Source: an optimization exercise on an open RTL-to-GDS flow (aim: small area). Production flows keep margins and buffers that such runs may drop. Function was checked by simulation only, so behaviour that the tests miss may differ from the original. The series may have gaps, and a smaller design here may also do less where the tests do not look. The clock cells of runs 6 and 7 come from the design's own scripts or RTL, not from TritonCTS. No driver is modelled on the clock port, so clock power and skew are understated where the tree is cut down; a real chip needs a root buffer or a tree. Power is estimated from default activity; no workload was simulated.

==> design/flow/design.v <==
`timescale 1ns / 1ps
module CF_cross
  #(
    parameter NPPC = 4,
    parameter DATA_WIDTH = 24,
    parameter POSITION_WIDTH = 12,
    parameter FFT_LENGTH = 64,
    parameter HEIGHT = 2160
    )
   (
    input [NPPC * DATA_WIDTH-1:0]  VIDEO_IN_tdata,
    input 			   VIDEO_IN_tvalid,
    input 			   VIDEO_IN_tuser,
    input 			   VIDEO_IN_tlast,
    output 			   VIDEO_IN_tready,
    input [POSITION_WIDTH - 1 : 0] xStart,
    input [POSITION_WIDTH - 1 : 0] yStart,
    output [NPPC * DATA_WIDTH-1:0] VIDEO_OUT_tdata,
    output 			   VIDEO_OUT_tvalid,
    output 			   VIDEO_OUT_tuser,
    output 			   VIDEO_OUT_tlast,
    input 			   VIDEO_OUT_tready,
    input 			   s_axis_video_aclk,
    input 			   s_axis_video_aresetn
    );
   localparam [11:0] XINV = 12'b010101011111;
   localparam [11:0] YINV = 12'b001010111111;
   reg [11:0] xQ;     
   reg [11:0] yQ;     
   wire [11:0] xD;
   wire [11:0] yD;
   always @(posedge s_axis_video_aclk) begin
      xQ <= xD;
      yQ <= yD;
   end
   wire acc, last, xclr, xclr_n, xc1, xc2, xc3, x23,
        xc4, xc5, xc6, xc7, xc8, xc9, xc10, xc11,
        xt_b0, xt_t1, xt_t2, xt_t3, xt_b4, xt_b5, xt_b6, xt_b7,
        xt_b8, xt_b9, xt_b10, xt_t11, yc1, yc2, yc3, y23,
        yc4, yc5, yc6, yc7, yc8, yc9, yc10, yc11,
        yw_a, yw_b, yw_c, yw, yclr, yclr_p, yt_b0, yt_t1,
        yt_t2, yt_t3, yt_b4, yt_t5, yt_b6, yt_b7, yt_b8, yt_b9,
        yt_b10, yt_t11, xf0_s, xf0_c, xf1_s, xf1_c, xf2_s, xf2_c,
        xf3_s, xf3_c, xL0, xL8, xL15, xq1, xq2, xq3,
        xq4, xq5, xq6, xd0, xe0, xd1, xe1, xd2,
        xe2, xd3, xe3, xd4, xe4, xd5, xe5, xe6,
        xInA, xInB, xIn, yf0_s, yf0_c, yf1_s, yf1_c, yf2_s,
        yf2_c, yf3_s, yf3_c, yf4_s, yf4_c, yf5_s, yf5_c, ym0,
        ym1, yL0, yL63, yLmid, yd0, yd1, yd2, yd3,
        yd4, yd5, yeq0a, yeq0b, yeq0, ynz1, ynz2, ynz3,
        ynz4, ynz5, ynz6, ymm1, ymm2, ymm3, ymm4, ymm5,
        ye1a, ye1b, yeq1, yIn, red0a, red0b, red1a, red1b,
        red2a, red2b, red3a, red3b;
   CF_cross_nand2 g1 (.a(VIDEO_IN_tvalid), .b(VIDEO_OUT_tready), .y(acc));
   CF_cross_nand3 g2 (.a(VIDEO_IN_tvalid), .b(VIDEO_OUT_tready), .c(VIDEO_IN_tlast), .y(last));
   CF_cross_nand2 g3 (.a(s_axis_video_aresetn), .b(last), .y(xclr));
   CF_cross_inv g4 (.a(xclr), .y(xclr_n));
   CF_cross_nor2 g5 (.a(acc), .b(xQ[0]), .y(xc1));
   CF_cross_nor3 g6 (.a(acc), .b(xQ[0]), .c(xQ[1]), .y(xc2));
   CF_cross_nor4 g7 (.a(acc), .b(xQ[0]), .c(xQ[1]), .d(xQ[2]), .y(xc3));
   CF_cross_nor2 g8 (.a(xQ[2]), .b(xQ[3]), .y(x23));
   CF_cross_nand2 g9 (.a(xc2), .b(x23), .y(xc4));
   CF_cross_nor2 g10 (.a(xc4), .b(xQ[4]), .y(xc5));
   CF_cross_nand2 g11 (.a(xc5), .b(xQ[5]), .y(xc6));
   CF_cross_nor2 g12 (.a(xc6), .b(xQ[6]), .y(xc7));
   CF_cross_nand2 g13 (.a(xc7), .b(xQ[7]), .y(xc8));
   CF_cross_nor2 g14 (.a(xc8), .b(xQ[8]), .y(xc9));
   CF_cross_nand2 g15 (.a(xc9), .b(xQ[9]), .y(xc10));
   CF_cross_nor2 g16 (.a(xc10), .b(xQ[10]), .y(xc11));
   CF_cross_a21oi g17 (.a1(acc), .a2(xQ[0]), .b1(xclr), .y(xt_b0));
   CF_cross_nand2b g18 (.an(xc1), .b(xt_b0), .y(xD[0]));
   CF_cross_xnor2 g19 (.a(xQ[1]), .b(xc1), .y(xt_t1));
   CF_cross_nand2 g20 (.a(xclr_n), .b(xt_t1), .y(xD[1]));
   CF_cross_xnor2 g21 (.a(xQ[2]), .b(xc2), .y(xt_t2));
   CF_cross_nand2 g22 (.a(xclr_n), .b(xt_t2), .y(xD[2]));
   CF_cross_xnor2 g23 (.a(xQ[3]), .b(xc3), .y(xt_t3));
   CF_cross_nand2 g24 (.a(xclr_n), .b(xt_t3), .y(xD[3]));
   CF_cross_a21oi g25 (.a1(xc4), .a2(xQ[4]), .b1(xclr), .y(xt_b4));
   CF_cross_nand2b g26 (.an(xc5), .b(xt_b4), .y(xD[4]));
   CF_cross_o21ai g27 (.a1(xc5), .a2(xQ[5]), .b1(xclr_n), .y(xt_b5));
   CF_cross_nor2b g28 (.a(xt_b5), .bn(xc6), .y(xD[5]));
   CF_cross_a21oi g29 (.a1(xc6), .a2(xQ[6]), .b1(xclr), .y(xt_b6));
   CF_cross_nand2b g30 (.an(xc7), .b(xt_b6), .y(xD[6]));
   CF_cross_o21ai g31 (.a1(xc7), .a2(xQ[7]), .b1(xclr_n), .y(xt_b7));
   CF_cross_nor2b g32 (.a(xt_b7), .bn(xc8), .y(xD[7]));
   CF_cross_a21oi g33 (.a1(xc8), .a2(xQ[8]), .b1(xclr), .y(xt_b8));
   CF_cross_nand2b g34 (.an(xc9), .b(xt_b8), .y(xD[8]));
   CF_cross_o21ai g35 (.a1(xc9), .a2(xQ[9]), .b1(xclr_n), .y(xt_b9));
   CF_cross_nor2b g36 (.a(xt_b9), .bn(xc10), .y(xD[9]));
   CF_cross_a21oi g37 (.a1(xc10), .a2(xQ[10]), .b1(xclr), .y(xt_b10));
   CF_cross_nand2b g38 (.an(xc11), .b(xt_b10), .y(xD[10]));
   CF_cross_xnor2 g39 (.a(xQ[11]), .b(xc11), .y(xt_t11));
   CF_cross_nor2 g40 (.a(xclr), .b(xt_t11), .y(xD[11]));
   CF_cross_nor2 g41 (.a(last), .b(yQ[0]), .y(yc1));
   CF_cross_nor3 g42 (.a(last), .b(yQ[0]), .c(yQ[1]), .y(yc2));
   CF_cross_nor4 g43 (.a(last), .b(yQ[0]), .c(yQ[1]), .d(yQ[2]), .y(yc3));
   CF_cross_nor2 g44 (.a(yQ[2]), .b(yQ[3]), .y(y23));
   CF_cross_nand2 g45 (.a(yc2), .b(y23), .y(yc4));
   CF_cross_nor2 g46 (.a(yc4), .b(yQ[4]), .y(yc5));
   CF_cross_nor3 g47 (.a(yc4), .b(yQ[4]), .c(yQ[5]), .y(yc6));
   CF_cross_nand2 g48 (.a(yc6), .b(yQ[6]), .y(yc7));
   CF_cross_nor2 g49 (.a(yc7), .b(yQ[7]), .y(yc8));
   CF_cross_nand2 g50 (.a(yc8), .b(yQ[8]), .y(yc9));
   CF_cross_nor2 g51 (.a(yc9), .b(yQ[9]), .y(yc10));
   CF_cross_nand2 g52 (.a(yc10), .b(yQ[10]), .y(yc11));
   CF_cross_nor4 g53 (.a(yc4), .b(yQ[5]), .c(yQ[8]), .d(yQ[10]), .y(yw_a));
   CF_cross_nand4 g54 (.a(yQ[4]), .b(yQ[6]), .c(yQ[7]), .d(yQ[9]), .y(yw_b));
   CF_cross_nand2 g55 (.a(yQ[11]), .b(yw_a), .y(yw_c));
   CF_cross_nor2 g56 (.a(yw_b), .b(yw_c), .y(yw));
   CF_cross_nor3b g57 (.a(VIDEO_IN_tuser), .b(yw), .cn(s_axis_video_aresetn), .y(yclr));
   CF_cross_inv g58 (.a(yclr), .y(yclr_p));
   CF_cross_a21oi g59 (.a1(last), .a2(yQ[0]), .b1(yclr_p), .y(yt_b0));
   CF_cross_nand2b g60 (.an(yc1), .b(yt_b0), .y(yD[0]));
   CF_cross_xnor2 g61 (.a(yQ[1]), .b(yc1), .y(yt_t1));
   CF_cross_nand2 g62 (.a(yclr), .b(yt_t1), .y(yD[1]));
   CF_cross_xnor2 g63 (.a(yQ[2]), .b(yc2), .y(yt_t2));
   CF_cross_nand2 g64 (.a(yclr), .b(yt_t2), .y(yD[2]));
   CF_cross_xnor2 g65 (.a(yQ[3]), .b(yc3), .y(yt_t3));
   CF_cross_nand2 g66 (.a(yclr), .b(yt_t3), .y(yD[3]));
   CF_cross_a21oi g67 (.a1(yc4), .a2(yQ[4]), .b1(yclr_p), .y(yt_b4));
   CF_cross_nand2b g68 (.an(yc5), .b(yt_b4), .y(yD[4]));
   CF_cross_xnor2 g69 (.a(yQ[5]), .b(yc5), .y(yt_t5));
   CF_cross_nand2 g70 (.a(yclr), .b(yt_t5), .y(yD[5]));
   CF_cross_o21ai g71 (.a1(yc6), .a2(yQ[6]), .b1(yclr), .y(yt_b6));
   CF_cross_nor2b g72 (.a(yt_b6), .bn(yc7), .y(yD[6]));
   CF_cross_a21oi g73 (.a1(yc7), .a2(yQ[7]), .b1(yclr_p), .y(yt_b7));
   CF_cross_nand2b g74 (.an(yc8), .b(yt_b7), .y(yD[7]));
   CF_cross_o21ai g75 (.a1(yc8), .a2(yQ[8]), .b1(yclr), .y(yt_b8));
   CF_cross_nor2b g76 (.a(yt_b8), .bn(yc9), .y(yD[8]));
   CF_cross_a21oi g77 (.a1(yc9), .a2(yQ[9]), .b1(yclr_p), .y(yt_b9));
   CF_cross_nand2b g78 (.an(yc10), .b(yt_b9), .y(yD[9]));
   CF_cross_o21ai g79 (.a1(yc10), .a2(yQ[10]), .b1(yclr), .y(yt_b10));
   CF_cross_nor2b g80 (.a(yt_b10), .bn(yc11), .y(yD[10]));
   CF_cross_xor2 g81 (.a(yQ[11]), .b(yc11), .y(yt_t11));
   CF_cross_nor2 g82 (.a(yclr_p), .b(yt_t11), .y(yD[11]));
   CF_cross_ha g83 (.a(xStart[2]), .b(xQ[0]), .s(xf0_s), .co(xf0_c));
   CF_cross_fa g84 (.a(xStart[3]), .b(xQ[1]), .ci(xf0_c), .s(xf1_s), .co(xf1_c));
   CF_cross_fa g85 (.a(xStart[4]), .b(xQ[2]), .ci(xf1_c), .s(xf2_s), .co(xf2_c));
   CF_cross_fa g86 (.a(xStart[5]), .b(xQ[3]), .ci(xf2_c), .s(xf3_s), .co(xf3_c));
   CF_cross_nand4 g87 (.a(xf0_s), .b(xf1_s), .c(xf2_s), .d(xf3_s), .y(xL0));
   CF_cross_nand4b g88 (.an(xf3_s), .b(xf0_s), .c(xf1_s), .d(xf2_s), .y(xL8));
   CF_cross_nor4 g89 (.a(xf0_s), .b(xf1_s), .c(xf2_s), .d(xf3_s), .y(xL15));
   CF_cross_nand2 g90 (.a(xf3_c), .b(xQ[4]), .y(xq1));
   CF_cross_nor2 g91 (.a(xq1), .b(xQ[5]), .y(xq2));
   CF_cross_nand2 g92 (.a(xq2), .b(xQ[6]), .y(xq3));
   CF_cross_nor2 g93 (.a(xq3), .b(xQ[7]), .y(xq4));
   CF_cross_nand2 g94 (.a(xq4), .b(xQ[8]), .y(xq5));
   CF_cross_nor2 g95 (.a(xq5), .b(xQ[9]), .y(xq6));
   CF_cross_xor2 g96 (.a(xQ[4]), .b(xStart[6]), .y(xd0));
   CF_cross_xnor2 g97 (.a(xd0), .b(xf3_c), .y(xe0));
   CF_cross_xor2 g98 (.a(xQ[5]), .b(xStart[7]), .y(xd1));
   CF_cross_xnor2 g99 (.a(xd1), .b(xq1), .y(xe1));
   CF_cross_xor2 g100 (.a(xQ[6]), .b(xStart[8]), .y(xd2));
   CF_cross_xnor2 g101 (.a(xd2), .b(xq2), .y(xe2));
   CF_cross_xor2 g102 (.a(xQ[7]), .b(xStart[9]), .y(xd3));
   CF_cross_xnor2 g103 (.a(xd3), .b(xq3), .y(xe3));
   CF_cross_xor2 g104 (.a(xQ[8]), .b(xStart[10]), .y(xd4));
   CF_cross_xnor2 g105 (.a(xd4), .b(xq4), .y(xe4));
   CF_cross_xor2 g106 (.a(xQ[9]), .b(xStart[11]), .y(xd5));
   CF_cross_xnor2 g107 (.a(xd5), .b(xq5), .y(xe5));
   CF_cross_xnor2 g108 (.a(xQ[10]), .b(xq6), .y(xe6));
   CF_cross_nor4 g109 (.a(xe0), .b(xe1), .c(xe2), .d(xe3), .y(xInA));
   CF_cross_nor4 g110 (.a(xe4), .b(xe5), .c(xe6), .d(xQ[11]), .y(xInB));
   CF_cross_nand2 g111 (.a(xInA), .b(xInB), .y(xIn));
   CF_cross_ha g112 (.a(yStart[0]), .b(yQ[0]), .s(yf0_s), .co(yf0_c));
   CF_cross_fa g113 (.a(yStart[1]), .b(yQ[1]), .ci(yf0_c), .s(yf1_s), .co(yf1_c));
   CF_cross_fa g114 (.a(yStart[2]), .b(yQ[2]), .ci(yf1_c), .s(yf2_s), .co(yf2_c));
   CF_cross_fa g115 (.a(yStart[3]), .b(yQ[3]), .ci(yf2_c), .s(yf3_s), .co(yf3_c));
   CF_cross_fa g116 (.a(yStart[4]), .b(yQ[4]), .ci(yf3_c), .s(yf4_s), .co(yf4_c));
   CF_cross_fa g117 (.a(yStart[5]), .b(yQ[5]), .ci(yf4_c), .s(yf5_s), .co(yf5_c));
   CF_cross_nand4 g118 (.a(yf1_s), .b(yf2_s), .c(yf3_s), .d(yf4_s), .y(ym0));
   CF_cross_or4 g119 (.a(yf1_s), .b(yf2_s), .c(yf3_s), .d(yf4_s), .y(ym1));
   CF_cross_nand3b g120 (.an(ym0), .b(yf0_s), .c(yf5_s), .y(yL0));
   CF_cross_nor3 g121 (.a(ym1), .b(yf0_s), .c(yf5_s), .y(yL63));
   CF_cross_mux2i g122 (.a0(ym0), .a1(ym1), .s(yf5_s), .y(yLmid));
   CF_cross_xor2 g123 (.a(yQ[6]), .b(yStart[6]), .y(yd0));
   CF_cross_xnor2 g124 (.a(yQ[7]), .b(yStart[7]), .y(yd1));
   CF_cross_xor2 g125 (.a(yQ[8]), .b(yStart[8]), .y(yd2));
   CF_cross_xnor2 g126 (.a(yQ[9]), .b(yStart[9]), .y(yd3));
   CF_cross_xor2 g127 (.a(yQ[10]), .b(yStart[10]), .y(yd4));
   CF_cross_xor2 g128 (.a(yQ[11]), .b(yStart[11]), .y(yd5));
   CF_cross_nor3 g129 (.a(yd0), .b(yd1), .c(yd2), .y(yeq0a));
   CF_cross_nor3 g130 (.a(yd3), .b(yd4), .c(yd5), .y(yeq0b));
   CF_cross_nand2 g131 (.a(yeq0a), .b(yeq0b), .y(yeq0));
   CF_cross_inv g132 (.a(yQ[6]), .y(ynz1));
   CF_cross_nand2 g133 (.a(ynz1), .b(yQ[7]), .y(ynz2));
   CF_cross_nor2 g134 (.a(ynz2), .b(yQ[8]), .y(ynz3));
   CF_cross_nand2 g135 (.a(ynz3), .b(yQ[9]), .y(ynz4));
   CF_cross_nor2 g136 (.a(ynz4), .b(yQ[10]), .y(ynz5));
   CF_cross_nor2b g137 (.a(yQ[11]), .bn(ynz5), .y(ynz6));
   CF_cross_xor2 g138 (.a(yd1), .b(ynz1), .y(ymm1));
   CF_cross_xnor2 g139 (.a(yd2), .b(ynz2), .y(ymm2));
   CF_cross_xor2 g140 (.a(yd3), .b(ynz3), .y(ymm3));
   CF_cross_xnor2 g141 (.a(yd4), .b(ynz4), .y(ymm4));
   CF_cross_xor2 g142 (.a(yd5), .b(ynz5), .y(ymm5));
   CF_cross_nor4 g143 (.a(ymm1), .b(ymm2), .c(ymm3), .d(ymm4), .y(ye1a));
   CF_cross_nor2 g144 (.a(ymm5), .b(ynz6), .y(ye1b));
   CF_cross_nand3 g145 (.a(yd0), .b(ye1a), .c(ye1b), .y(yeq1));
   CF_cross_mux2i g146 (.a0(yeq0), .a1(yeq1), .s(yf5_c), .y(yIn));
   wire rAn, rBn, e0n, e15n;
   CF_cross_red red (.xIn(~xIn), .xL0(~xL0), .xL8(~xL8), .xL15(xL15),
                     .yIn(yIn), .yL0(~yL0), .yL63(yL63), .yLmid(yLmid),
                     .rAn(rAn), .rBn(rBn), .e0n(e0n), .e15n(e15n));
   CF_cross_nand3 g147 (.a(rAn), .b(rBn), .c(e0n), .y(red0a));
   CF_cross_nor2b g148 (.a(red0a), .bn(VIDEO_IN_tdata[0]), .y(VIDEO_OUT_tdata[0]));
   CF_cross_nor2b g149 (.a(red0a), .bn(VIDEO_IN_tdata[1]), .y(VIDEO_OUT_tdata[1]));
   CF_cross_nor2b g150 (.a(red0a), .bn(VIDEO_IN_tdata[2]), .y(VIDEO_OUT_tdata[2]));
   CF_cross_nor2b g151 (.a(red0a), .bn(VIDEO_IN_tdata[3]), .y(VIDEO_OUT_tdata[3]));
   CF_cross_nor2b g152 (.a(red0a), .bn(VIDEO_IN_tdata[4]), .y(VIDEO_OUT_tdata[4]));
   CF_cross_nor2b g153 (.a(red0a), .bn(VIDEO_IN_tdata[5]), .y(VIDEO_OUT_tdata[5]));
   CF_cross_nor2b g154 (.a(red0a), .bn(VIDEO_IN_tdata[6]), .y(VIDEO_OUT_tdata[6]));
   CF_cross_nor2b g155 (.a(red0a), .bn(VIDEO_IN_tdata[7]), .y(VIDEO_OUT_tdata[7]));
   CF_cross_nor2b g156 (.a(red0a), .bn(VIDEO_IN_tdata[8]), .y(VIDEO_OUT_tdata[8]));
   CF_cross_nor2b g157 (.a(red0a), .bn(VIDEO_IN_tdata[9]), .y(VIDEO_OUT_tdata[9]));
   CF_cross_nor2b g158 (.a(red0a), .bn(VIDEO_IN_tdata[10]), .y(VIDEO_OUT_tdata[10]));
   CF_cross_nor2b g159 (.a(red0a), .bn(VIDEO_IN_tdata[11]), .y(VIDEO_OUT_tdata[11]));
   CF_cross_nand3 g160 (.a(rAn), .b(rBn), .c(e0n), .y(red0b));
   CF_cross_nor2b g161 (.a(red0b), .bn(VIDEO_IN_tdata[12]), .y(VIDEO_OUT_tdata[12]));
   CF_cross_nor2b g162 (.a(red0b), .bn(VIDEO_IN_tdata[13]), .y(VIDEO_OUT_tdata[13]));
   CF_cross_nor2b g163 (.a(red0b), .bn(VIDEO_IN_tdata[14]), .y(VIDEO_OUT_tdata[14]));
   CF_cross_nor2b g164 (.a(red0b), .bn(VIDEO_IN_tdata[15]), .y(VIDEO_OUT_tdata[15]));
   CF_cross_or2 g165 (.a(VIDEO_IN_tdata[16]), .b(red0b), .y(VIDEO_OUT_tdata[16]));
   CF_cross_or2 g166 (.a(VIDEO_IN_tdata[17]), .b(red0b), .y(VIDEO_OUT_tdata[17]));
   CF_cross_or2 g167 (.a(VIDEO_IN_tdata[18]), .b(red0b), .y(VIDEO_OUT_tdata[18]));
   CF_cross_or2 g168 (.a(VIDEO_IN_tdata[19]), .b(red0b), .y(VIDEO_OUT_tdata[19]));
   CF_cross_or2 g169 (.a(VIDEO_IN_tdata[20]), .b(red0b), .y(VIDEO_OUT_tdata[20]));
   CF_cross_or2 g170 (.a(VIDEO_IN_tdata[21]), .b(red0b), .y(VIDEO_OUT_tdata[21]));
   CF_cross_or2 g171 (.a(VIDEO_IN_tdata[22]), .b(red0b), .y(VIDEO_OUT_tdata[22]));
   CF_cross_or2 g172 (.a(VIDEO_IN_tdata[23]), .b(red0b), .y(VIDEO_OUT_tdata[23]));
   CF_cross_nand2 g173 (.a(rAn), .b(rBn), .y(red1a));
   CF_cross_nor2b g174 (.a(red1a), .bn(VIDEO_IN_tdata[24]), .y(VIDEO_OUT_tdata[24]));
   CF_cross_nor2b g175 (.a(red1a), .bn(VIDEO_IN_tdata[25]), .y(VIDEO_OUT_tdata[25]));
   CF_cross_nor2b g176 (.a(red1a), .bn(VIDEO_IN_tdata[26]), .y(VIDEO_OUT_tdata[26]));
   CF_cross_nor2b g177 (.a(red1a), .bn(VIDEO_IN_tdata[27]), .y(VIDEO_OUT_tdata[27]));
   CF_cross_nor2b g178 (.a(red1a), .bn(VIDEO_IN_tdata[28]), .y(VIDEO_OUT_tdata[28]));
   CF_cross_nor2b g179 (.a(red1a), .bn(VIDEO_IN_tdata[29]), .y(VIDEO_OUT_tdata[29]));
   CF_cross_nor2b g180 (.a(red1a), .bn(VIDEO_IN_tdata[30]), .y(VIDEO_OUT_tdata[30]));
   CF_cross_nor2b g181 (.a(red1a), .bn(VIDEO_IN_tdata[31]), .y(VIDEO_OUT_tdata[31]));
   CF_cross_nor2b g182 (.a(red1a), .bn(VIDEO_IN_tdata[32]), .y(VIDEO_OUT_tdata[32]));
   CF_cross_nor2b g183 (.a(red1a), .bn(VIDEO_IN_tdata[33]), .y(VIDEO_OUT_tdata[33]));
   CF_cross_nor2b g184 (.a(red1a), .bn(VIDEO_IN_tdata[34]), .y(VIDEO_OUT_tdata[34]));
   CF_cross_nor2b g185 (.a(red1a), .bn(VIDEO_IN_tdata[35]), .y(VIDEO_OUT_tdata[35]));
   CF_cross_nand2 g186 (.a(rAn), .b(rBn), .y(red1b));
   CF_cross_nor2b g187 (.a(red1b), .bn(VIDEO_IN_tdata[36]), .y(VIDEO_OUT_tdata[36]));
   CF_cross_nor2b g188 (.a(red1b), .bn(VIDEO_IN_tdata[37]), .y(VIDEO_OUT_tdata[37]));
   CF_cross_nor2b g189 (.a(red1b), .bn(VIDEO_IN_tdata[38]), .y(VIDEO_OUT_tdata[38]));
   CF_cross_nor2b g190 (.a(red1b), .bn(VIDEO_IN_tdata[39]), .y(VIDEO_OUT_tdata[39]));
   CF_cross_or2 g191 (.a(VIDEO_IN_tdata[40]), .b(red1b), .y(VIDEO_OUT_tdata[40]));
   CF_cross_or2 g192 (.a(VIDEO_IN_tdata[41]), .b(red1b), .y(VIDEO_OUT_tdata[41]));
   CF_cross_or2 g193 (.a(VIDEO_IN_tdata[42]), .b(red1b), .y(VIDEO_OUT_tdata[42]));
   CF_cross_or2 g194 (.a(VIDEO_IN_tdata[43]), .b(red1b), .y(VIDEO_OUT_tdata[43]));
   CF_cross_or2 g195 (.a(VIDEO_IN_tdata[44]), .b(red1b), .y(VIDEO_OUT_tdata[44]));
   CF_cross_or2 g196 (.a(VIDEO_IN_tdata[45]), .b(red1b), .y(VIDEO_OUT_tdata[45]));
   CF_cross_or2 g197 (.a(VIDEO_IN_tdata[46]), .b(red1b), .y(VIDEO_OUT_tdata[46]));
   CF_cross_or2 g198 (.a(VIDEO_IN_tdata[47]), .b(red1b), .y(VIDEO_OUT_tdata[47]));
   CF_cross_nand2 g199 (.a(rAn), .b(rBn), .y(red2a));
   CF_cross_nor2b g200 (.a(red2a), .bn(VIDEO_IN_tdata[48]), .y(VIDEO_OUT_tdata[48]));
   CF_cross_nor2b g201 (.a(red2a), .bn(VIDEO_IN_tdata[49]), .y(VIDEO_OUT_tdata[49]));
   CF_cross_nor2b g202 (.a(red2a), .bn(VIDEO_IN_tdata[50]), .y(VIDEO_OUT_tdata[50]));
   CF_cross_nor2b g203 (.a(red2a), .bn(VIDEO_IN_tdata[51]), .y(VIDEO_OUT_tdata[51]));
   CF_cross_nor2b g204 (.a(red2a), .bn(VIDEO_IN_tdata[52]), .y(VIDEO_OUT_tdata[52]));
   CF_cross_nor2b g205 (.a(red2a), .bn(VIDEO_IN_tdata[53]), .y(VIDEO_OUT_tdata[53]));
   CF_cross_nor2b g206 (.a(red2a), .bn(VIDEO_IN_tdata[54]), .y(VIDEO_OUT_tdata[54]));
   CF_cross_nor2b g207 (.a(red2a), .bn(VIDEO_IN_tdata[55]), .y(VIDEO_OUT_tdata[55]));
   CF_cross_nor2b g208 (.a(red2a), .bn(VIDEO_IN_tdata[56]), .y(VIDEO_OUT_tdata[56]));
   CF_cross_nor2b g209 (.a(red2a), .bn(VIDEO_IN_tdata[57]), .y(VIDEO_OUT_tdata[57]));
   CF_cross_nor2b g210 (.a(red2a), .bn(VIDEO_IN_tdata[58]), .y(VIDEO_OUT_tdata[58]));
   CF_cross_nor2b g211 (.a(red2a), .bn(VIDEO_IN_tdata[59]), .y(VIDEO_OUT_tdata[59]));
   CF_cross_nand2 g212 (.a(rAn), .b(rBn), .y(red2b));
   CF_cross_nor2b g213 (.a(red2b), .bn(VIDEO_IN_tdata[60]), .y(VIDEO_OUT_tdata[60]));
   CF_cross_nor2b g214 (.a(red2b), .bn(VIDEO_IN_tdata[61]), .y(VIDEO_OUT_tdata[61]));
   CF_cross_nor2b g215 (.a(red2b), .bn(VIDEO_IN_tdata[62]), .y(VIDEO_OUT_tdata[62]));
   CF_cross_nor2b g216 (.a(red2b), .bn(VIDEO_IN_tdata[63]), .y(VIDEO_OUT_tdata[63]));
   CF_cross_or2 g217 (.a(VIDEO_IN_tdata[64]), .b(red2b), .y(VIDEO_OUT_tdata[64]));
   CF_cross_or2 g218 (.a(VIDEO_IN_tdata[65]), .b(red2b), .y(VIDEO_OUT_tdata[65]));
   CF_cross_or2 g219 (.a(VIDEO_IN_tdata[66]), .b(red2b), .y(VIDEO_OUT_tdata[66]));
   CF_cross_or2 g220 (.a(VIDEO_IN_tdata[67]), .b(red2b), .y(VIDEO_OUT_tdata[67]));
   CF_cross_or2 g221 (.a(VIDEO_IN_tdata[68]), .b(red2b), .y(VIDEO_OUT_tdata[68]));
   CF_cross_or2 g222 (.a(VIDEO_IN_tdata[69]), .b(red2b), .y(VIDEO_OUT_tdata[69]));
   CF_cross_or2 g223 (.a(VIDEO_IN_tdata[70]), .b(red2b), .y(VIDEO_OUT_tdata[70]));
   CF_cross_or2 g224 (.a(VIDEO_IN_tdata[71]), .b(red2b), .y(VIDEO_OUT_tdata[71]));
   CF_cross_nand3 g225 (.a(rAn), .b(rBn), .c(e15n), .y(red3a));
   CF_cross_nor2b g226 (.a(red3a), .bn(VIDEO_IN_tdata[72]), .y(VIDEO_OUT_tdata[72]));
   CF_cross_nor2b g227 (.a(red3a), .bn(VIDEO_IN_tdata[73]), .y(VIDEO_OUT_tdata[73]));
   CF_cross_nor2b g228 (.a(red3a), .bn(VIDEO_IN_tdata[74]), .y(VIDEO_OUT_tdata[74]));
   CF_cross_nor2b g229 (.a(red3a), .bn(VIDEO_IN_tdata[75]), .y(VIDEO_OUT_tdata[75]));
   CF_cross_nor2b g230 (.a(red3a), .bn(VIDEO_IN_tdata[76]), .y(VIDEO_OUT_tdata[76]));
   CF_cross_nor2b g231 (.a(red3a), .bn(VIDEO_IN_tdata[77]), .y(VIDEO_OUT_tdata[77]));
   CF_cross_nor2b g232 (.a(red3a), .bn(VIDEO_IN_tdata[78]), .y(VIDEO_OUT_tdata[78]));
   CF_cross_nor2b g233 (.a(red3a), .bn(VIDEO_IN_tdata[79]), .y(VIDEO_OUT_tdata[79]));
   CF_cross_nor2b g234 (.a(red3a), .bn(VIDEO_IN_tdata[80]), .y(VIDEO_OUT_tdata[80]));
   CF_cross_nor2b g235 (.a(red3a), .bn(VIDEO_IN_tdata[81]), .y(VIDEO_OUT_tdata[81]));
   CF_cross_nor2b g236 (.a(red3a), .bn(VIDEO_IN_tdata[82]), .y(VIDEO_OUT_tdata[82]));
   CF_cross_nor2b g237 (.a(red3a), .bn(VIDEO_IN_tdata[83]), .y(VIDEO_OUT_tdata[83]));
   CF_cross_nand3 g238 (.a(rAn), .b(rBn), .c(e15n), .y(red3b));
   CF_cross_nor2b g239 (.a(red3b), .bn(VIDEO_IN_tdata[84]), .y(VIDEO_OUT_tdata[84]));
   CF_cross_nor2b g240 (.a(red3b), .bn(VIDEO_IN_tdata[85]), .y(VIDEO_OUT_tdata[85]));
   CF_cross_nor2b g241 (.a(red3b), .bn(VIDEO_IN_tdata[86]), .y(VIDEO_OUT_tdata[86]));
   CF_cross_nor2b g242 (.a(red3b), .bn(VIDEO_IN_tdata[87]), .y(VIDEO_OUT_tdata[87]));
   CF_cross_or2 g243 (.a(VIDEO_IN_tdata[88]), .b(red3b), .y(VIDEO_OUT_tdata[88]));
   CF_cross_or2 g244 (.a(VIDEO_IN_tdata[89]), .b(red3b), .y(VIDEO_OUT_tdata[89]));
   CF_cross_or2 g245 (.a(VIDEO_IN_tdata[90]), .b(red3b), .y(VIDEO_OUT_tdata[90]));
   CF_cross_or2 g246 (.a(VIDEO_IN_tdata[91]), .b(red3b), .y(VIDEO_OUT_tdata[91]));
   CF_cross_or2 g247 (.a(VIDEO_IN_tdata[92]), .b(red3b), .y(VIDEO_OUT_tdata[92]));
   CF_cross_or2 g248 (.a(VIDEO_IN_tdata[93]), .b(red3b), .y(VIDEO_OUT_tdata[93]));
   CF_cross_or2 g249 (.a(VIDEO_IN_tdata[94]), .b(red3b), .y(VIDEO_OUT_tdata[94]));
   CF_cross_or2 g250 (.a(VIDEO_IN_tdata[95]), .b(red3b), .y(VIDEO_OUT_tdata[95]));
   assign VIDEO_OUT_tvalid = VIDEO_IN_tvalid;
   assign VIDEO_OUT_tuser = VIDEO_IN_tuser;
   assign VIDEO_OUT_tlast = VIDEO_IN_tlast;
   assign VIDEO_IN_tready = VIDEO_OUT_tready;
endmodule
module CF_cross_red
  (
   input  xIn, xL0, xL8, xL15,
   input  yIn, yL0, yL63, yLmid,
   output rAn, rBn, e0n, e15n
   );
   assign rAn = ~((xIn & xL8) | (yIn & yLmid));
   assign rBn = ~(xIn & yIn & (yL0 | yL63));
   assign e0n  = ~(xIn & yIn & xL0);
   assign e15n = ~(xIn & yIn & xL15);
endmodule
module CF_cross_a21oi (input a1, input a2, input b1, output y);
   assign y = ~((a1 & a2) | b1);
endmodule
module CF_cross_fa (input a, input b, input ci, output s, output co);
   assign {co, s} = a + b + ci;
endmodule
module CF_cross_ha (input a, input b, output s, output co);
   assign {co, s} = a + b;
endmodule
module CF_cross_inv (input a, output y);
   assign y = ~a;
endmodule
module CF_cross_mux2i (input a0, input a1, input s, output y);
   assign y = ~(s ? a1 : a0);
endmodule
module CF_cross_nand2 (input a, input b, output y);
   assign y = ~(a & b);
endmodule
module CF_cross_nand2b (input an, input b, output y);
   assign y = an | ~b;
endmodule
module CF_cross_nand3 (input a, input b, input c, output y);
   assign y = ~(a & b & c);
endmodule
module CF_cross_nand3b (input an, input b, input c, output y);
   assign y = ~(~an & b & c);
endmodule
module CF_cross_nand4 (input a, input b, input c, input d, output y);
   assign y = ~(a & b & c & d);
endmodule
module CF_cross_nand4b (input an, input b, input c, input d, output y);
   assign y = ~(~an & b & c & d);
endmodule
module CF_cross_nor2 (input a, input b, output y);
   assign y = ~(a | b);
endmodule
module CF_cross_nor2b (input a, input bn, output y);
   assign y = ~a & bn;
endmodule
module CF_cross_nor3 (input a, input b, input c, output y);
   assign y = ~(a | b | c);
endmodule
module CF_cross_nor3b (input a, input b, input cn, output y);
   assign y = ~a & ~b & cn;
endmodule
module CF_cross_nor4 (input a, input b, input c, input d, output y);
   assign y = ~(a | b | c | d);
endmodule
module CF_cross_o21ai (input a1, input a2, input b1, output y);
   assign y = ~((a1 | a2) & b1);
endmodule
module CF_cross_or2 (input a, input b, output y);
   assign y = a | b;
endmodule
module CF_cross_or4 (input a, input b, input c, input d, output y);
   assign y = a | b | c | d;
endmodule
module CF_cross_xnor2 (input a, input b, output y);
   assign y = ~(a ^ b);
endmodule
module CF_cross_xor2 (input a, input b, output y);
   assign y = a ^ b;
endmodule
==> design/flow/flow/run.sh <==
#!/bin/bash
# Standard ORFS layout (standard.sh) with these changes:
#  - the port buffers that buffer_ports inserts use the smallest buffer cell;
#  - after floorplan, combinational cells are swapped for their smallest drive strength
#    (flow/downsize.tcl); the later repair steps upsize where timing needs it;
#  - after clock tree synthesis, the clock buffers that drive registers are made clkbuf_8
#    (flow/cts_leaves.tcl) to keep the register clock slew low.
set -euo pipefail
here=$(pwd)
bash standard.sh "BUFFER_PORTS_ARGS=-buffer_cell sky130_fd_sc_hd__buf_1" \
  "POST_FLOORPLAN_TCL=$here/flow/downsize.tcl" \
  "POST_CTS_TCL=$here/flow/cts_leaves.tcl" finish > standard_flow.log 2>&1
==> design/flow/flow/cts_leaves.tcl <==
# After clock tree synthesis: clock buffers that drive register clock pins are made
# sky130_fd_sc_hd__clkbuf_8, so the clock slew at the registers stays well under the limit,
# and the dummy loads CTS adds for balancing are removed.
set n 0
set big [get_lib_cells */sky130_fd_sc_hd__clkbuf_8]
foreach inst [[ord::get_db_block] getInsts] {
  set mname [[$inst getMaster] getName]
  if { ![string match "sky130_fd_sc_hd__clkbuf_*" $mname] } { continue }
  if { $mname == "sky130_fd_sc_hd__clkbuf_8" } { continue }
  set drives_reg 0
  foreach it [$inst getITerms] {
    if { ![$it isOutputSignal] } { continue }
    set net [$it getNet]
    if { $net == "NULL" } { continue }
    foreach load [$net getITerms] {
      if { [[$load getMTerm] getName] == "CLK" } { set drives_reg 1 }
    }
  }
  if { $drives_reg } {
    replace_cell [get_cells [$inst getName]] $big
    incr n
  }
}
puts "cts_leaves: resized $n clock buffers"
# dummy loads that CTS added to balance the clock tree are removed
set nd 0
foreach inst [[ord::get_db_block] getInsts] {
  if { [string match "clkload*" [$inst getName]] } {
    odb::dbInst_destroy $inst
    incr nd
  }
}
puts "cts_leaves: removed $nd dummy loads"
if { $nd > 0 } { incr n }
if { $n > 0 } {
  detailed_placement
  check_placement -verbose
  estimate_parasitics -placement
}
==> design/flow/flow/downsize.tcl <==
# Swap every combinational cell for the smallest-area cell of the same family and function
# (drive strength only). Registers keep their cells. Later repair steps upsize where timing,
# slew or capacitance call for it.
set dont_use_pats $::env(DONT_USE_CELLS)
proc ds_dont_use { name pats } {
  foreach p $pats {
    if { [string match $p $name] } { return 1 }
  }
  return 0
}
set n_swapped 0
set saved 0.0
foreach inst [get_cells *] {
  set lc [get_lib_cells -of_objects $inst]
  if { $lc == "" } { continue }
  set name [get_name $lc]
  if { ![regexp {^(sky130_fd_sc_hd__[a-z0-9]+)_[0-9]+$} $name -> base] } { continue }
  # registers, latches, taps and fillers keep their cells
  if { [regexp {__(s?df|s?edf|dl|sdl|tap|fill|decap|conb|diode)} $name] } { continue }
  set best $lc
  set best_area [get_property $lc area]
  foreach e [get_lib_cells */${base}_*] {
    set en [get_name $e]
    if { ![regexp {^sky130_fd_sc_hd__[a-z0-9]+_[0-9]+$} $en] } { continue }
    if { [ds_dont_use $en $dont_use_pats] } { continue }
    set a [get_property $e area]
    if { $a < $best_area - 1e-6 && [sta::equiv_cells $lc $e] } {
      set best $e
      set best_area $a
    }
  }
  if { $best != $lc } {
    set saved [expr { $saved + [get_property $lc area] - $best_area }]
    replace_cell $inst $best
    incr n_swapped
  }
}
puts "downsize: swapped $n_swapped cells, saved [format %.1f $saved] um2"
==> design/flow/standard.sh <==
#!/bin/bash
# synth_recipe.tcl (not shown) runs the flow's synth.tcl, then flattens the netlist and writes it again
# the make line also repeats each setting of config.mk as NAME=value (left out here)
make -C /OpenROAD-flow-scripts/flow DESIGN_CONFIG=/design/flow/config.mk WORK_HOME=/design/flow/orfs CLKGATE_MAP_FILE= SYNTH_SCRIPT=/design/flow/synth_recipe.tcl "${@:-finish}"
==> design/flow/config.mk <==
export PLATFORM = sky130hd
export DESIGN_NAME = CF_cross
export DESIGN_NICKNAME = CF_cross
export VERILOG_FILES = /design/flow/design.v
export SDC_FILE = /design/flow/constraint.sdc
export NUM_CORES = 4
export LEC_CHECK = 0
export CAP_MARGIN = 20
export CORE_MARGIN = 2
export CORE_UTILIZATION = 40
export CTS_BUF_LIST = sky130_fd_sc_hd__clkbuf_2 sky130_fd_sc_hd__clkbuf_4
export GPL_TIMING_DRIVEN = 0
export SLEW_MARGIN = 20
export SYNTH_HIERARCHICAL = 1
==> design/flow/constraint.sdc <==
create_clock -name core_clock -period 7.0 [get_ports {s_axis_video_aclk}]
set_input_delay 1.4000 -clock core_clock [delete_from_list [all_inputs] [get_ports {s_axis_video_aclk}]]
set_output_delay 1.4000 -clock core_clock [all_outputs]
set_load 0.01 [all_outputs]
**Run 1: metal 2**

Scale: 6 px per um.
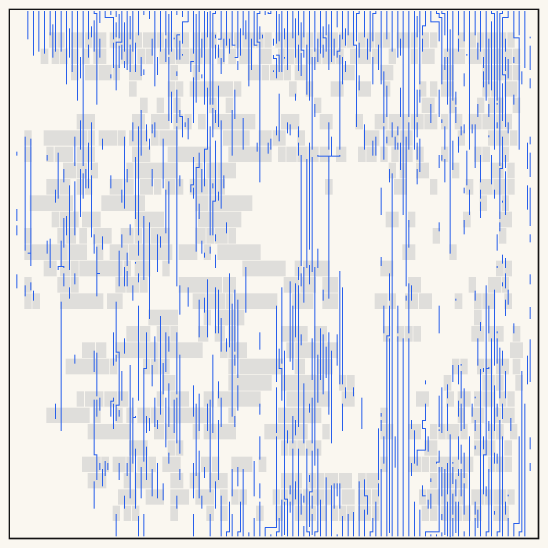
wire length on this layer	4080 um
longest straight run	60.3 um
main direction	vertical
nets with wire on the layer	550
share of all routed wire	48%
wirelength, routed: 8.53 mm
met2 GRT Util: 0.320
via count: 2706

**Run 1: clock distribution**

Scale: 8 px per um.
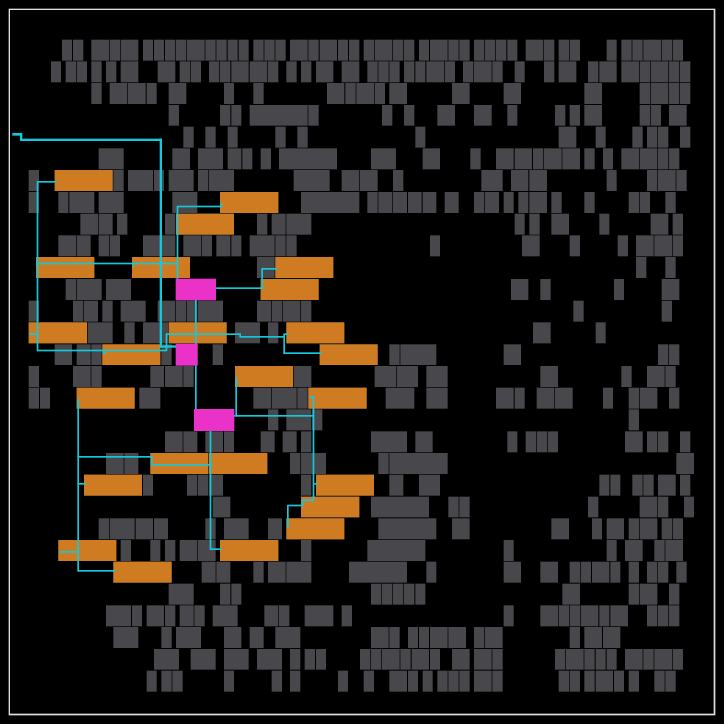
[clock wires] cyan | length: 285 um
[flip-flops] orange | count: 24
[clock drivers] magenta | count: 3
routed clock nets	4

**Run 1: IR drop map**

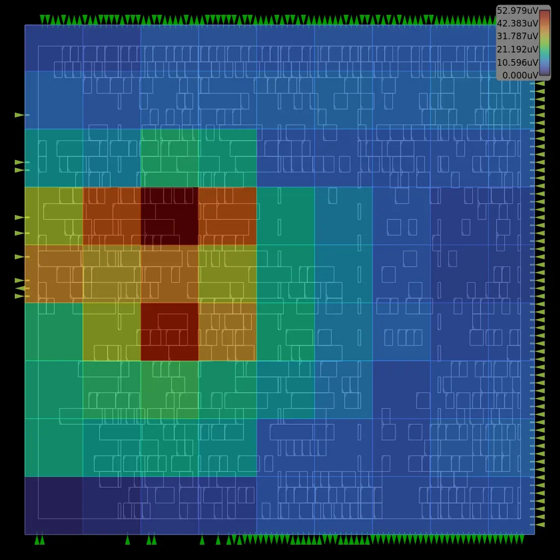
PD cells: 103 nW/um^2
total power draw: 0.000327 W
sw power: 0.000105 W
Pint: 0.000222 W

**Run 1: wiring by layer**

Scale: 6 px per um. Two of the layers only.
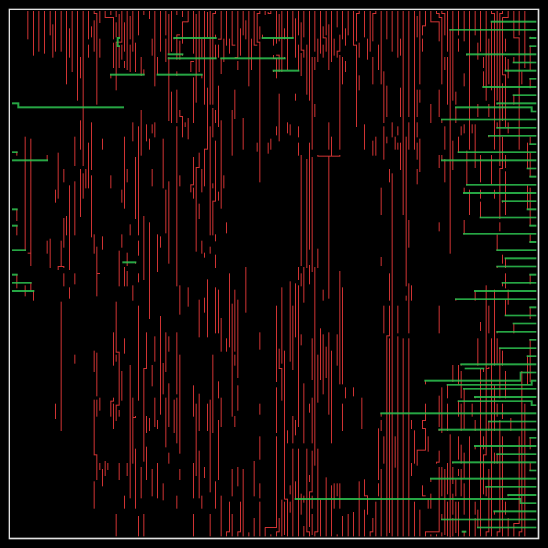
layer	colour	wire length
metal 2	red	4080 um
metal 3	green	622 um

==> summary.txt, run 1 <==
Run status
  • Outcome: no timing/DRC/antenna violations

Setup path
  • Worst EP arrival: between 5 and 6 ns
  • R2R Setup Slk: 4.78 ns
  • Req. time, crit path: roughly 5.6 ns
  • Startpoint Class: input pin
  • Crit Reg-Reg Endpoint: yQ[7]
  • R2R depth: 9
  • R2R Path Start: yQ[1]
  • Crit path launch: yStart[0]
  • CP Max Fanout: 12
  • Worst Setup End Kind: output port
  • Critical path class: in2out
  • Setup crit end: VIDEO_OUT_tdata[8]

Finish
  • Layout area overhead: 12.6%
  • Number of fill cells: 723
  • Final net count: 653
  • Most common cell after layout, fill and taps aside: buf_1
  • Ant. Diodes: 0
  • Commonest cells after routing, fill and taps aside: buf_1 (227), nor2b_1 (71), or2_1 (32), nand2_1 (29), dfxtp_1 (24)
  • Share of cells above drive strength 1: 0.0136

Synth
  • Post-Syn Instances: 286
  • Synth cell types: 25
  • Post-synth net total: approximately 420
  • Sequential-to-total area share from yosys stat: 0.170
  • Syn Std Cell Area: 2820 um^2
  • Flops & latches, synth: 24
  • Primary FF master, synth: dfxtp_1
  • Ys async rst share: 0
  • Yosys warns: 7
  • Syn Area/Cell: 9.86 um^2
  • EDFF count, synth: 0

GRT
  • Global-route wire length before repair: 11.8 mm
  • Antenna violations before repair: 0
  • Global route overflow: 0
  • Vias in the first global route: 2355
  • GR Util All Layers: 0.196
  • Largest net degree at the start of global routing: 13

Timing
  • Hold Slack: 0.538 ns
  • Final hold vios: 0
  • Slew Limit Headroom: 0.402
  • Fin crit share: 0.958
  • Setup TNS Final: 0 ns
  • RSZ-0062 raised after global routing: false
  • Max-slew violations: 0
  • Final Skew: 0.00540 ns
  • Clock period minus worst slack: 6.71 ns
  • Final setup viols: 0
  • Least-Margin Pin Slew: roughly 0.9 ns
  • Highest clock rate: 149 MHz

Place
  • Port Buffer Count: 223
  • Post-DP HPWL: 7.35 mm
  • Routability-driven placement congestion ratio: 0.780

Route
  • Metal-1 WL: ~3.8 mm
  • Met3 Wirelength: 621 um
  • Antenna violation net count after detailed routing: 0
  • Via density per instance: between 4 and 5
  • Post-route DRC violation count: 0
  • Drt first pass iters: 4
  • Top Metal Used: met4
  • Initial DRC count: 123
  • Average routed wire per standard cell: 14.0 um
  • WL met2: 4.08 mm

Clock network
  • CTS tree: built
  • Skew-Pair Late Insertion Delay: around 0.28 ns
  • CTS clock-pin slew for the worst setup and hold paths: approximately 0.080 ns
  • Clock Sinks: 24

Worst hold path
  • Min-delay worst type: reg2reg

Floorplan
  • Initial core utilization: 0.415
  • Chip height: between 80 and 90 um
  • Die width: ~90 um
  • Core Footprint: 6790 um^2
  • # IOs: 226
  • Die ar.: approximately 7700 um^2
  • Rows: 30

Power
  • Leakage: 1.16 nW
  • Maximum vdd drop: ~0.10 mV

Flow run
  • Max Cap Viol: 0
[run 1: per-module statistics from Yosys (local to each module, per instance), excerpt]
module	area (um^2)	cells	flip-flops and latches	times used
CF_cross_nand2b	6.26	1	0	9
CF_cross_xnor2	8.76	1	0	19
CF_cross_nand4b	8.76	1	0	1
CF_cross_o21ai	5.00	1	0	6
CF_cross_red	30.0	4	0	1
CF_cross_or4	7.51	1	0	1
CF_cross_nor2	3.75	1	0	20
CF_cross	526	32	24	1
CF_cross_nor3	10.0	1	0	6
CF_cross_a21oi	8.76	1	0	9
CF_cross_nand4	6.26	1	0	3
CF_cross_nor4	12.5	1	0	7
CF_cross_or2	6.26	1	0	32
CF_cross_ha	12.5	1	0	2
[run 1: worst max-delay path: stages]
cell and delay (ns):
buf_1 0.07, ha_1 0.20, fa_1 0.39, fa_1 0.40, fa_1 0.39, fa_1 0.39, fa_1 0.56, mux2i_1 0.11
a22oi_2 0.40, nand3_1 0.42, nor2b_1 0.38, buf_1 0.19
[run 1: power by group]
| group | switching, W | internal [W] | leakage, nW |
|---|---|---|---|
| combinational | 0.0000642 | 0.0000526 | 0.946 |
| clock | 0.0000397 | 0.0000325 | 0.0190 |
| sequential | 0.000000968 | 0.000137 | 0.194 |
[run 1: worst min-delay path by stage]
stage / slack [ns] / depth (start not counted) / start / to
floorplan: 0.49 / 2 / xQ[10] / xQ[10]
global placement: 0.51 / 2 / xQ[11] / xQ[11]
detailed placement: 0.51 / 2 / xQ[10] / xQ[10]
global route: 0.57 / 2 / xQ[11] / xQ[11]
finish: 0.54 / 2 / xQ[11] / xQ[11]
[run 1: cell families after synthesis]
family,Yosys count,share of synthesized area
mux,2,0.00710
fa+ha+maj,10,0.0657
xor+xnor,33,0.102
buf+inv,11,0.0200
flops,24,0.170
compound gates,17,0.0457
simple gates,189,0.589
[run 1: synthesized netlist by cell type (all sizes together), types with 2 or more instances]
master | n | area share
nor2b | 71 | 0.35
o21ai | 6 | 0.011
mux2i | 2 | 0.0071
or2 | 32 | 0.071
nand2 | 29 | 0.039
xnor2 | 19 | 0.059
nor3 | 6 | 0.021
nand4 | 3 | 0.0067
nand3 | 8 | 0.014
xor2 | 14 | 0.043
nor4 | 7 | 0.031
buf | 4 | 0.011
fa | 8 | 0.057
ha | 2 | 0.0089
inv | 7 | 0.0093
nand2b | 9 | 0.020
dfxtp | 24 | 0.17
nor2 | 20 | 0.027
a21oi | 9 | 0.028
[run 1: state kept, by name, indices dropped and copies added (netlist names)]
name  cells
xQ       12
yQ       12
[run 1: per-layer routing]
layer  vias up  global-route usage
met4         0              0.0308
met3         4              0.0330
met1      1233               0.277
met5         -                   0
met2        92               0.320
li1       1377                   -
[run 1: through the flow]
| step | instances | power (W) | cell area [um^2] | utilization | setup WS, ns |
|---|---|---|---|---|---|
| 6_report | 611 | 0.000327 | 3170 | 0.467 | 0.291 |
| 5_1_grt | 611 | 0.000348 | 3170 | 0.467 | 0.0448 |
| 3_5_place_dp | 605 | 0.000257 | 3110 | 0.458 | 0.0245 |
| 3_3_place_gp | 605 | 0.000257 | 3110 | 0.458 | 0.0209 |
| 2_1_floorplan | 286 | 0.000224 | 2820 | - | 0.291 |
[run 1: cell type report]
| class | instances | area [um^2] | share of cell area |
|---|---|---|---|
| Multi-Input combinational cell | 251 | 1640 | 0.516 |
| Sequential cell | 24 | 480 | 0.151 |
| Tap cell | 96 | 120 | 0.0378 |
| Inverter | 7 | 26.3 | 0.00828 |
| Clock buffer | 3 | 35.0 | 0.0110 |
| Timing Repair Buffer | 226 | 860 | 0.271 |
| Buffer | 4 | 15.0 | 0.00473 |
**Run 1: placement by cell class**

Scale: 4 px per um.
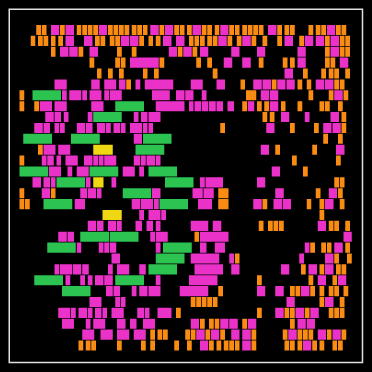

==> run 2, diff against run 1 <==
--- a/design/flow/config.mk
+++ b/design/flow/config.mk
@@ -10,5 +10,4 @@
 export CORE_UTILIZATION = 40
 export CTS_BUF_LIST = sky130_fd_sc_hd__clkbuf_2 sky130_fd_sc_hd__clkbuf_4
-export GPL_TIMING_DRIVEN = 0
 export SLEW_MARGIN = 20
 export SYNTH_HIERARCHICAL = 1
**Run 2: placement by cell class**

Scale: 4 px per um.
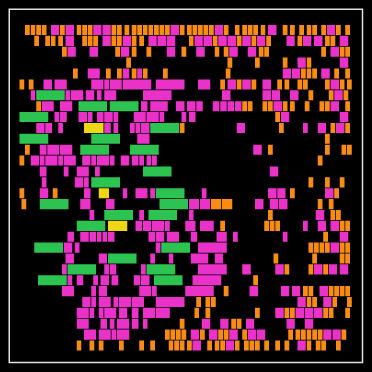
class	colour	cells
combinational and other logic	magenta	258
remaining buffers and delay cells	orange	225
sequential cells	green	24
clock drivers	yellow	3

**Run 2: IR drop map**

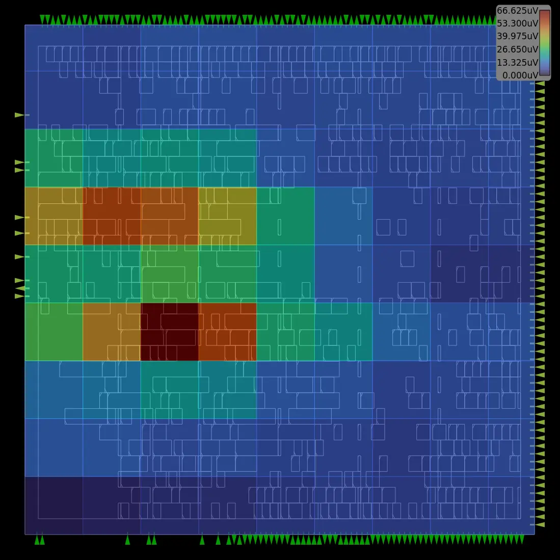
Pint: 0.000222 W
sw power: 0.000105 W
total power draw: 0.000326 W

==> summary.txt, run 2 <==
Run status
  • Outcome: no timing/DRC/antenna violations

GRT
  • Vias in the first global route: 2324
  • Largest net degree at the start of global routing: 14
  • GR Util All Layers: 0.198
  • Global route overflow: 0
  • Antenna violations before repair: 0
  • Global-route wire length before repair: 11.9 mm

Synth
  • Primary FF master, synth: dfxtp_1
  • Yosys warns: 7
  • Syn Area/Cell: 9.86 um^2
  • Post-Syn Instances: 286
  • Share of the synthesized area in the top cell type: 0.346
  • Ys async rst share: 0
  • Post-synth net total: about 420
  • Synth cell types: 25
  • EDFF count, synth: 0
  • Synth top area cells: nor2b_4 (35%), dfxtp_1 (17%), or2_1 (7.1%)
  • Flops & latches, synth: 24
  • Sequential-to-total area share from yosys stat: 0.170
  • Syn Std Cell Area: 2820 um^2
  • Area leader, netlist: nor2b_4
  • Commonest cells in the netlist: nor2b_4 (71), or2_1 (32), nand2_1 (29)
  • Most numerous cell in the Yosys netlist: nor2b_4

Timing
  • Final hold vios: 0
  • Final Skew: about 0.0056 ns
  • RSZ-0062 raised after global routing: false
  • Slew Limit Headroom: 0.376
  • Setup TNS Final: 0 ns
  • Final setup viols: 0
  • Clock period minus worst slack: 6.55 ns
  • Least-Margin Pin Slew: 0.934 ns
  • Max-slew violations: 0
  • Highest clock rate: 153 MHz
  • Fin crit share: 0.936

Route
  • Antenna violation net count after detailed routing: 0
  • Average routed wire per standard cell: 14.0 um
  • Via count: between 2000 and 3000
  • Wirelength, routed: 8.48 mm
  • Drt first pass iters: 4
  • Via density per instance: 4.40
  • Post-route DRC violation count: 0
  • Initial DRC count: roughly 110

Worst hold path
  • Min-delay worst type: reg2reg
  • Sink of the worst hold path: xQ[11]
  • Worst Hold Launch: xQ[11]
  • WHS Path Cells: 2

Finish
  • Number of fill cells: 740
  • Share of cells above drive strength 1: 0.00980
  • Commonest cells after routing, fill and taps aside: buf_1 (223), nor2b_1 (71), or2_1 (32), nand2_1 (29), dfxtp_1 (24)
  • Biggest registers after layout: xQ (12), yQ (12)
  • Most common cell after layout, fill and taps aside: buf_1
  • Final instance area: 3150 um^2
  • Final net count: 648
  • Ant. Diodes: 0
  • Layout area overhead: 11.6%
  • Final Core Density: 0.463

Setup path
  • CP bufs+invs: 3
  • Worst EP arrival: 5.15 ns
  • R2R Setup Slk: between 4 and 5 ns
  • Startpoint Class: input pin
  • R2R depth: 9
  • Worst Setup End Kind: output port
  • CP Max Fanout: 12
  • CP cell instances: buf_1, ha_1, fa_1, fa_1, fa_1, fa_1, fa_1, mux2i_1, a22oi_1, buf_4, nand3_1, nor2b_1, buf_1
  • CP delay by family, top: adder cells
  • Crit Reg-Reg Endpoint: yQ[7]
  • Slowest-stage cell, CP: fa_1
  • Critical path class: in2out
  • Req. time, crit path: approximately 5.6 ns
  • CP dominant cell by count: fa_1
  • R2R Path Start: yQ[1]
  • Max stage delay on crit path: 0.56 ns

Clock network
  • Skew-Pair Late Insertion Delay: 0.28 ns
  • Clock Sinks: 24
  • CTS tree: built
  • CTS clock-pin slew for the worst setup and hold paths: ~0.070 ns

Place
  • DP Area: 3110 um^2
  • Routability-driven placement congestion ratio: 0.771
  • Port Buffer Count: 223
  • Post-DP HPWL: around 7.3 mm

Power
  • Leakage: 1.15 nW
  • PD cells: 104 nW/um^2
  • Maximum vdd drop: 0.0960 mV

Floorplan
  • Core Footprint: just under 7000 um^2
  • Chip height: 88.0 um
  • Die width: slightly below 90 um
  • # IOs: ~230
  • Initial core utilization: 0.415
  • Die ar.: 7740 um^2
  • Rows: 30

Flow run
  • Max Cap Viol: 0
-- run 2: changes by cell type in the layout (fill, tap and decap cells not counted) --
cell and change:
a22oi_1 +1, a22oi_2 -1, buf_1 -4, buf_4 -1
-- run 2: worst max-delay path by stage --
| stage | endpoint | from | cells past startpoint |
|---|---|---|---|
| after floorplan | VIDEO_OUT_tdata[0] | yStart[0] | 11 |
| after global placement | VIDEO_OUT_tdata[8] | yStart[0] | 13 |
| after detailed placement | VIDEO_OUT_tdata[8] | yStart[0] | 13 |
| after global routing | VIDEO_OUT_tdata[8] | xStart[2] | 20 |
| final | VIDEO_OUT_tdata[8] | yStart[0] | 13 |
-- run 2: area by class of cell --
cell class	instances	area [um^2]	area share
multi-input combinational	251	1630	0.519
timing repair buffer	225	852	0.271
sequential	24	480	0.153
tap	96	120	0.0382
clock buffer	3	35.0	0.0111
inverter	7	26.3	0.00835
-- run 2: metal layers --
layer	part of all wire	GRT usage	routed length, um
met5	0	0	0
met4	0.0034	0.0336	29
met3	0.079	0.0254	670
met2	0.47	0.320	4020
met1	0.44	0.285	3750
-- run 2: Yosys stat by module, one instance, submodules excluded, excerpt --
module | cells | area [um^2] | flip-flops and latches | copies in the design
CF_cross | 32 | 526 | 24 | 1
CF_cross_red | 4 | 30.0 | 0 | 1
CF_cross_nor4 | 1 | 12.5 | 0 | 7
CF_cross_nor3b | 1 | 12.5 | 0 | 1
CF_cross_nor3 | 1 | 10.0 | 0 | 6
CF_cross_xor2 | 1 | 8.76 | 0 | 14
CF_cross_a21oi | 1 | 8.76 | 0 | 9
CF_cross_nor2 | 1 | 3.75 | 0 | 20
CF_cross_nand2 | 1 | 3.75 | 0 | 29
CF_cross_inv | 1 | 3.75 | 0 | 3
-- run 2: power by group --
group	switching [W]	leakage, nW	internal, W
registers	0.000000957	0.194	0.000137
clock network	0.0000396	0.0190	0.0000325
logic	0.0000641	0.937	0.0000521
-- run 2: logic make-up (layout without fill, tap and decap cells) --
kind of cell               after synthesis  in the layout  share of synthesized area
DFF                                     24             24                      0.170
buffers and inverters                   11            235                     0.0200
AOI/OAI and AO/OA                       17             17                     0.0457
adders and majority gates               10             10                     0.0657
muxes                                    2              2                    0.00710
xor gates and xnor gates                33             33                      0.102
and+or+nand+nor                        189            189                      0.589
-- run 2: worst min-delay path: cells and delay by family (launching register included) --
family / cells / cell delay, ns
simple gates: 1 / 0.04
xor+xnor: 1 / 0.13
flops: 1 / 0.33
-- run 2: per-stage QoR --
step | std cells | hold slack, ns | setup slack, ns
detailed placement | 603 | 0.524 | 0.471
finish | 606 | 0.541 | 0.448
global placement | 603 | 0.509 | 0.511
global route | 606 | 0.581 | 0.200
floorplan | 286 | 0.489 | 0.291
**Run 2: clock distribution**

Scale: 8 px per um.
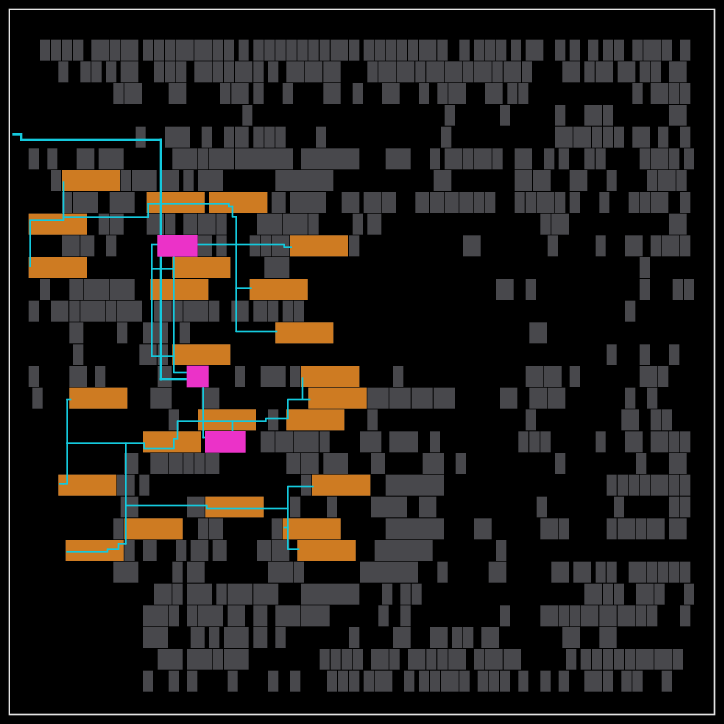

==> run 3, diff against run 2 <==
--- a/design/flow/design.v
+++ b/design/flow/design.v
@@ -199,6 +199,5 @@
    CF_cross_mux2i g146 (.a0(yeq0), .a1(yeq1), .s(yf5_c), .y(yIn));
    wire rAn, rBn, e0n, e15n;
-   CF_cross_red red (.xIn(~xIn), .xL0(~xL0), .xL8(~xL8), .xL15(xL15),
-                     .yIn(yIn), .yL0(~yL0), .yL63(yL63), .yLmid(yLmid),
+   CF_cross_red red (.xIn_n(xIn), .xL0_n(xL0), .xL8_n(xL8), .xL15(xL15), .yIn(yIn), .yL0_n(yL0), .yL63(yL63), .yLmid(yLmid),
                      .rAn(rAn), .rBn(rBn), .e0n(e0n), .e15n(e15n));
    CF_cross_nand3 g147 (.a(rAn), .b(rBn), .c(e0n), .y(red0a));
@@ -313,8 +312,11 @@
 module CF_cross_red
   (
-   input  xIn, xL0, xL8, xL15,
-   input  yIn, yL0, yL63, yLmid,
+   input  xIn_n, xL0_n, xL8_n, xL15, yIn, yL0_n, yL63, yLmid,
    output rAn, rBn, e0n, e15n
    );
+   wire xIn = ~xIn_n;
+   wire xL0 = ~xL0_n;
+   wire xL8 = ~xL8_n;
+   wire yL0 = ~yL0_n;
    assign rAn = ~((xIn & xL8) | (yIn & yLmid));
    assign rBn = ~(xIn & yIn & (yL0 | yL63));
**Run 3: clock distribution**

Scale: 8 px per um.
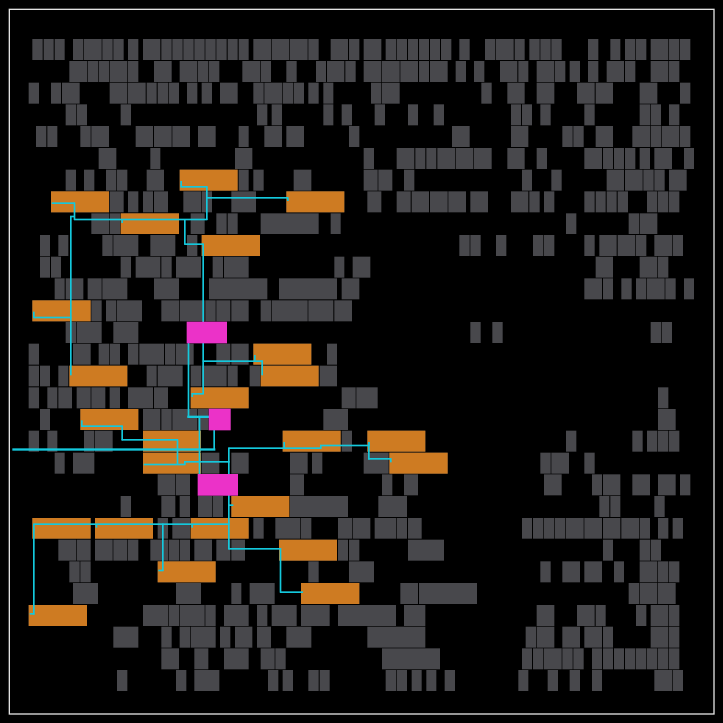
[flip-flops] orange | count: 24
[clock drivers] magenta | count: 3
[clock wires] cyan | length: 277 um
routed clock nets	4

==> summary.txt, run 3 <==
Run status
  • Outcome: no timing/DRC/antenna violations

Timing
  • Final setup viols: 0
  • Clock period minus worst slack: 6.84 ns
  • Final WS setup: about 0.16 ns
  • Least-Margin Pin Slew: roughly 0.9 ns
  • Slew Limit Headroom: 0.398
  • RSZ-0062 raised after global routing: true
  • Fin crit share: 0.977
  • Highest clock rate: roughly 150 MHz
  • Setup TNS Final: 0 ns
  • Max-slew violations: 0
  • Final hold vios: 0
  • Final Skew: 0.0128 ns

Synth
  • Area leader, netlist: nor2b_4
  • Commonest cells in the netlist: nor2b_4 (72), or2_1 (32), nand2_1 (30)
  • Syn Std Cell Area: 2820 um^2
  • Post-Syn Instances: 285
  • Most numerous cell in the Yosys netlist: nor2b_4
  • Synth cell types: 24
  • Flops & latches, synth: 24
  • Synth top area cells: nor2b_4 (35%), dfxtp_1 (17%), or2_1 (7.1%)
  • EDFF count, synth: 0
  • Share of the synthesized area in the top cell type: 0.352
  • Yosys warns: 7
  • Sequential-to-total area share from yosys stat: 0.171
  • Syn Area/Cell: 9.88 um^2
  • Ys async rst share: 0
  • Primary FF master, synth: dfxtp_1
  • Post-synth net total: 421

Finish
  • Number of fill cells: 725
  • Share of cells above drive strength 1: 0.00787
  • Biggest registers after layout: xQ (12), yQ (12)
  • Most common cell after layout, fill and taps aside: buf_1
  • Commonest cells after routing, fill and taps aside: buf_1 (223), nor2b_1 (72), or2_1 (32), nand2_1 (30), dfxtp_1 (24)
  • Layout area overhead: 11.3%
  • Final net count: 646

Clock network
  • Clock Sinks: 24
  • CTS tree: built
  • CTS clock-pin slew for the worst setup and hold paths: 0.09 ns
  • Skew-Pair Late Insertion Delay: 0.28 ns

Route
  • Antenna violation net count after detailed routing: 0
  • Wirelength, routed: 8.83 mm
  • Via density per instance: 4.51
  • Via count: 2726
  • Post-route DRC violation count: 0
  • Initial DRC count: 56
  • Drt first pass iters: 4
  • Average routed wire per standard cell: 14.6 um

GRT
  • Largest net degree at the start of global routing: 15
  • GR Util All Layers: 0.204
  • Global-route wire length before repair: 12.3 mm
  • Vias in the first global route: around 2500
  • Global route overflow: 0
  • Antenna violations before repair: 1

Floorplan
  • Die ar.: 7730 um^2
  • Chip height: 87.9 um
  • # IOs: 226
  • Core Footprint: 6790 um^2
  • Die width: just under 90 um
  • Initial core utilization: 0.415
  • Rows: 30

Worst hold path
  • Min-delay worst type: reg2reg
  • Worst Hold Launch: xQ[10]

Setup path
  • Req. time, crit path: ~5.6 ns
  • Startpoint Class: input pin
  • Slowest-stage cell, CP: nand3_1
  • Critical path class: in2out
  • Worst Setup End Kind: output port
  • CP dominant cell by count: fa_1
  • CP Max Fanout: 12
  • Max stage delay on crit path: ~0.55 ns
  • Crit path launch: yStart[0]
  • R2R Path Start: yQ[1]
  • CP cell instances: buf_1, ha_1, fa_1, fa_1, fa_1, fa_1, fa_1, nand3b_1, inv_1, o21ai_1, nand3_1, nor2b_1, buf_1
  • Worst EP arrival: around 5.4 ns

Power
  • Seq pwr share: 0.422
  • Clock power share: 0.226
  • Sw frac: 0.323
  • Leakage: ~1.1 nW
  • Combinational power share: 0.352
  • Maximum vdd drop: 0.0764 mV

Place
  • Setup slack after placement: 0.146 ns
  • Post-DP HPWL: between 7 and 8 mm
  • Port Buffer Count: 223
  • Routability-driven placement congestion ratio: just over 0.9

Flow run
  • Max Cap Viol: 0
**Run 3: IR drop map**

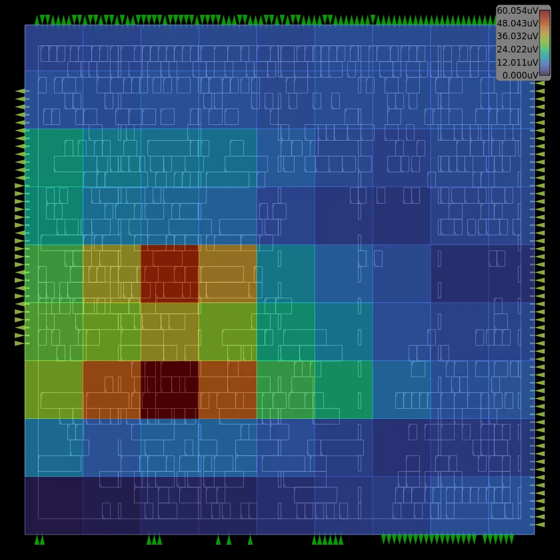
sw power: 0.000106 W
total power draw: 0.000327 W
PD cells: 104 nW/um^2
Pint: 0.000222 W

run 3: cell types whose count changed in the layout (fill, tap and decap cells not counted):
cell      change
inv_1         -3
nand3_1       -2
a21oi_1       +1
a22oi_1       -1
buf_4         -1
diode_2       +1
nand2_1       +1
nand2b_1      +1
nor2_1        +1
nor2b_1       +1
o211ai_1      -1
o21ai_1       +1
run 3: layer usage:
| metal | global-route usage | vias up | share of wire |
|---|---|---|---|
| li1 | - | 1366 | - |
| met1 | 0.289 | 1241 | 0.45 |
| met2 | 0.319 | 113 | 0.44 |
| met3 | 0.0481 | 6 | 0.090 |
| met4 | 0.0350 | 0 | 0.012 |
| met5 | 0 | - | 0 |
run 3: kinds of logic after synthesis:
logic type | synth area share
xor gates and xnor gates | 0.103
muxes | 0.00711
AOI/OAI and AO/OA | 0.0422
and+or+nand+nor | 0.596
DFF | 0.171
buffers and inverters | 0.0160
adders and majority gates | 0.0657
run 3: worst max-delay path, delay by kind of cell:
| kind | cells | cell delay, ns |
|---|---|---|
| fa+ha+maj | 6 | 2.25 |
| compound gates | 1 | 0.53 |
| buf+inv | 3 | 0.32 |
| simple gates | 3 | 0.94 |
run 3: path summary, 6_finish.rpt:
kind	endpoint	slack [ns]	depth (start not counted)
worst max-delay path	VIDEO_OUT_tdata[2]	0.16	13
worst min-delay path	xQ[10]	0.53	2
worst max register to register	yQ[4]	4.72	9
worst min register to register	xQ[10]	0.53	2
run 3: Yosys stat by module (local to each module, per instance), excerpt:
module,cells,flops+latches,times used
CF_cross,28,24,1
CF_cross_fa,1,0,8
CF_cross_nor2b,1,0,71
CF_cross_ha,1,0,2
CF_cross_nor3,1,0,6
CF_cross_mux2i,1,0,2
CF_cross_nand4b,1,0,1
CF_cross_a21oi,1,0,9
CF_cross_xor2,1,0,14
CF_cross_or4,1,0,1
CF_cross_or2,1,0,32
CF_cross_nand4,1,0,3
CF_cross_o21ai,1,0,6
CF_cross_nor2,1,0,20
CF_cross_nand2,1,0,29
CF_cross_inv,1,0,3
run 3: power groups by stage:
stage	Combinational [W]	Sequential (W)	Clock, W
after floorplan	0.0000823	0.000141	0
after global placement	0.000114	0.000141	0
after detailed placement	0.000114	0.000141	0
after global routing	0.000127	0.000138	0.0000848
final	0.000115	0.000138	0.0000739
run 3: layout make-up:
| cell class | instances | area [um^2] | share of cell area |
|---|---|---|---|
| clock buffer | 3 | 35.0 | 0.0112 |
| tap | 96 | 120 | 0.0383 |
| antenna | 1 | 2.50 | 0.000798 |
| timing repair buffer | 224 | 845 | 0.269 |
| inverter | 4 | 15.0 | 0.00479 |
| multi-input combinational | 253 | 1640 | 0.522 |
| sequential | 24 | 480 | 0.153 |
run 3: stage by stage:
step                 util  hold WS, ns  instances  total power (W)  cell area [um^2]
finish              0.462        0.532        605         0.000327              3140
global route        0.461        0.552        604         0.000350              3130
detailed placement  0.456        0.516        601         0.000256              3100
global placement    0.456        0.508        601         0.000255              3100
floorplan               -        0.489        285         0.000224              2820
**Run 3: placement by cell class**

Scale: 4 px per um.
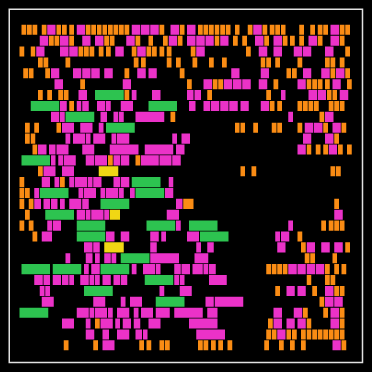

==> run 4, diff against run 3 <==
--- a/design/flow/flow/cts_leaves.tcl
+++ b/design/flow/flow/cts_leaves.tcl
@@ -22,4 +22,10 @@
   }
 }
+# the root buffer, driven by the clock port, only drives the leaf buffers
+foreach inst [[ord::get_db_block] getInsts] {
+  if { [$inst getName] == "clkbuf_0_s_axis_video_aclk" && [[$inst getMaster] getName] != "sky130_fd_sc_hd__clkbuf_2" } {
+    replace_cell [get_cells [$inst getName]] [get_lib_cells */sky130_fd_sc_hd__clkbuf_2]
+  }
+}
 puts "cts_leaves: resized $n clock buffers"
 # dummy loads that CTS added to balance the clock tree are removed
--- a/design/flow/config.mk
+++ b/design/flow/config.mk
@@ -10,4 +10,5 @@
 export CORE_UTILIZATION = 40
 export CTS_BUF_LIST = sky130_fd_sc_hd__clkbuf_2 sky130_fd_sc_hd__clkbuf_4
+export SETUP_SLACK_MARGIN = 0.15
 export SLEW_MARGIN = 20
 export SYNTH_HIERARCHICAL = 1
**Run 4: placement by cell class**

Scale: 4 px per um.
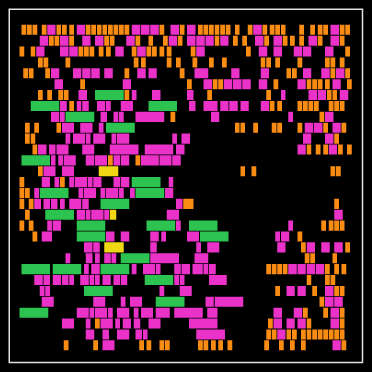
class	colour	cells
sequential cells	green	24
clock drivers	yellow	3
remaining buffers and delay cells	orange	224
combinational and other logic	magenta	257

==> summary.txt, run 4 <==
Run status
  • Outcome: no timing/DRC/antenna violations

Synth
  • Sequential-to-total area share from yosys stat: 0.171
  • Share of the synthesized area in the top cell type: 0.352
  • Post-synth net total: between 400 and 500
  • EDFF count, synth: 0
  • Area leader, netlist: nor2b_4
  • Primary FF master, synth: dfxtp_1
  • Syn Std Cell Area: 2820 um^2
  • Most numerous cell in the Yosys netlist: nor2b_4
  • Flops & latches, synth: 24
  • Commonest cells in the netlist: nor2b_4 (72), or2_1 (32), nand2_1 (30)
  • Synth cell types: 24
  • Ys async rst share: 0
  • Syn Area/Cell: 9.88 um^2
  • Post-Syn Instances: ~290
  • Yosys warns: 7
  • Synth top area cells: nor2b_4 (35%), dfxtp_1 (17%), or2_1 (7.1%)

GRT
  • Vias in the first global route: 2497
  • Largest net degree at the start of global routing: 15
  • Global route overflow: 0
  • Antenna violations before repair: 1
  • Global-route wire length before repair: 12.3 mm
  • GR Util All Layers: 0.204

Setup path
  • CP dominant cell by count: fa_1
  • Worst Setup End Kind: output port
  • Slowest-stage cell, CP: fa_1
  • CP cell instances: buf_1, ha_1, fa_1, fa_1, fa_1, fa_1, fa_1, nand3b_1, inv_1, o21ai_2, nand3_1, or2_1, buf_1
  • CP Max Fanout: 12
  • Req. time, crit path: roughly 5.6 ns
  • CP bufs+invs: 3
  • CP delay by family, top: adder cells
  • Worst EP arrival: 5.16 ns
  • Critical path class: in2out
  • Startpoint Class: input pin
  • Max stage delay on crit path: 0.50 ns

Timing
  • Max-slew violations: 0
  • Fin crit share: 0.937
  • Hold Slack: 0.532 ns
  • Clock period minus worst slack: roughly 6.6 ns
  • Highest clock rate: 153 MHz
  • Final Skew: 0.0128 ns
  • Setup TNS Final: 0 ns
  • Final hold vios: 0
  • Final setup viols: 0

Place
  • Port Buffer Count: 223
  • Routability-driven placement congestion ratio: 0.917
  • Post-DP HPWL: 7.66 mm

Floorplan
  • # IOs: about 230
  • Die width: 87.9 um
  • Die ar.: approximately 7700 um^2
  • Core Footprint: 6790 um^2
  • Rows: 30
  • Initial core utilization: 0.415
  • Chip height: approximately 88 um

Power
  • Pint: 0.000219 W
  • Sw frac: 0.326
  • Leakage: approximately 1.1 nW
  • Maximum vdd drop: 0.0763 mV
  • Sw power: 0.000106 W
  • Seq pwr share: 0.425
  • Combinational power share: 0.355
  • Clock power share: 0.220
  • PD cells: 103 nW/um^2

Clock network
  • Skew-Pair Late Insertion Delay: 0.28 ns
  • Clock Sinks: 24

Finish
  • Share of cells above drive strength 1: 0.0138
  • Final net count: 646
  • Final Core Density: 0.463
  • Commonest cells after routing, fill and taps aside: buf_1 (223), nor2b_1 (72), or2_1 (32), nand2_1 (30), dfxtp_1 (24)
  • Layout area overhead: 11.7%
  • Most common cell after layout, fill and taps aside: buf_1
  • Biggest registers after layout: xQ (12), yQ (12)

Worst hold path
  • Min-delay worst type: reg2reg

Route
  • Initial DRC count: 53
  • Post-route DRC violation count: 0
  • Via density per instance: 4.51
  • Antenna violation net count after detailed routing: 0
  • Average routed wire per standard cell: 14.6 um

Flow run
  • Max Cap Viol: 0
**Run 4: metal 2**

Scale: 6 px per um.
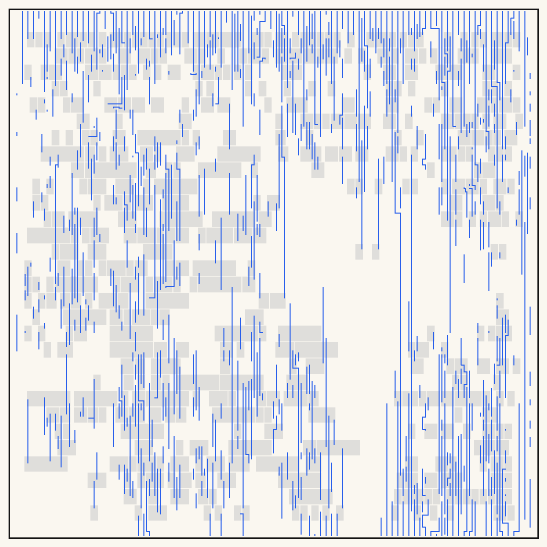
nets with wire on the layer	571
main direction	vertical
share of all routed wire	44%
met2 GRT Util: 0.319
via count: 2726
wirelength, routed: 8.84 mm

## run 4: changes by cell type in the layout (fill, tap and decap cells not counted)
| cell | before | now |
|---|---|---|
| clkbuf_4 | 1 | 0 |
| nand3_2 | 0 | 2 |
| o21ai_2 | 0 | 1 |
| nand3_1 | 6 | 4 |
| o21ai_1 | 7 | 6 |
| clkbuf_2 | 0 | 1 |
## run 4: final timing paths
kind             start             endpoint  slack, ns  depth (start not counted)
min             xQ[10]               xQ[10]       0.53                          2
min reg2reg     xQ[10]               xQ[10]       0.53                          2
max reg2reg      yQ[1]                yQ[4]       4.72                          9
max          yStart[0]  VIDEO_OUT_tdata[91]       0.44                         13
## run 4: area by class of cell
cell class / instances / area, um^2
well taps: 96 / 120
fillers: 729 / 3650
repair buffers: 224 / 845
clock buffers: 3 / 32.5
inverters: 4 / 15.0
flip-flops and latches: 24 / 480
multi-input cells: 253 / 1650
diodes: 1 / 2.50
## run 4: kinds of logic (layout without fill, tap and decap cells)
kind of cell / Yosys count / after routing / synth area share
AO/OA/AOI/OAI: 17 / 17 / 0.0422
XOR/XNOR: 33 / 33 / 0.103
adder cells (fa/ha/maj): 10 / 10 / 0.0657
buffers and inverters: 8 / 231 / 0.0160
flip-flops: 24 / 24 / 0.171
multiplexers: 2 / 2 / 0.00711
other: 0 / 1 / 0
AND/OR/NAND/NOR: 191 / 191 / 0.596
## run 4: power by group through the flow
stage / logic [W] / clock network (W) / registers [W]
2_1_floorplan: 0.0000823 / 0 / 0.000141
3_3_place_gp: 0.000114 / 0 / 0.000141
3_5_place_dp: 0.000114 / 0 / 0.000141
5_1_grt: 0.000127 / 0.0000820 / 0.000138
6_report: 0.000115 / 0.0000713 / 0.000138
## run 4: routing by layer
metal,part of all wire,global-route usage,vias to the layer above,wire (um)
li1,-,-,1366,-
met1,0.45,0.289,1242,3980
met2,0.44,0.319,112,3930
met3,0.093,0.0481,6,820
met4,0.012,0.0350,0,109
met5,0,0,-,0
## run 4: per-module statistics from Yosys (local to each module, per instance), a selection
module	times used	cell area, um^2	cells	flip-flops and latches
CF_cross_nand2b	9	6.26	1	0
CF_cross_nand4	3	6.26	1	0
CF_cross_nor2	20	3.75	1	0
CF_cross_nor3	6	10.0	1	0
CF_cross_nor4	7	12.5	1	0
CF_cross_or4	1	7.51	1	0
CF_cross_xnor2	19	8.76	1	0
## run 4: metrics by stage
stage	std cells	worst slack [ns]	instance area [um^2]
2_1_floorplan	285	0.286	2820
3_3_place_gp	601	0.240	3100
3_5_place_dp	601	0.146	3100
5_1_grt	604	0.223	3140
6_report	605	0.443	3150
## run 4: tightest hold or removal path, stage by stage, from the launching register on
cell and delay (ns):
dfxtp_1 0.37, a21oi_1 0.08, nand2b_1 0.06
**Run 4: wiring by layer**

Scale: 6 px per um. Two of the layers only.
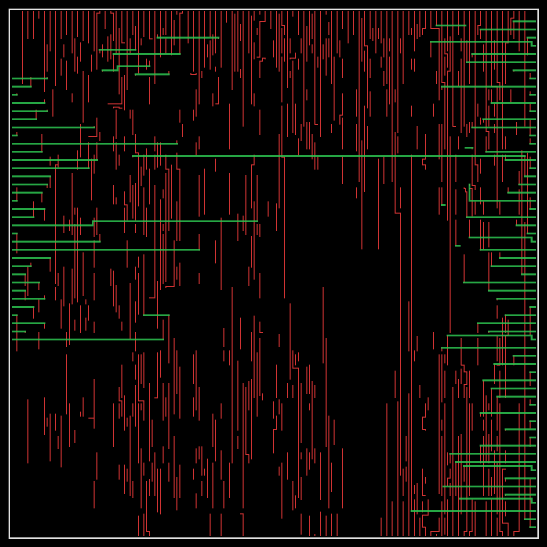

==> run 5: too many edits to list; what changed since run 4 <==
design/flow/design.v: 388 -> 385 lines; modules unchanged: 20
  CF_cross: edited, 310 -> 311 lines
  CF_cross_red: edited, 14 -> 13 lines
  removed: CF_cross_nand3b
==> module CF_cross_red as of run 5 <==
module CF_cross_red
  (
   input  xIn_n, xL0_n, xL8_n, xL15, yIn, yL0, yL63, yLmid,
   output rAn, rBn, e0n, e15n
   );
   wire xIn = ~xIn_n;
   wire xL0 = ~xL0_n;
   wire xL8 = ~xL8_n;
   assign rAn = ~((xIn & xL8) | (yIn & yLmid));
   assign rBn = ~(xIn & yIn & (yL0 | yL63));
   assign e0n  = ~(xIn & yIn & xL0);
   assign e15n = ~(xIn & yIn & xL15);
endmodule
--- a/design/flow/flow/cts_leaves.tcl
+++ b/design/flow/flow/cts_leaves.tcl
@@ -22,10 +22,4 @@
   }
 }
-# the root buffer, driven by the clock port, only drives the leaf buffers
-foreach inst [[ord::get_db_block] getInsts] {
-  if { [$inst getName] == "clkbuf_0_s_axis_video_aclk" && [[$inst getMaster] getName] != "sky130_fd_sc_hd__clkbuf_2" } {
-    replace_cell [get_cells [$inst getName]] [get_lib_cells */sky130_fd_sc_hd__clkbuf_2]
-  }
-}
 puts "cts_leaves: resized $n clock buffers"
 # dummy loads that CTS added to balance the clock tree are removed
--- a/design/flow/config.mk
+++ b/design/flow/config.mk
@@ -10,5 +10,4 @@
 export CORE_UTILIZATION = 40
 export CTS_BUF_LIST = sky130_fd_sc_hd__clkbuf_2 sky130_fd_sc_hd__clkbuf_4
-export SETUP_SLACK_MARGIN = 0.15
 export SLEW_MARGIN = 20
 export SYNTH_HIERARCHICAL = 1
**Run 5: wiring by layer**

Scale: 6 px per um. Two of the layers only.
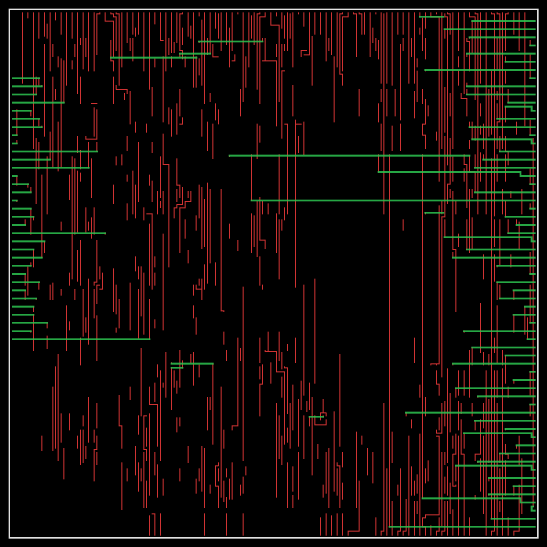
layer	colour	wire length
metal 2	red	3970 um
metal 3	green	801 um
via count: 2672
wirelength, routed: 8.68 mm
GR Util All Layers: 0.204

==> summary.txt, run 5 <==
Synth
  • Share of the synthesized area in the top cell type: 0.352
  • Post-Syn Instances: 285
  • Synth top area cells: nor2b_4 (35%), dfxtp_1 (17%), or2_1 (7.1%)
  • Synth cell types: 23
  • Syn Area/Cell: 9.87 um^2
  • Area leader, netlist: nor2b_4
  • EDFF count, synth: 0
  • Ys async rst share: 0
  • Yosys warns: 7
  • Syn Std Cell Area: 2810 um^2
  • Most numerous cell in the Yosys netlist: nor2b_4
  • Primary FF master, synth: dfxtp_1
  • Sequential-to-total area share from yosys stat: 0.171
  • Post-synth net total: 421
  • Commonest cells in the netlist: nor2b_4 (72), or2_1 (32), nand2_1 (31)
  • Flops & latches, synth: 24

Route
  • Initial DRC count: approximately 100
  • Average routed wire per standard cell: roughly 14 um
  • Via density per instance: 4.42
  • Post-route DRC violation count: 0
  • Antenna violation net count after detailed routing: 0
  • Drt first pass iters: 4

Timing
  • Slew Limit Headroom: 0.292
  • Highest clock rate: 153 MHz
  • Clock period minus worst slack: 6.54 ns
  • Final setup viols: 0
  • Final Skew: 0.0123 ns
  • RSZ-0062 raised after global routing: false
  • Setup TNS Final: 0 ns
  • Least-Margin Pin Slew: 1.06 ns
  • Final hold vios: 0
  • Fin crit share: 0.935
  • Max-slew violations: 0

Power
  • Maximum vdd drop: about 0.069 mV
  • PD cells: 104 nW/um^2
  • Leakage: between 1 and 1.5 nW

Run status
  • Outcome: no timing/DRC/antenna violations

Place
  • Routability-driven placement congestion ratio: 0.925
  • Post-DP HPWL: around 7.5 mm
  • DP Area: 3090 um^2
  • Port Buffer Count: about 220
  • DP Cell Count: 601

Flow run
  • Max Cap Viol: 0

Setup path
  • Critical path class: in2out
  • Req. time, crit path: 5.60 ns
  • Crit path launch: yStart[0]
  • Startpoint Class: input pin
  • CP dominant cell by count: fa_1
  • Worst EP arrival: roughly 5.1 ns
  • R2R Path Start: yQ[1]
  • R2R depth: 9
  • Max stage delay on crit path: 0.55 ns
  • Slowest-stage cell, CP: fa_1
  • CP Max Fanout: 12
  • Crit Reg-Reg Endpoint: yQ[7]
  • Worst Setup End Kind: output port
  • R2R Setup Slk: 4.58 ns
  • Setup crit end: VIDEO_OUT_tdata[5]
  • CP cell instances: buf_1, ha_1, fa_1, fa_1, fa_1, fa_1, fa_1, nor3_1, o21ai_2, nand3_1, nor2b_1, buf_1

Floorplan
  • # IOs: 226
  • Core Footprint: 6790 um^2
  • Rows: 30
  • Chip height: 87.9 um
  • Die width: a little under 90 um
  • Die ar.: 7720 um^2
  • Initial core utilization: 0.414

Clock network
  • CTS clock-pin slew for the worst setup and hold paths: 0.07 ns
  • Clock Sinks: 24
  • CTS tree: built
  • Skew-Pair Late Insertion Delay: roughly 0.28 ns

Finish
  • Final Core Density: 0.462
  • Most common cell after layout, fill and taps aside: buf_1
  • Biggest registers after layout: xQ (12), yQ (12)
  • Share of cells above drive strength 1: 0.0118
  • Cell Count, Final, Fillers Out: slightly above 600
  • Commonest cells after routing, fill and taps aside: buf_1 (223), nor2b_1 (72), or2_1 (32), nand2_1 (31), dfxtp_1 (24)
  • Final net count: 646
  • Final instance area: 3140 um^2
  • Layout area overhead: 11.7%

Worst hold path
  • Min-delay worst type: reg2reg

GRT
  • Global-route wire length before repair: between 10 and 15 mm
  • Antenna violations before repair: 2
  • Global route overflow: 0
  • Vias in the first global route: 2457
  • Largest net degree at the start of global routing: 15
**Run 5: metal 2**

Scale: 6 px per um.
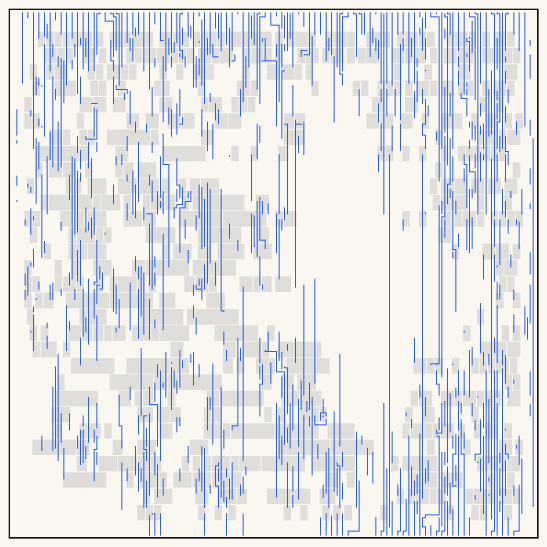
share of all routed wire	46%
main direction	vertical
wire length on this layer	3970 um
nets with wire on the layer	550

-- run 5: changes by cell type after synthesis --
cell and delta:
nand2_1 +1, nand3b_1 -1, inv_1 -1, nor2_1 +1
-- run 5: how the worst min path moves through the flow --
stage | startpoint | endpoint | slack (ns) | cells past startpoint
floorplan | xQ[10] | xQ[10] | 0.49 | 2
global placement | xQ[10] | xQ[10] | 0.51 | 2
detailed placement | xQ[11] | xQ[11] | 0.52 | 2
global route | xQ[11] | xQ[11] | 0.57 | 2
finish | xQ[11] | xQ[11] | 0.54 | 2
-- run 5: cell type report --
class / instances / area (um^2)
sequential: 24 / 480
antenna: 1 / 2.50
timing repair buffer: 224 / 845
fill: 747 / 3650
multi-input combinational: 254 / 1650
tap: 96 / 120
inverter: 3 / 11.3
clock buffer: 3 / 35.0
-- run 5: critical path, delay by kind of cell --
family / cells / cell delay, ns
fa+ha+maj: 6 / 2.28
compound gates: 1 / 0.38
buf+inv: 2 / 0.27
simple gates: 3 / 0.79
-- run 5: modules after synthesis, one instance, submodules excluded, a selection --
module           area, um^2  cells inside  copies in the design
CF_cross_or4           7.51             1                     1
CF_cross_fa            20.0             1                     8
CF_cross_nand3         5.00             1                     6
CF_cross_a21oi         8.76             1                     9
CF_cross_o21ai         5.00             1                     6
CF_cross_or2           6.26             1                    32
CF_cross_ha            12.5             1                     2
CF_cross_inv           3.75             1                     3
CF_cross_nor3          10.0             1                     6
CF_cross_nor3b         12.5             1                     1
CF_cross_nand2b        6.26             1                     9
-- run 5: where the power goes --
part / switching (W) / internal [W]
registers: 0.000000988 / 0.000137
clock network: 0.0000404 / 0.0000325
logic: 0.0000638 / 0.0000519
total: 0.000105 / 0.000222
-- run 5: routing by layer --
metal	vias up	wire length, um	GRT usage
met1	1196	3880	0.279
met4	0	32	0.0294
met5	-	0	0
met2	112	3970	0.337
met3	2	800	0.0434
li1	1362	-	-
-- run 5: through the flow --
step                hold WS, ns  power (W)  worst slack [ns]
floorplan                 0.489   0.000224             0.286
global placement          0.511   0.000255             0.262
detailed placement        0.521   0.000256             0.146
global route              0.573   0.000346             0.197
finish                    0.536   0.000327             0.456
-- run 5: cell families after synthesis --
logic type / count (synthesis) / synth area share
flip-flops: 24 / 0.171
multiplexers: 2 / 0.00712
AND/OR/NAND/NOR: 192 / 0.597
adder cells (fa/ha/maj): 10 / 0.0658
buffers and inverters: 7 / 0.0147
AO/OA/AOI/OAI: 17 / 0.0423
XOR/XNOR: 33 / 0.103
**Run 5: placement by cell class**

Scale: 4 px per um.
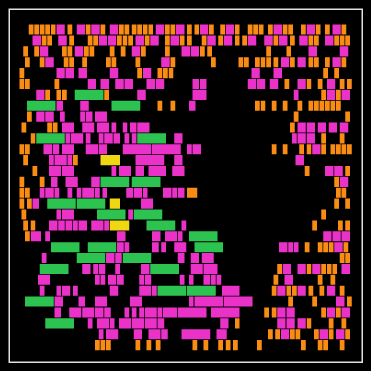

==> run 6, diff against run 5 <==
==> design/flow/flow/cts_leaves.tcl (replaced) <==
# After clock tree synthesis: the clock tree is rebuilt as one sky130_fd_sc_hd__clkbuf_16,
# driven by the clock port, that drives every register clock pin (24 of them), in place
# of the root buffer and leaf buffers CTS built; the dummy loads CTS adds for balancing
# are removed.
set block [ord::get_db_block]
set port_net [$block findNet s_axis_video_aclk]
set roots {}
foreach it [$port_net getITerms] { lappend roots [$it getInst] }
if { [llength $roots] != 1 } { error "cts_leaves: expected one cell on the clock port" }
set root [lindex $roots 0]
set root_out ""
foreach it [$root getITerms] {
  if { [$it isOutputSignal] } { set root_out [$it getNet] }
}
# dummy loads
foreach inst [$block getInsts] {
  if { [string match "clkload*" [$inst getName]] } { odb::dbInst_destroy $inst }
}
set moved 0
set removed 0
foreach it [$root_out getITerms] {
  set inst [$it getInst]
  if { $inst == $root } { continue }
  if { ![string match "sky130_fd_sc_hd__clkbuf_*" [[$inst getMaster] getName]] } { continue }
  set leaf_out ""
  foreach lit [$inst getITerms] {
    if { [$lit isOutputSignal] } { set leaf_out [$lit getNet] }
  }
  foreach sink [$leaf_out getITerms] {
    if { [$sink getInst] == $inst } { continue }
    $sink disconnect
    $sink connect $root_out
    incr moved
  }
  odb::dbInst_destroy $inst
  odb::dbNet_destroy $leaf_out
  incr removed
}
replace_cell [get_cells [$root getName]] [get_lib_cells */sky130_fd_sc_hd__clkbuf_16]
# put the buffer at the centre of its sinks; detailed placement legalizes it
set sx 0
set sy 0
set ns 0
foreach sink [$root_out getITerms] {
  set inst [$sink getInst]
  if { $inst == $root } { continue }
  set bb [$inst getBBox]
  set sx [expr { $sx + ([$bb xMin] + [$bb xMax]) / 2 }]
  set sy [expr { $sy + ([$bb yMin] + [$bb yMax]) / 2 }]
  incr ns
}
if { $ns > 0 } {
  $root setLocation [expr { $sx / $ns }] [expr { $sy / $ns }]
}
puts "cts_leaves: moved $moved clock sinks to the root buffer, removed $removed buffers"
detailed_placement
check_placement -verbose
estimate_parasitics -placement
--- a/design/flow/config.mk
+++ b/design/flow/config.mk
@@ -8,5 +8,5 @@
 export CAP_MARGIN = 20
 export CORE_MARGIN = 2
-export CORE_UTILIZATION = 40
+export CORE_UTILIZATION = 55
 export CTS_BUF_LIST = sky130_fd_sc_hd__clkbuf_2 sky130_fd_sc_hd__clkbuf_4
 export SLEW_MARGIN = 20
**Run 6: placement by cell class**

Scale: 4 px per um.
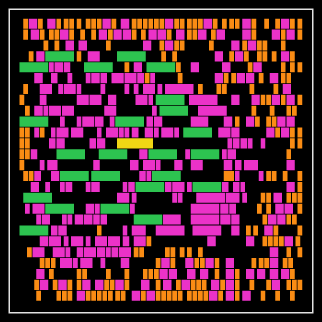
class	colour	cells
combinational and other logic	magenta	257
remaining buffers and delay cells	orange	224
sequential cells	green	24
clock drivers	yellow	1

**Run 6: metal 2**

Scale: 6 px per um.
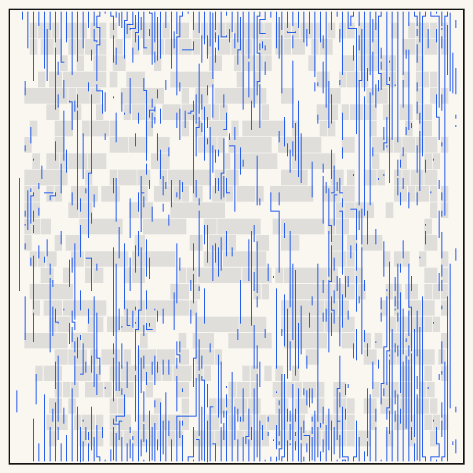
wire length on this layer	3420 um
nets with wire on the layer	528
longest straight run	33.1 um
via count: 2730
wirelength, routed: 8.20 mm

==> summary.txt, run 6 <==
Finish
  • Area used by multi-input combinational logic: 1640 um^2
  • FF+latch area: slightly below 500 um^2
  • Cell Count, Final, Fillers Out: between 500 and 600
  • Layout area overhead: 9.92%
  • Biggest registers after layout: xQ (12), yQ (12)
  • Commonest cells after routing, fill and taps aside: buf_1 (223), nor2b_1 (72), or2_1 (32), nand2_1 (31), dfxtp_1 (24)
  • Ant. Diodes: 0
  • Most common cell after layout, fill and taps aside: buf_1
  • Number of fill cells: about 500
  • Share of cells above drive strength 1: 0.00593
  • Final net count: 644

Setup path
  • Critical path class: in2out
  • Crit Reg-Reg Endpoint: yQ[7]
  • R2R Setup Slk: about 4.6 ns
  • CP Max Fanout: 12
  • R2R Path Start: yQ[1]
  • Startpoint Class: input pin
  • R2R depth: 9
  • Req. time, crit path: roughly 5.6 ns
  • Worst EP arrival: approximately 5.3 ns
  • Worst Setup End Kind: output port

Route
  • Post-route DRC violation count: 0
  • Antenna violation net count after detailed routing: 0
  • Via density per instance: 4.74
  • Initial DRC count: 152
  • Average routed wire per standard cell: 14.2 um
  • Drt first pass iters: 6

Synth
  • Flops & latches, synth: 24
  • Syn Std Cell Area: 2810 um^2
  • Most numerous cell in the Yosys netlist: nor2b_4
  • Ys async rst share: 0
  • Sequential-to-total area share from yosys stat: 0.171
  • EDFF count, synth: 0
  • Share of the synthesized area in the top cell type: 0.352
  • Syn Area/Cell: 9.87 um^2
  • Commonest cells in the netlist: nor2b_4 (72), or2_1 (32), nand2_1 (31)
  • Synth top area cells: nor2b_4 (35%), dfxtp_1 (17%), or2_1 (7.1%)
  • Post-Syn Instances: 285
  • Synth cell types: 23
  • Post-synth net total: 421
  • Primary FF master, synth: dfxtp_1
  • Area leader, netlist: nor2b_4
  • Yosys warns: 7

Timing
  • Max-slew violations: 0
  • Final Skew: around 0.0024 ns
  • Slew Limit Headroom: 0.322
  • Least-Margin Pin Slew: about 1.0 ns
  • Fin crit share: 0.959
  • Highest clock rate: around 150 MHz
  • Clock period minus worst slack: 6.71 ns
  • Setup TNS Final: 0 ns
  • Final setup viols: 0
  • Final hold vios: 0
  • RSZ-0062 raised after global routing: false

Floorplan
  • Initial core utilization: 0.561
  • Die ar.: 5700 um^2
  • Core Footprint: 5010 um^2
  • Rows: 26
  • Chip height: 75.5 um
  • Die width: 75.5 um
  • # IOs: 226

Flow run
  • Max Cap Viol: 0

Place
  • DP Cell Count: 575
  • Port Buffer Count: 223
  • Routability-driven placement congestion ratio: 0.933
  • Post-DP HPWL: 6.97 mm

GRT
  • Global-route wire length before repair: 10.6 mm
  • Largest net degree at the start of global routing: 25
  • GR Util All Layers: 0.268
  • Global route overflow: 0
  • Vias in the first global route: around 2100
  • Antenna violations before repair: 0

Power
  • Leakage: approximately 1.1 nW
  • PD cells: 102 nW/um^2
  • Maximum vdd drop: 0.0799 mV

Clock network
  • Clock Sinks: 24
  • CTS clock-pin slew for the worst setup and hold paths: roughly 0.090 ns
  • Skew-Pair Late Insertion Delay: 0.16 ns

Run status
  • Outcome: no timing/DRC/antenna violations

Worst hold path
  • Min-delay worst type: reg2reg
  • Sink of the worst hold path: xQ[11]
  • Worst Hold Launch: xQ[11]
  • WHS Path Cells: 2
run 6: worst max path at each step:
stage	from	to
finish	yStart[0]	VIDEO_OUT_tdata[72]
global route	yStart[0]	VIDEO_OUT_tdata[87]
detailed placement	yStart[0]	VIDEO_OUT_tdata[0]
global placement	yStart[0]	VIDEO_OUT_tdata[0]
floorplan	yStart[0]	VIDEO_OUT_tdata[0]
run 6: routing by layer:
metal / part of all wire / track usage / up-vias
met5: 0 / 0 / -
met4: 0.0090 / 0.0253 / 0
met3: 0.11 / 0.0582 / 10
met2: 0.42 / 0.376 / 146
met1: 0.46 / 0.431 / 1220
li1: - / - / 1354
run 6: logic make-up (layout without fill, tap and decap cells):
kind of cell,after synthesis,in the layout,synth area share
AOI/OAI and AO/OA,17,17,0.0423
and+or+nand+nor,192,192,0.597
DFF,24,24,0.171
xor gates and xnor gates,33,33,0.103
muxes,2,2,0.00712
adders and majority gates,10,10,0.0658
buffers and inverters,7,228,0.0147
run 6: cell type report:
type                            instances  area share
Multi-Input combinational cell        254       0.531
Timing Repair Buffer                  224       0.273
Sequential cell                        24       0.155
Tap cell                               70      0.0283
Clock buffer                            1     0.00809
Inverter                                3     0.00364
run 6: power by group:
part	internal (W)	leakage [nW]	total, W	switching, W
Combinational	0.0000519	0.905	0.000117	0.0000646
Sequential	0.000137	0.194	0.000138	0.000000962
Clock	0.0000263	0.0123	0.0000613	0.0000350
Total	0.000215	1.11	0.000316	0.000101
run 6: modules after synthesis (local to each module, per instance), excerpt:
module | flip-flops and latches | area, um^2 | cells
CF_cross_nand4b | 0 | 8.76 | 1
CF_cross_a21oi | 0 | 8.76 | 1
CF_cross_nand2 | 0 | 3.75 | 1
CF_cross_nand2b | 0 | 6.26 | 1
CF_cross_xnor2 | 0 | 8.76 | 1
CF_cross_nor4 | 0 | 12.5 | 1
run 6: critical path: stages:
cell	delay, ns
buf_1	0.08
ha_1	0.20
fa_1	0.39
fa_1	0.39
fa_1	0.39
fa_1	0.39
fa_1	0.57
nor3_1	0.07
o21ai_1	0.41
nand3_1	0.46
nor2b_1	0.35
buf_1	0.20
run 6: stage by stage:
| step | utilization | power, W | cell area (um^2) | worst slack, ns | hold slack (ns) |
|---|---|---|---|---|---|
| after detailed placement | 0.611 | 0.000256 | 3060 | 0.310 | 0.518 |
| final | 0.617 | 0.000316 | 3090 | 0.289 | 0.545 |
| after global routing | 0.617 | 0.000338 | 3090 | 0.00329 | 0.587 |
| after floorplan | - | 0.000224 | 2810 | 0.286 | 0.489 |
| after global placement | 0.611 | 0.000256 | 3060 | 0.353 | 0.509 |
**Run 6: wiring by layer**

Scale: 6 px per um. Two of the layers only.
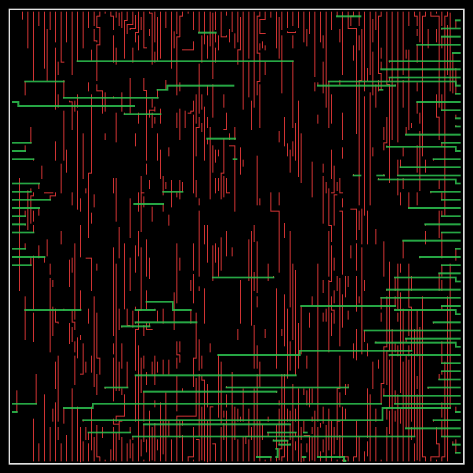

==> run 7, diff against run 6 <==
--- a/design/flow/config.mk
+++ b/design/flow/config.mk
@@ -8,5 +8,5 @@
 export CAP_MARGIN = 20
 export CORE_MARGIN = 2
-export CORE_UTILIZATION = 55
+export CORE_UTILIZATION = 40
 export CTS_BUF_LIST = sky130_fd_sc_hd__clkbuf_2 sky130_fd_sc_hd__clkbuf_4
 export SLEW_MARGIN = 20
**Run 7: wiring by layer**

Scale: 6 px per um. Two of the layers only.
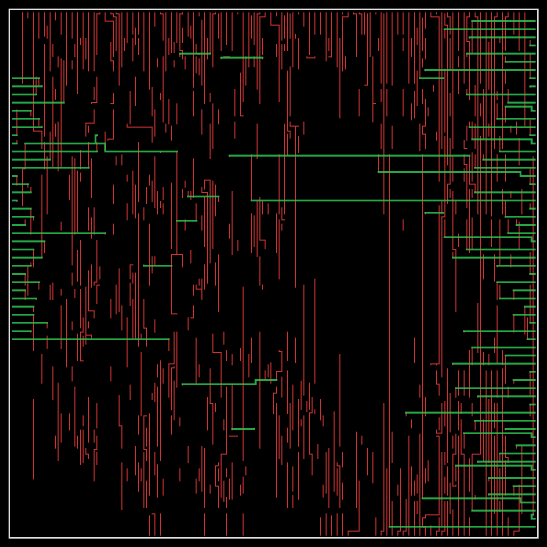
layer	colour	wire length
metal 2	red	4020 um
metal 3	green	829 um

==> summary.txt, run 7 <==
Flow run
  • Max Cap Viol: 0

GRT
  • Met2 GRT Util: 0.354
  • Global-route wire length before repair: 12.2 mm
  • Antenna violations before repair: 2
  • Largest net degree at the start of global routing: 25
  • Met1 Resource Use GR: 0.297
  • Global route overflow: 0
  • GRT busiest layer: met2
  • Vias in the first global route: 2432
  • GR Util All Layers: 0.212
  • Met3 usage: 0.0434

Timing
  • Highest clock rate: between 150 and 200 MHz
  • Fin crit share: 0.935
  • Final Skew: 0.00271 ns
  • RSZ-0062 raised after global routing: false
  • Least-Margin Pin Slew: 1.01 ns
  • Max-slew violations: 0
  • Setup TNS Final: 0 ns
  • Clock period minus worst slack: 6.54 ns
  • Final hold vios: 0
  • Final setup viols: 0
  • Hold Slack: 0.549 ns
  • Slew Limit Headroom: 0.325

Setup path
  • Startpoint Class: input pin
  • Req. time, crit path: 5.60 ns
  • Worst EP arrival: between 5 and 6 ns
  • CP cell instances: buf_1, ha_1, fa_1, fa_1, fa_1, fa_1, fa_1, nor3_1, o21ai_2, nand3_1, nor2b_1, buf_1
  • CP delay by family, top: adder cells
  • Max stage delay on crit path: 0.55 ns
  • CP dominant cell by count: fa_1
  • Critical path class: in2out
  • Slowest-stage cell, CP: fa_1
  • CP Max Fanout: 12
  • Worst Setup End Kind: output port
  • CP bufs+invs: 2

Synth
  • Syn Std Cell Area: 2810 um^2
  • Synth top area cells: nor2b_4 (35%), dfxtp_1 (17%), or2_1 (7.1%)
  • Flops & latches, synth: 24
  • Syn Area/Cell: 9.87 um^2
  • Post-Syn Instances: 285
  • Sequential-to-total area share from yosys stat: 0.171
  • Yosys warns: 7
  • Share of the synthesized area in the top cell type: 0.352
  • Most numerous cell in the Yosys netlist: nor2b_4
  • Ys async rst share: 0
  • Primary FF master, synth: dfxtp_1
  • Post-synth net total: 421
  • EDFF count, synth: 0
  • Area leader, netlist: nor2b_4
  • Synth cell types: 23
  • Commonest cells in the netlist: nor2b_4 (72), or2_1 (32), nand2_1 (31)

Route
  • Drt first pass iters: 6
  • Average routed wire per standard cell: 14.5 um
  • Post-route DRC violation count: 0
  • Antenna violation net count after detailed routing: 0
  • Wirelength, routed: ~8.7 mm
  • Initial DRC count: ~140
  • Via density per instance: 4.47
  • Via count: 2696

Place
  • Routability-driven placement congestion ratio: between 0.9 and 1
  • Port Buffer Count: 223
  • Post-DP HPWL: about 7.5 mm

Floorplan
  • Chip height: just under 90 um
  • Core Footprint: 6790 um^2
  • Rows: 30
  • Die ar.: 7720 um^2
  • Die width: 87.9 um
  • # IOs: 226
  • Initial core utilization: 0.414

Power
  • Sw power: between 0.0001 and 0.00015 W
  • Seq pwr share: 0.438
  • Clock power share: 0.196
  • Pint: 0.000215 W
  • Leakage: 1.11 nW
  • PD cells: just over 100 nW/um^2
  • Sw frac: 0.317
  • Maximum vdd drop: ~0.08 mV
  • Combinational power share: 0.366

Finish
  • Area used by multi-input combinational logic: 1650 um^2
  • Number of fill cells: 746
  • Most common cell after layout, fill and taps aside: buf_1
  • Commonest cells after routing, fill and taps aside: buf_1 (223), nor2b_1 (72), or2_1 (32), nand2_1 (31), dfxtp_1 (24)
  • FF+latch area: 480 um^2
  • Biggest registers after layout: xQ (12), yQ (12)
  • Share of cells above drive strength 1: 0.00791
  • Layout area overhead: 11.3%
  • Final net count: 644

Clock network
  • Skew-Pair Late Insertion Delay: 0.16 ns
  • Clock Sinks: 24
  • CTS clock-pin slew for the worst setup and hold paths: 0.09 ns

Run status
  • Outcome: no timing/DRC/antenna violations

Worst hold path
  • Min-delay worst type: reg2reg
**Run 7: placement by cell class**

Scale: 4 px per um.
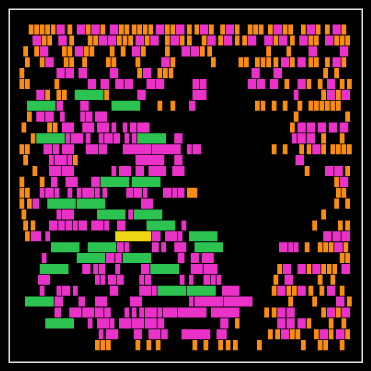
class	colour	cells
sequential cells	green	24
remaining buffers and delay cells	orange	224
combinational and other logic	magenta	257
clock drivers	yellow	1

-- run 7: modules after synthesis (local to each module, per instance), excerpt --
module | copies in the design | cell area, um^2 | flops+latches
CF_cross_xor2 | 14 | 8.76 | 0
CF_cross_xnor2 | 19 | 8.76 | 0
CF_cross_or4 | 1 | 7.51 | 0
CF_cross_mux2i | 2 | 10.0 | 0
CF_cross_nand4b | 1 | 8.76 | 0
CF_cross_a21oi | 9 | 8.76 | 0
CF_cross_or2 | 32 | 6.26 | 0
CF_cross | 1 | 510 | 24
CF_cross_nor3b | 1 | 12.5 | 0
CF_cross_ha | 2 | 12.5 | 0
CF_cross_nand2 | 30 | 3.75 | 0
CF_cross_o21ai | 6 | 5.00 | 0
CF_cross_nor2b | 71 | 13.8 | 0
CF_cross_nand2b | 9 | 6.26 | 0
-- run 7: cell families (layout without fill, tap and decap cells) --
family                     count (synthesis)  after routing  share of synthesized area
AOI/OAI and AO/OA                         17             17                     0.0423
adders and majority gates                 10             10                     0.0658
and+or+nand+nor                          192            192                      0.597
xor gates and xnor gates                  33             33                      0.103
buffers and inverters                      7            228                     0.0147
other                                      0              1                          0
DFF                                       24             24                      0.171
muxes                                      2              2                    0.00712
-- run 7: per-stage QoR --
stage	instances	utilization	setup slack, ns	total power (W)	instance area, um^2
final	603	0.461	0.458	0.000315	3130
after global placement	601	0.455	0.262	0.000255	3090
after detailed placement	601	0.455	0.146	0.000256	3090
after floorplan	285	-	0.286	0.000224	2810
after global routing	602	0.460	0.197	0.000333	3130
-- run 7: worst paths after layout --
| kind | from | endpoint | slack [ns] | cells past startpoint |
|---|---|---|---|---|
| setup / recovery | yStart[0] | VIDEO_OUT_tdata[10] | 0.46 | 12 |
| hold / removal | xQ[11] | xQ[11] | 0.55 | 2 |
| setup reg to reg | yQ[1] | yQ[9] | 4.64 | 9 |
| hold reg to reg | xQ[11] | xQ[11] | 0.55 | 2 |
-- run 7: power groups by stage --
stage	clock (W)	sequential, W	combinational, W
after detailed placement	0	0.000141	0.000114
after global placement	0	0.000141	0.000114
final	0.0000618	0.000138	0.000115
after floorplan	0	0.000141	0.0000823
after global routing	0.0000668	0.000138	0.000128
-- run 7: worst register-to-register path: stages, from the launching register on --
cell,delay (ns)
dfxtp_1,0.44
nor3_1,0.11
nand2_1,0.14
nor4_1,0.07
nand2_1,0.06
nor2_1,0.05
nor3b_1,0.82
inv_1,0.29
a21oi_1,0.21
nand2b_1,0.07
-- run 7: metal layers --
metal,share of wire,up-vias
met1,0.44,1215
met2,0.46,120
met5,0,-
met4,0.0025,0
met3,0.095,2
li1,-,1359
-- run 7: layout make-up --
class,instances,area share
antenna,1,0.000799
multi-input combinational,254,0.526
sequential,24,0.153
tap,96,0.0384
timing repair buffer,224,0.270
clock buffer,1,0.00799
inverter,3,0.00360

==> static timing again, ports no longer ideal <==
In the flow no input, the clock included, has a driving cell. The finished layouts below were timed again as built, in two steps.
Step 1 (the two cells are an assumption about what drives the block):
set clk [get_ports {s_axis_video_aclk}]
set_driving_cell -lib_cell sky130_fd_sc_hd__clkbuf_16 $clk
set_driving_cell -lib_cell sky130_fd_sc_hd__buf_2 [delete_from_list [all_inputs] $clk]
Step 2 moves the port delays by t, midway between the first and last clock arrival at a register: inputs arrive t later, outputs are due t later. That takes back most of the time a late clock gives input paths.
a / b / c = ideal / step 1 / step 2; a / b = the first two.
| run | t (ns) | slack for setup (ns) | hold slack, ns | clock arrival spread, ns | slew at the worst register clock pin (ns) |
|---|---|---|---|---|---|
| run 1 | 0.296 | 0.291 / 0.256 / 0.256 | 0.538 / 0.538 / 0.538 | 0.006 / 0.006 | 0.08 / 0.08 |
| run 2 | 0.300 | 0.448 / 0.422 / 0.422 | 0.541 / 0.541 / 0.541 | 0.007 / 0.006 | 0.08 / 0.08 |
| run 3 | 0.296 | 0.161 / 0.140 / 0.140 | 0.532 / 0.532 / 0.532 | 0.013 / 0.013 | 0.09 / 0.09 |
| run 4 | 0.293 | 0.443 / 0.423 / 0.423 | 0.532 / 0.532 / 0.532 | 0.013 / 0.013 | 0.09 / 0.09 |
| run 5 | 0.295 | 0.456 / 0.437 / 0.437 | 0.536 / 0.536 / 0.536 | 0.012 / 0.012 | 0.09 / 0.09 |
| run 6 | 0.183 | 0.289 / 0.259 / 0.259 | 0.545 / 0.545 / 0.545 | 0.003 / 0.003 | 0.09 / 0.09 |
| run 7 | 0.181 | 0.458 / 0.438 / 0.438 | 0.549 / 0.549 / 0.549 | 0.003 / 0.002 | 0.09 / 0.09 |
After both steps every run listed still meets setup and hold. For run 1, which loses most, drivers alone change the setup slack by -0.035 ns; drivers and shift together by -0.035 ns.
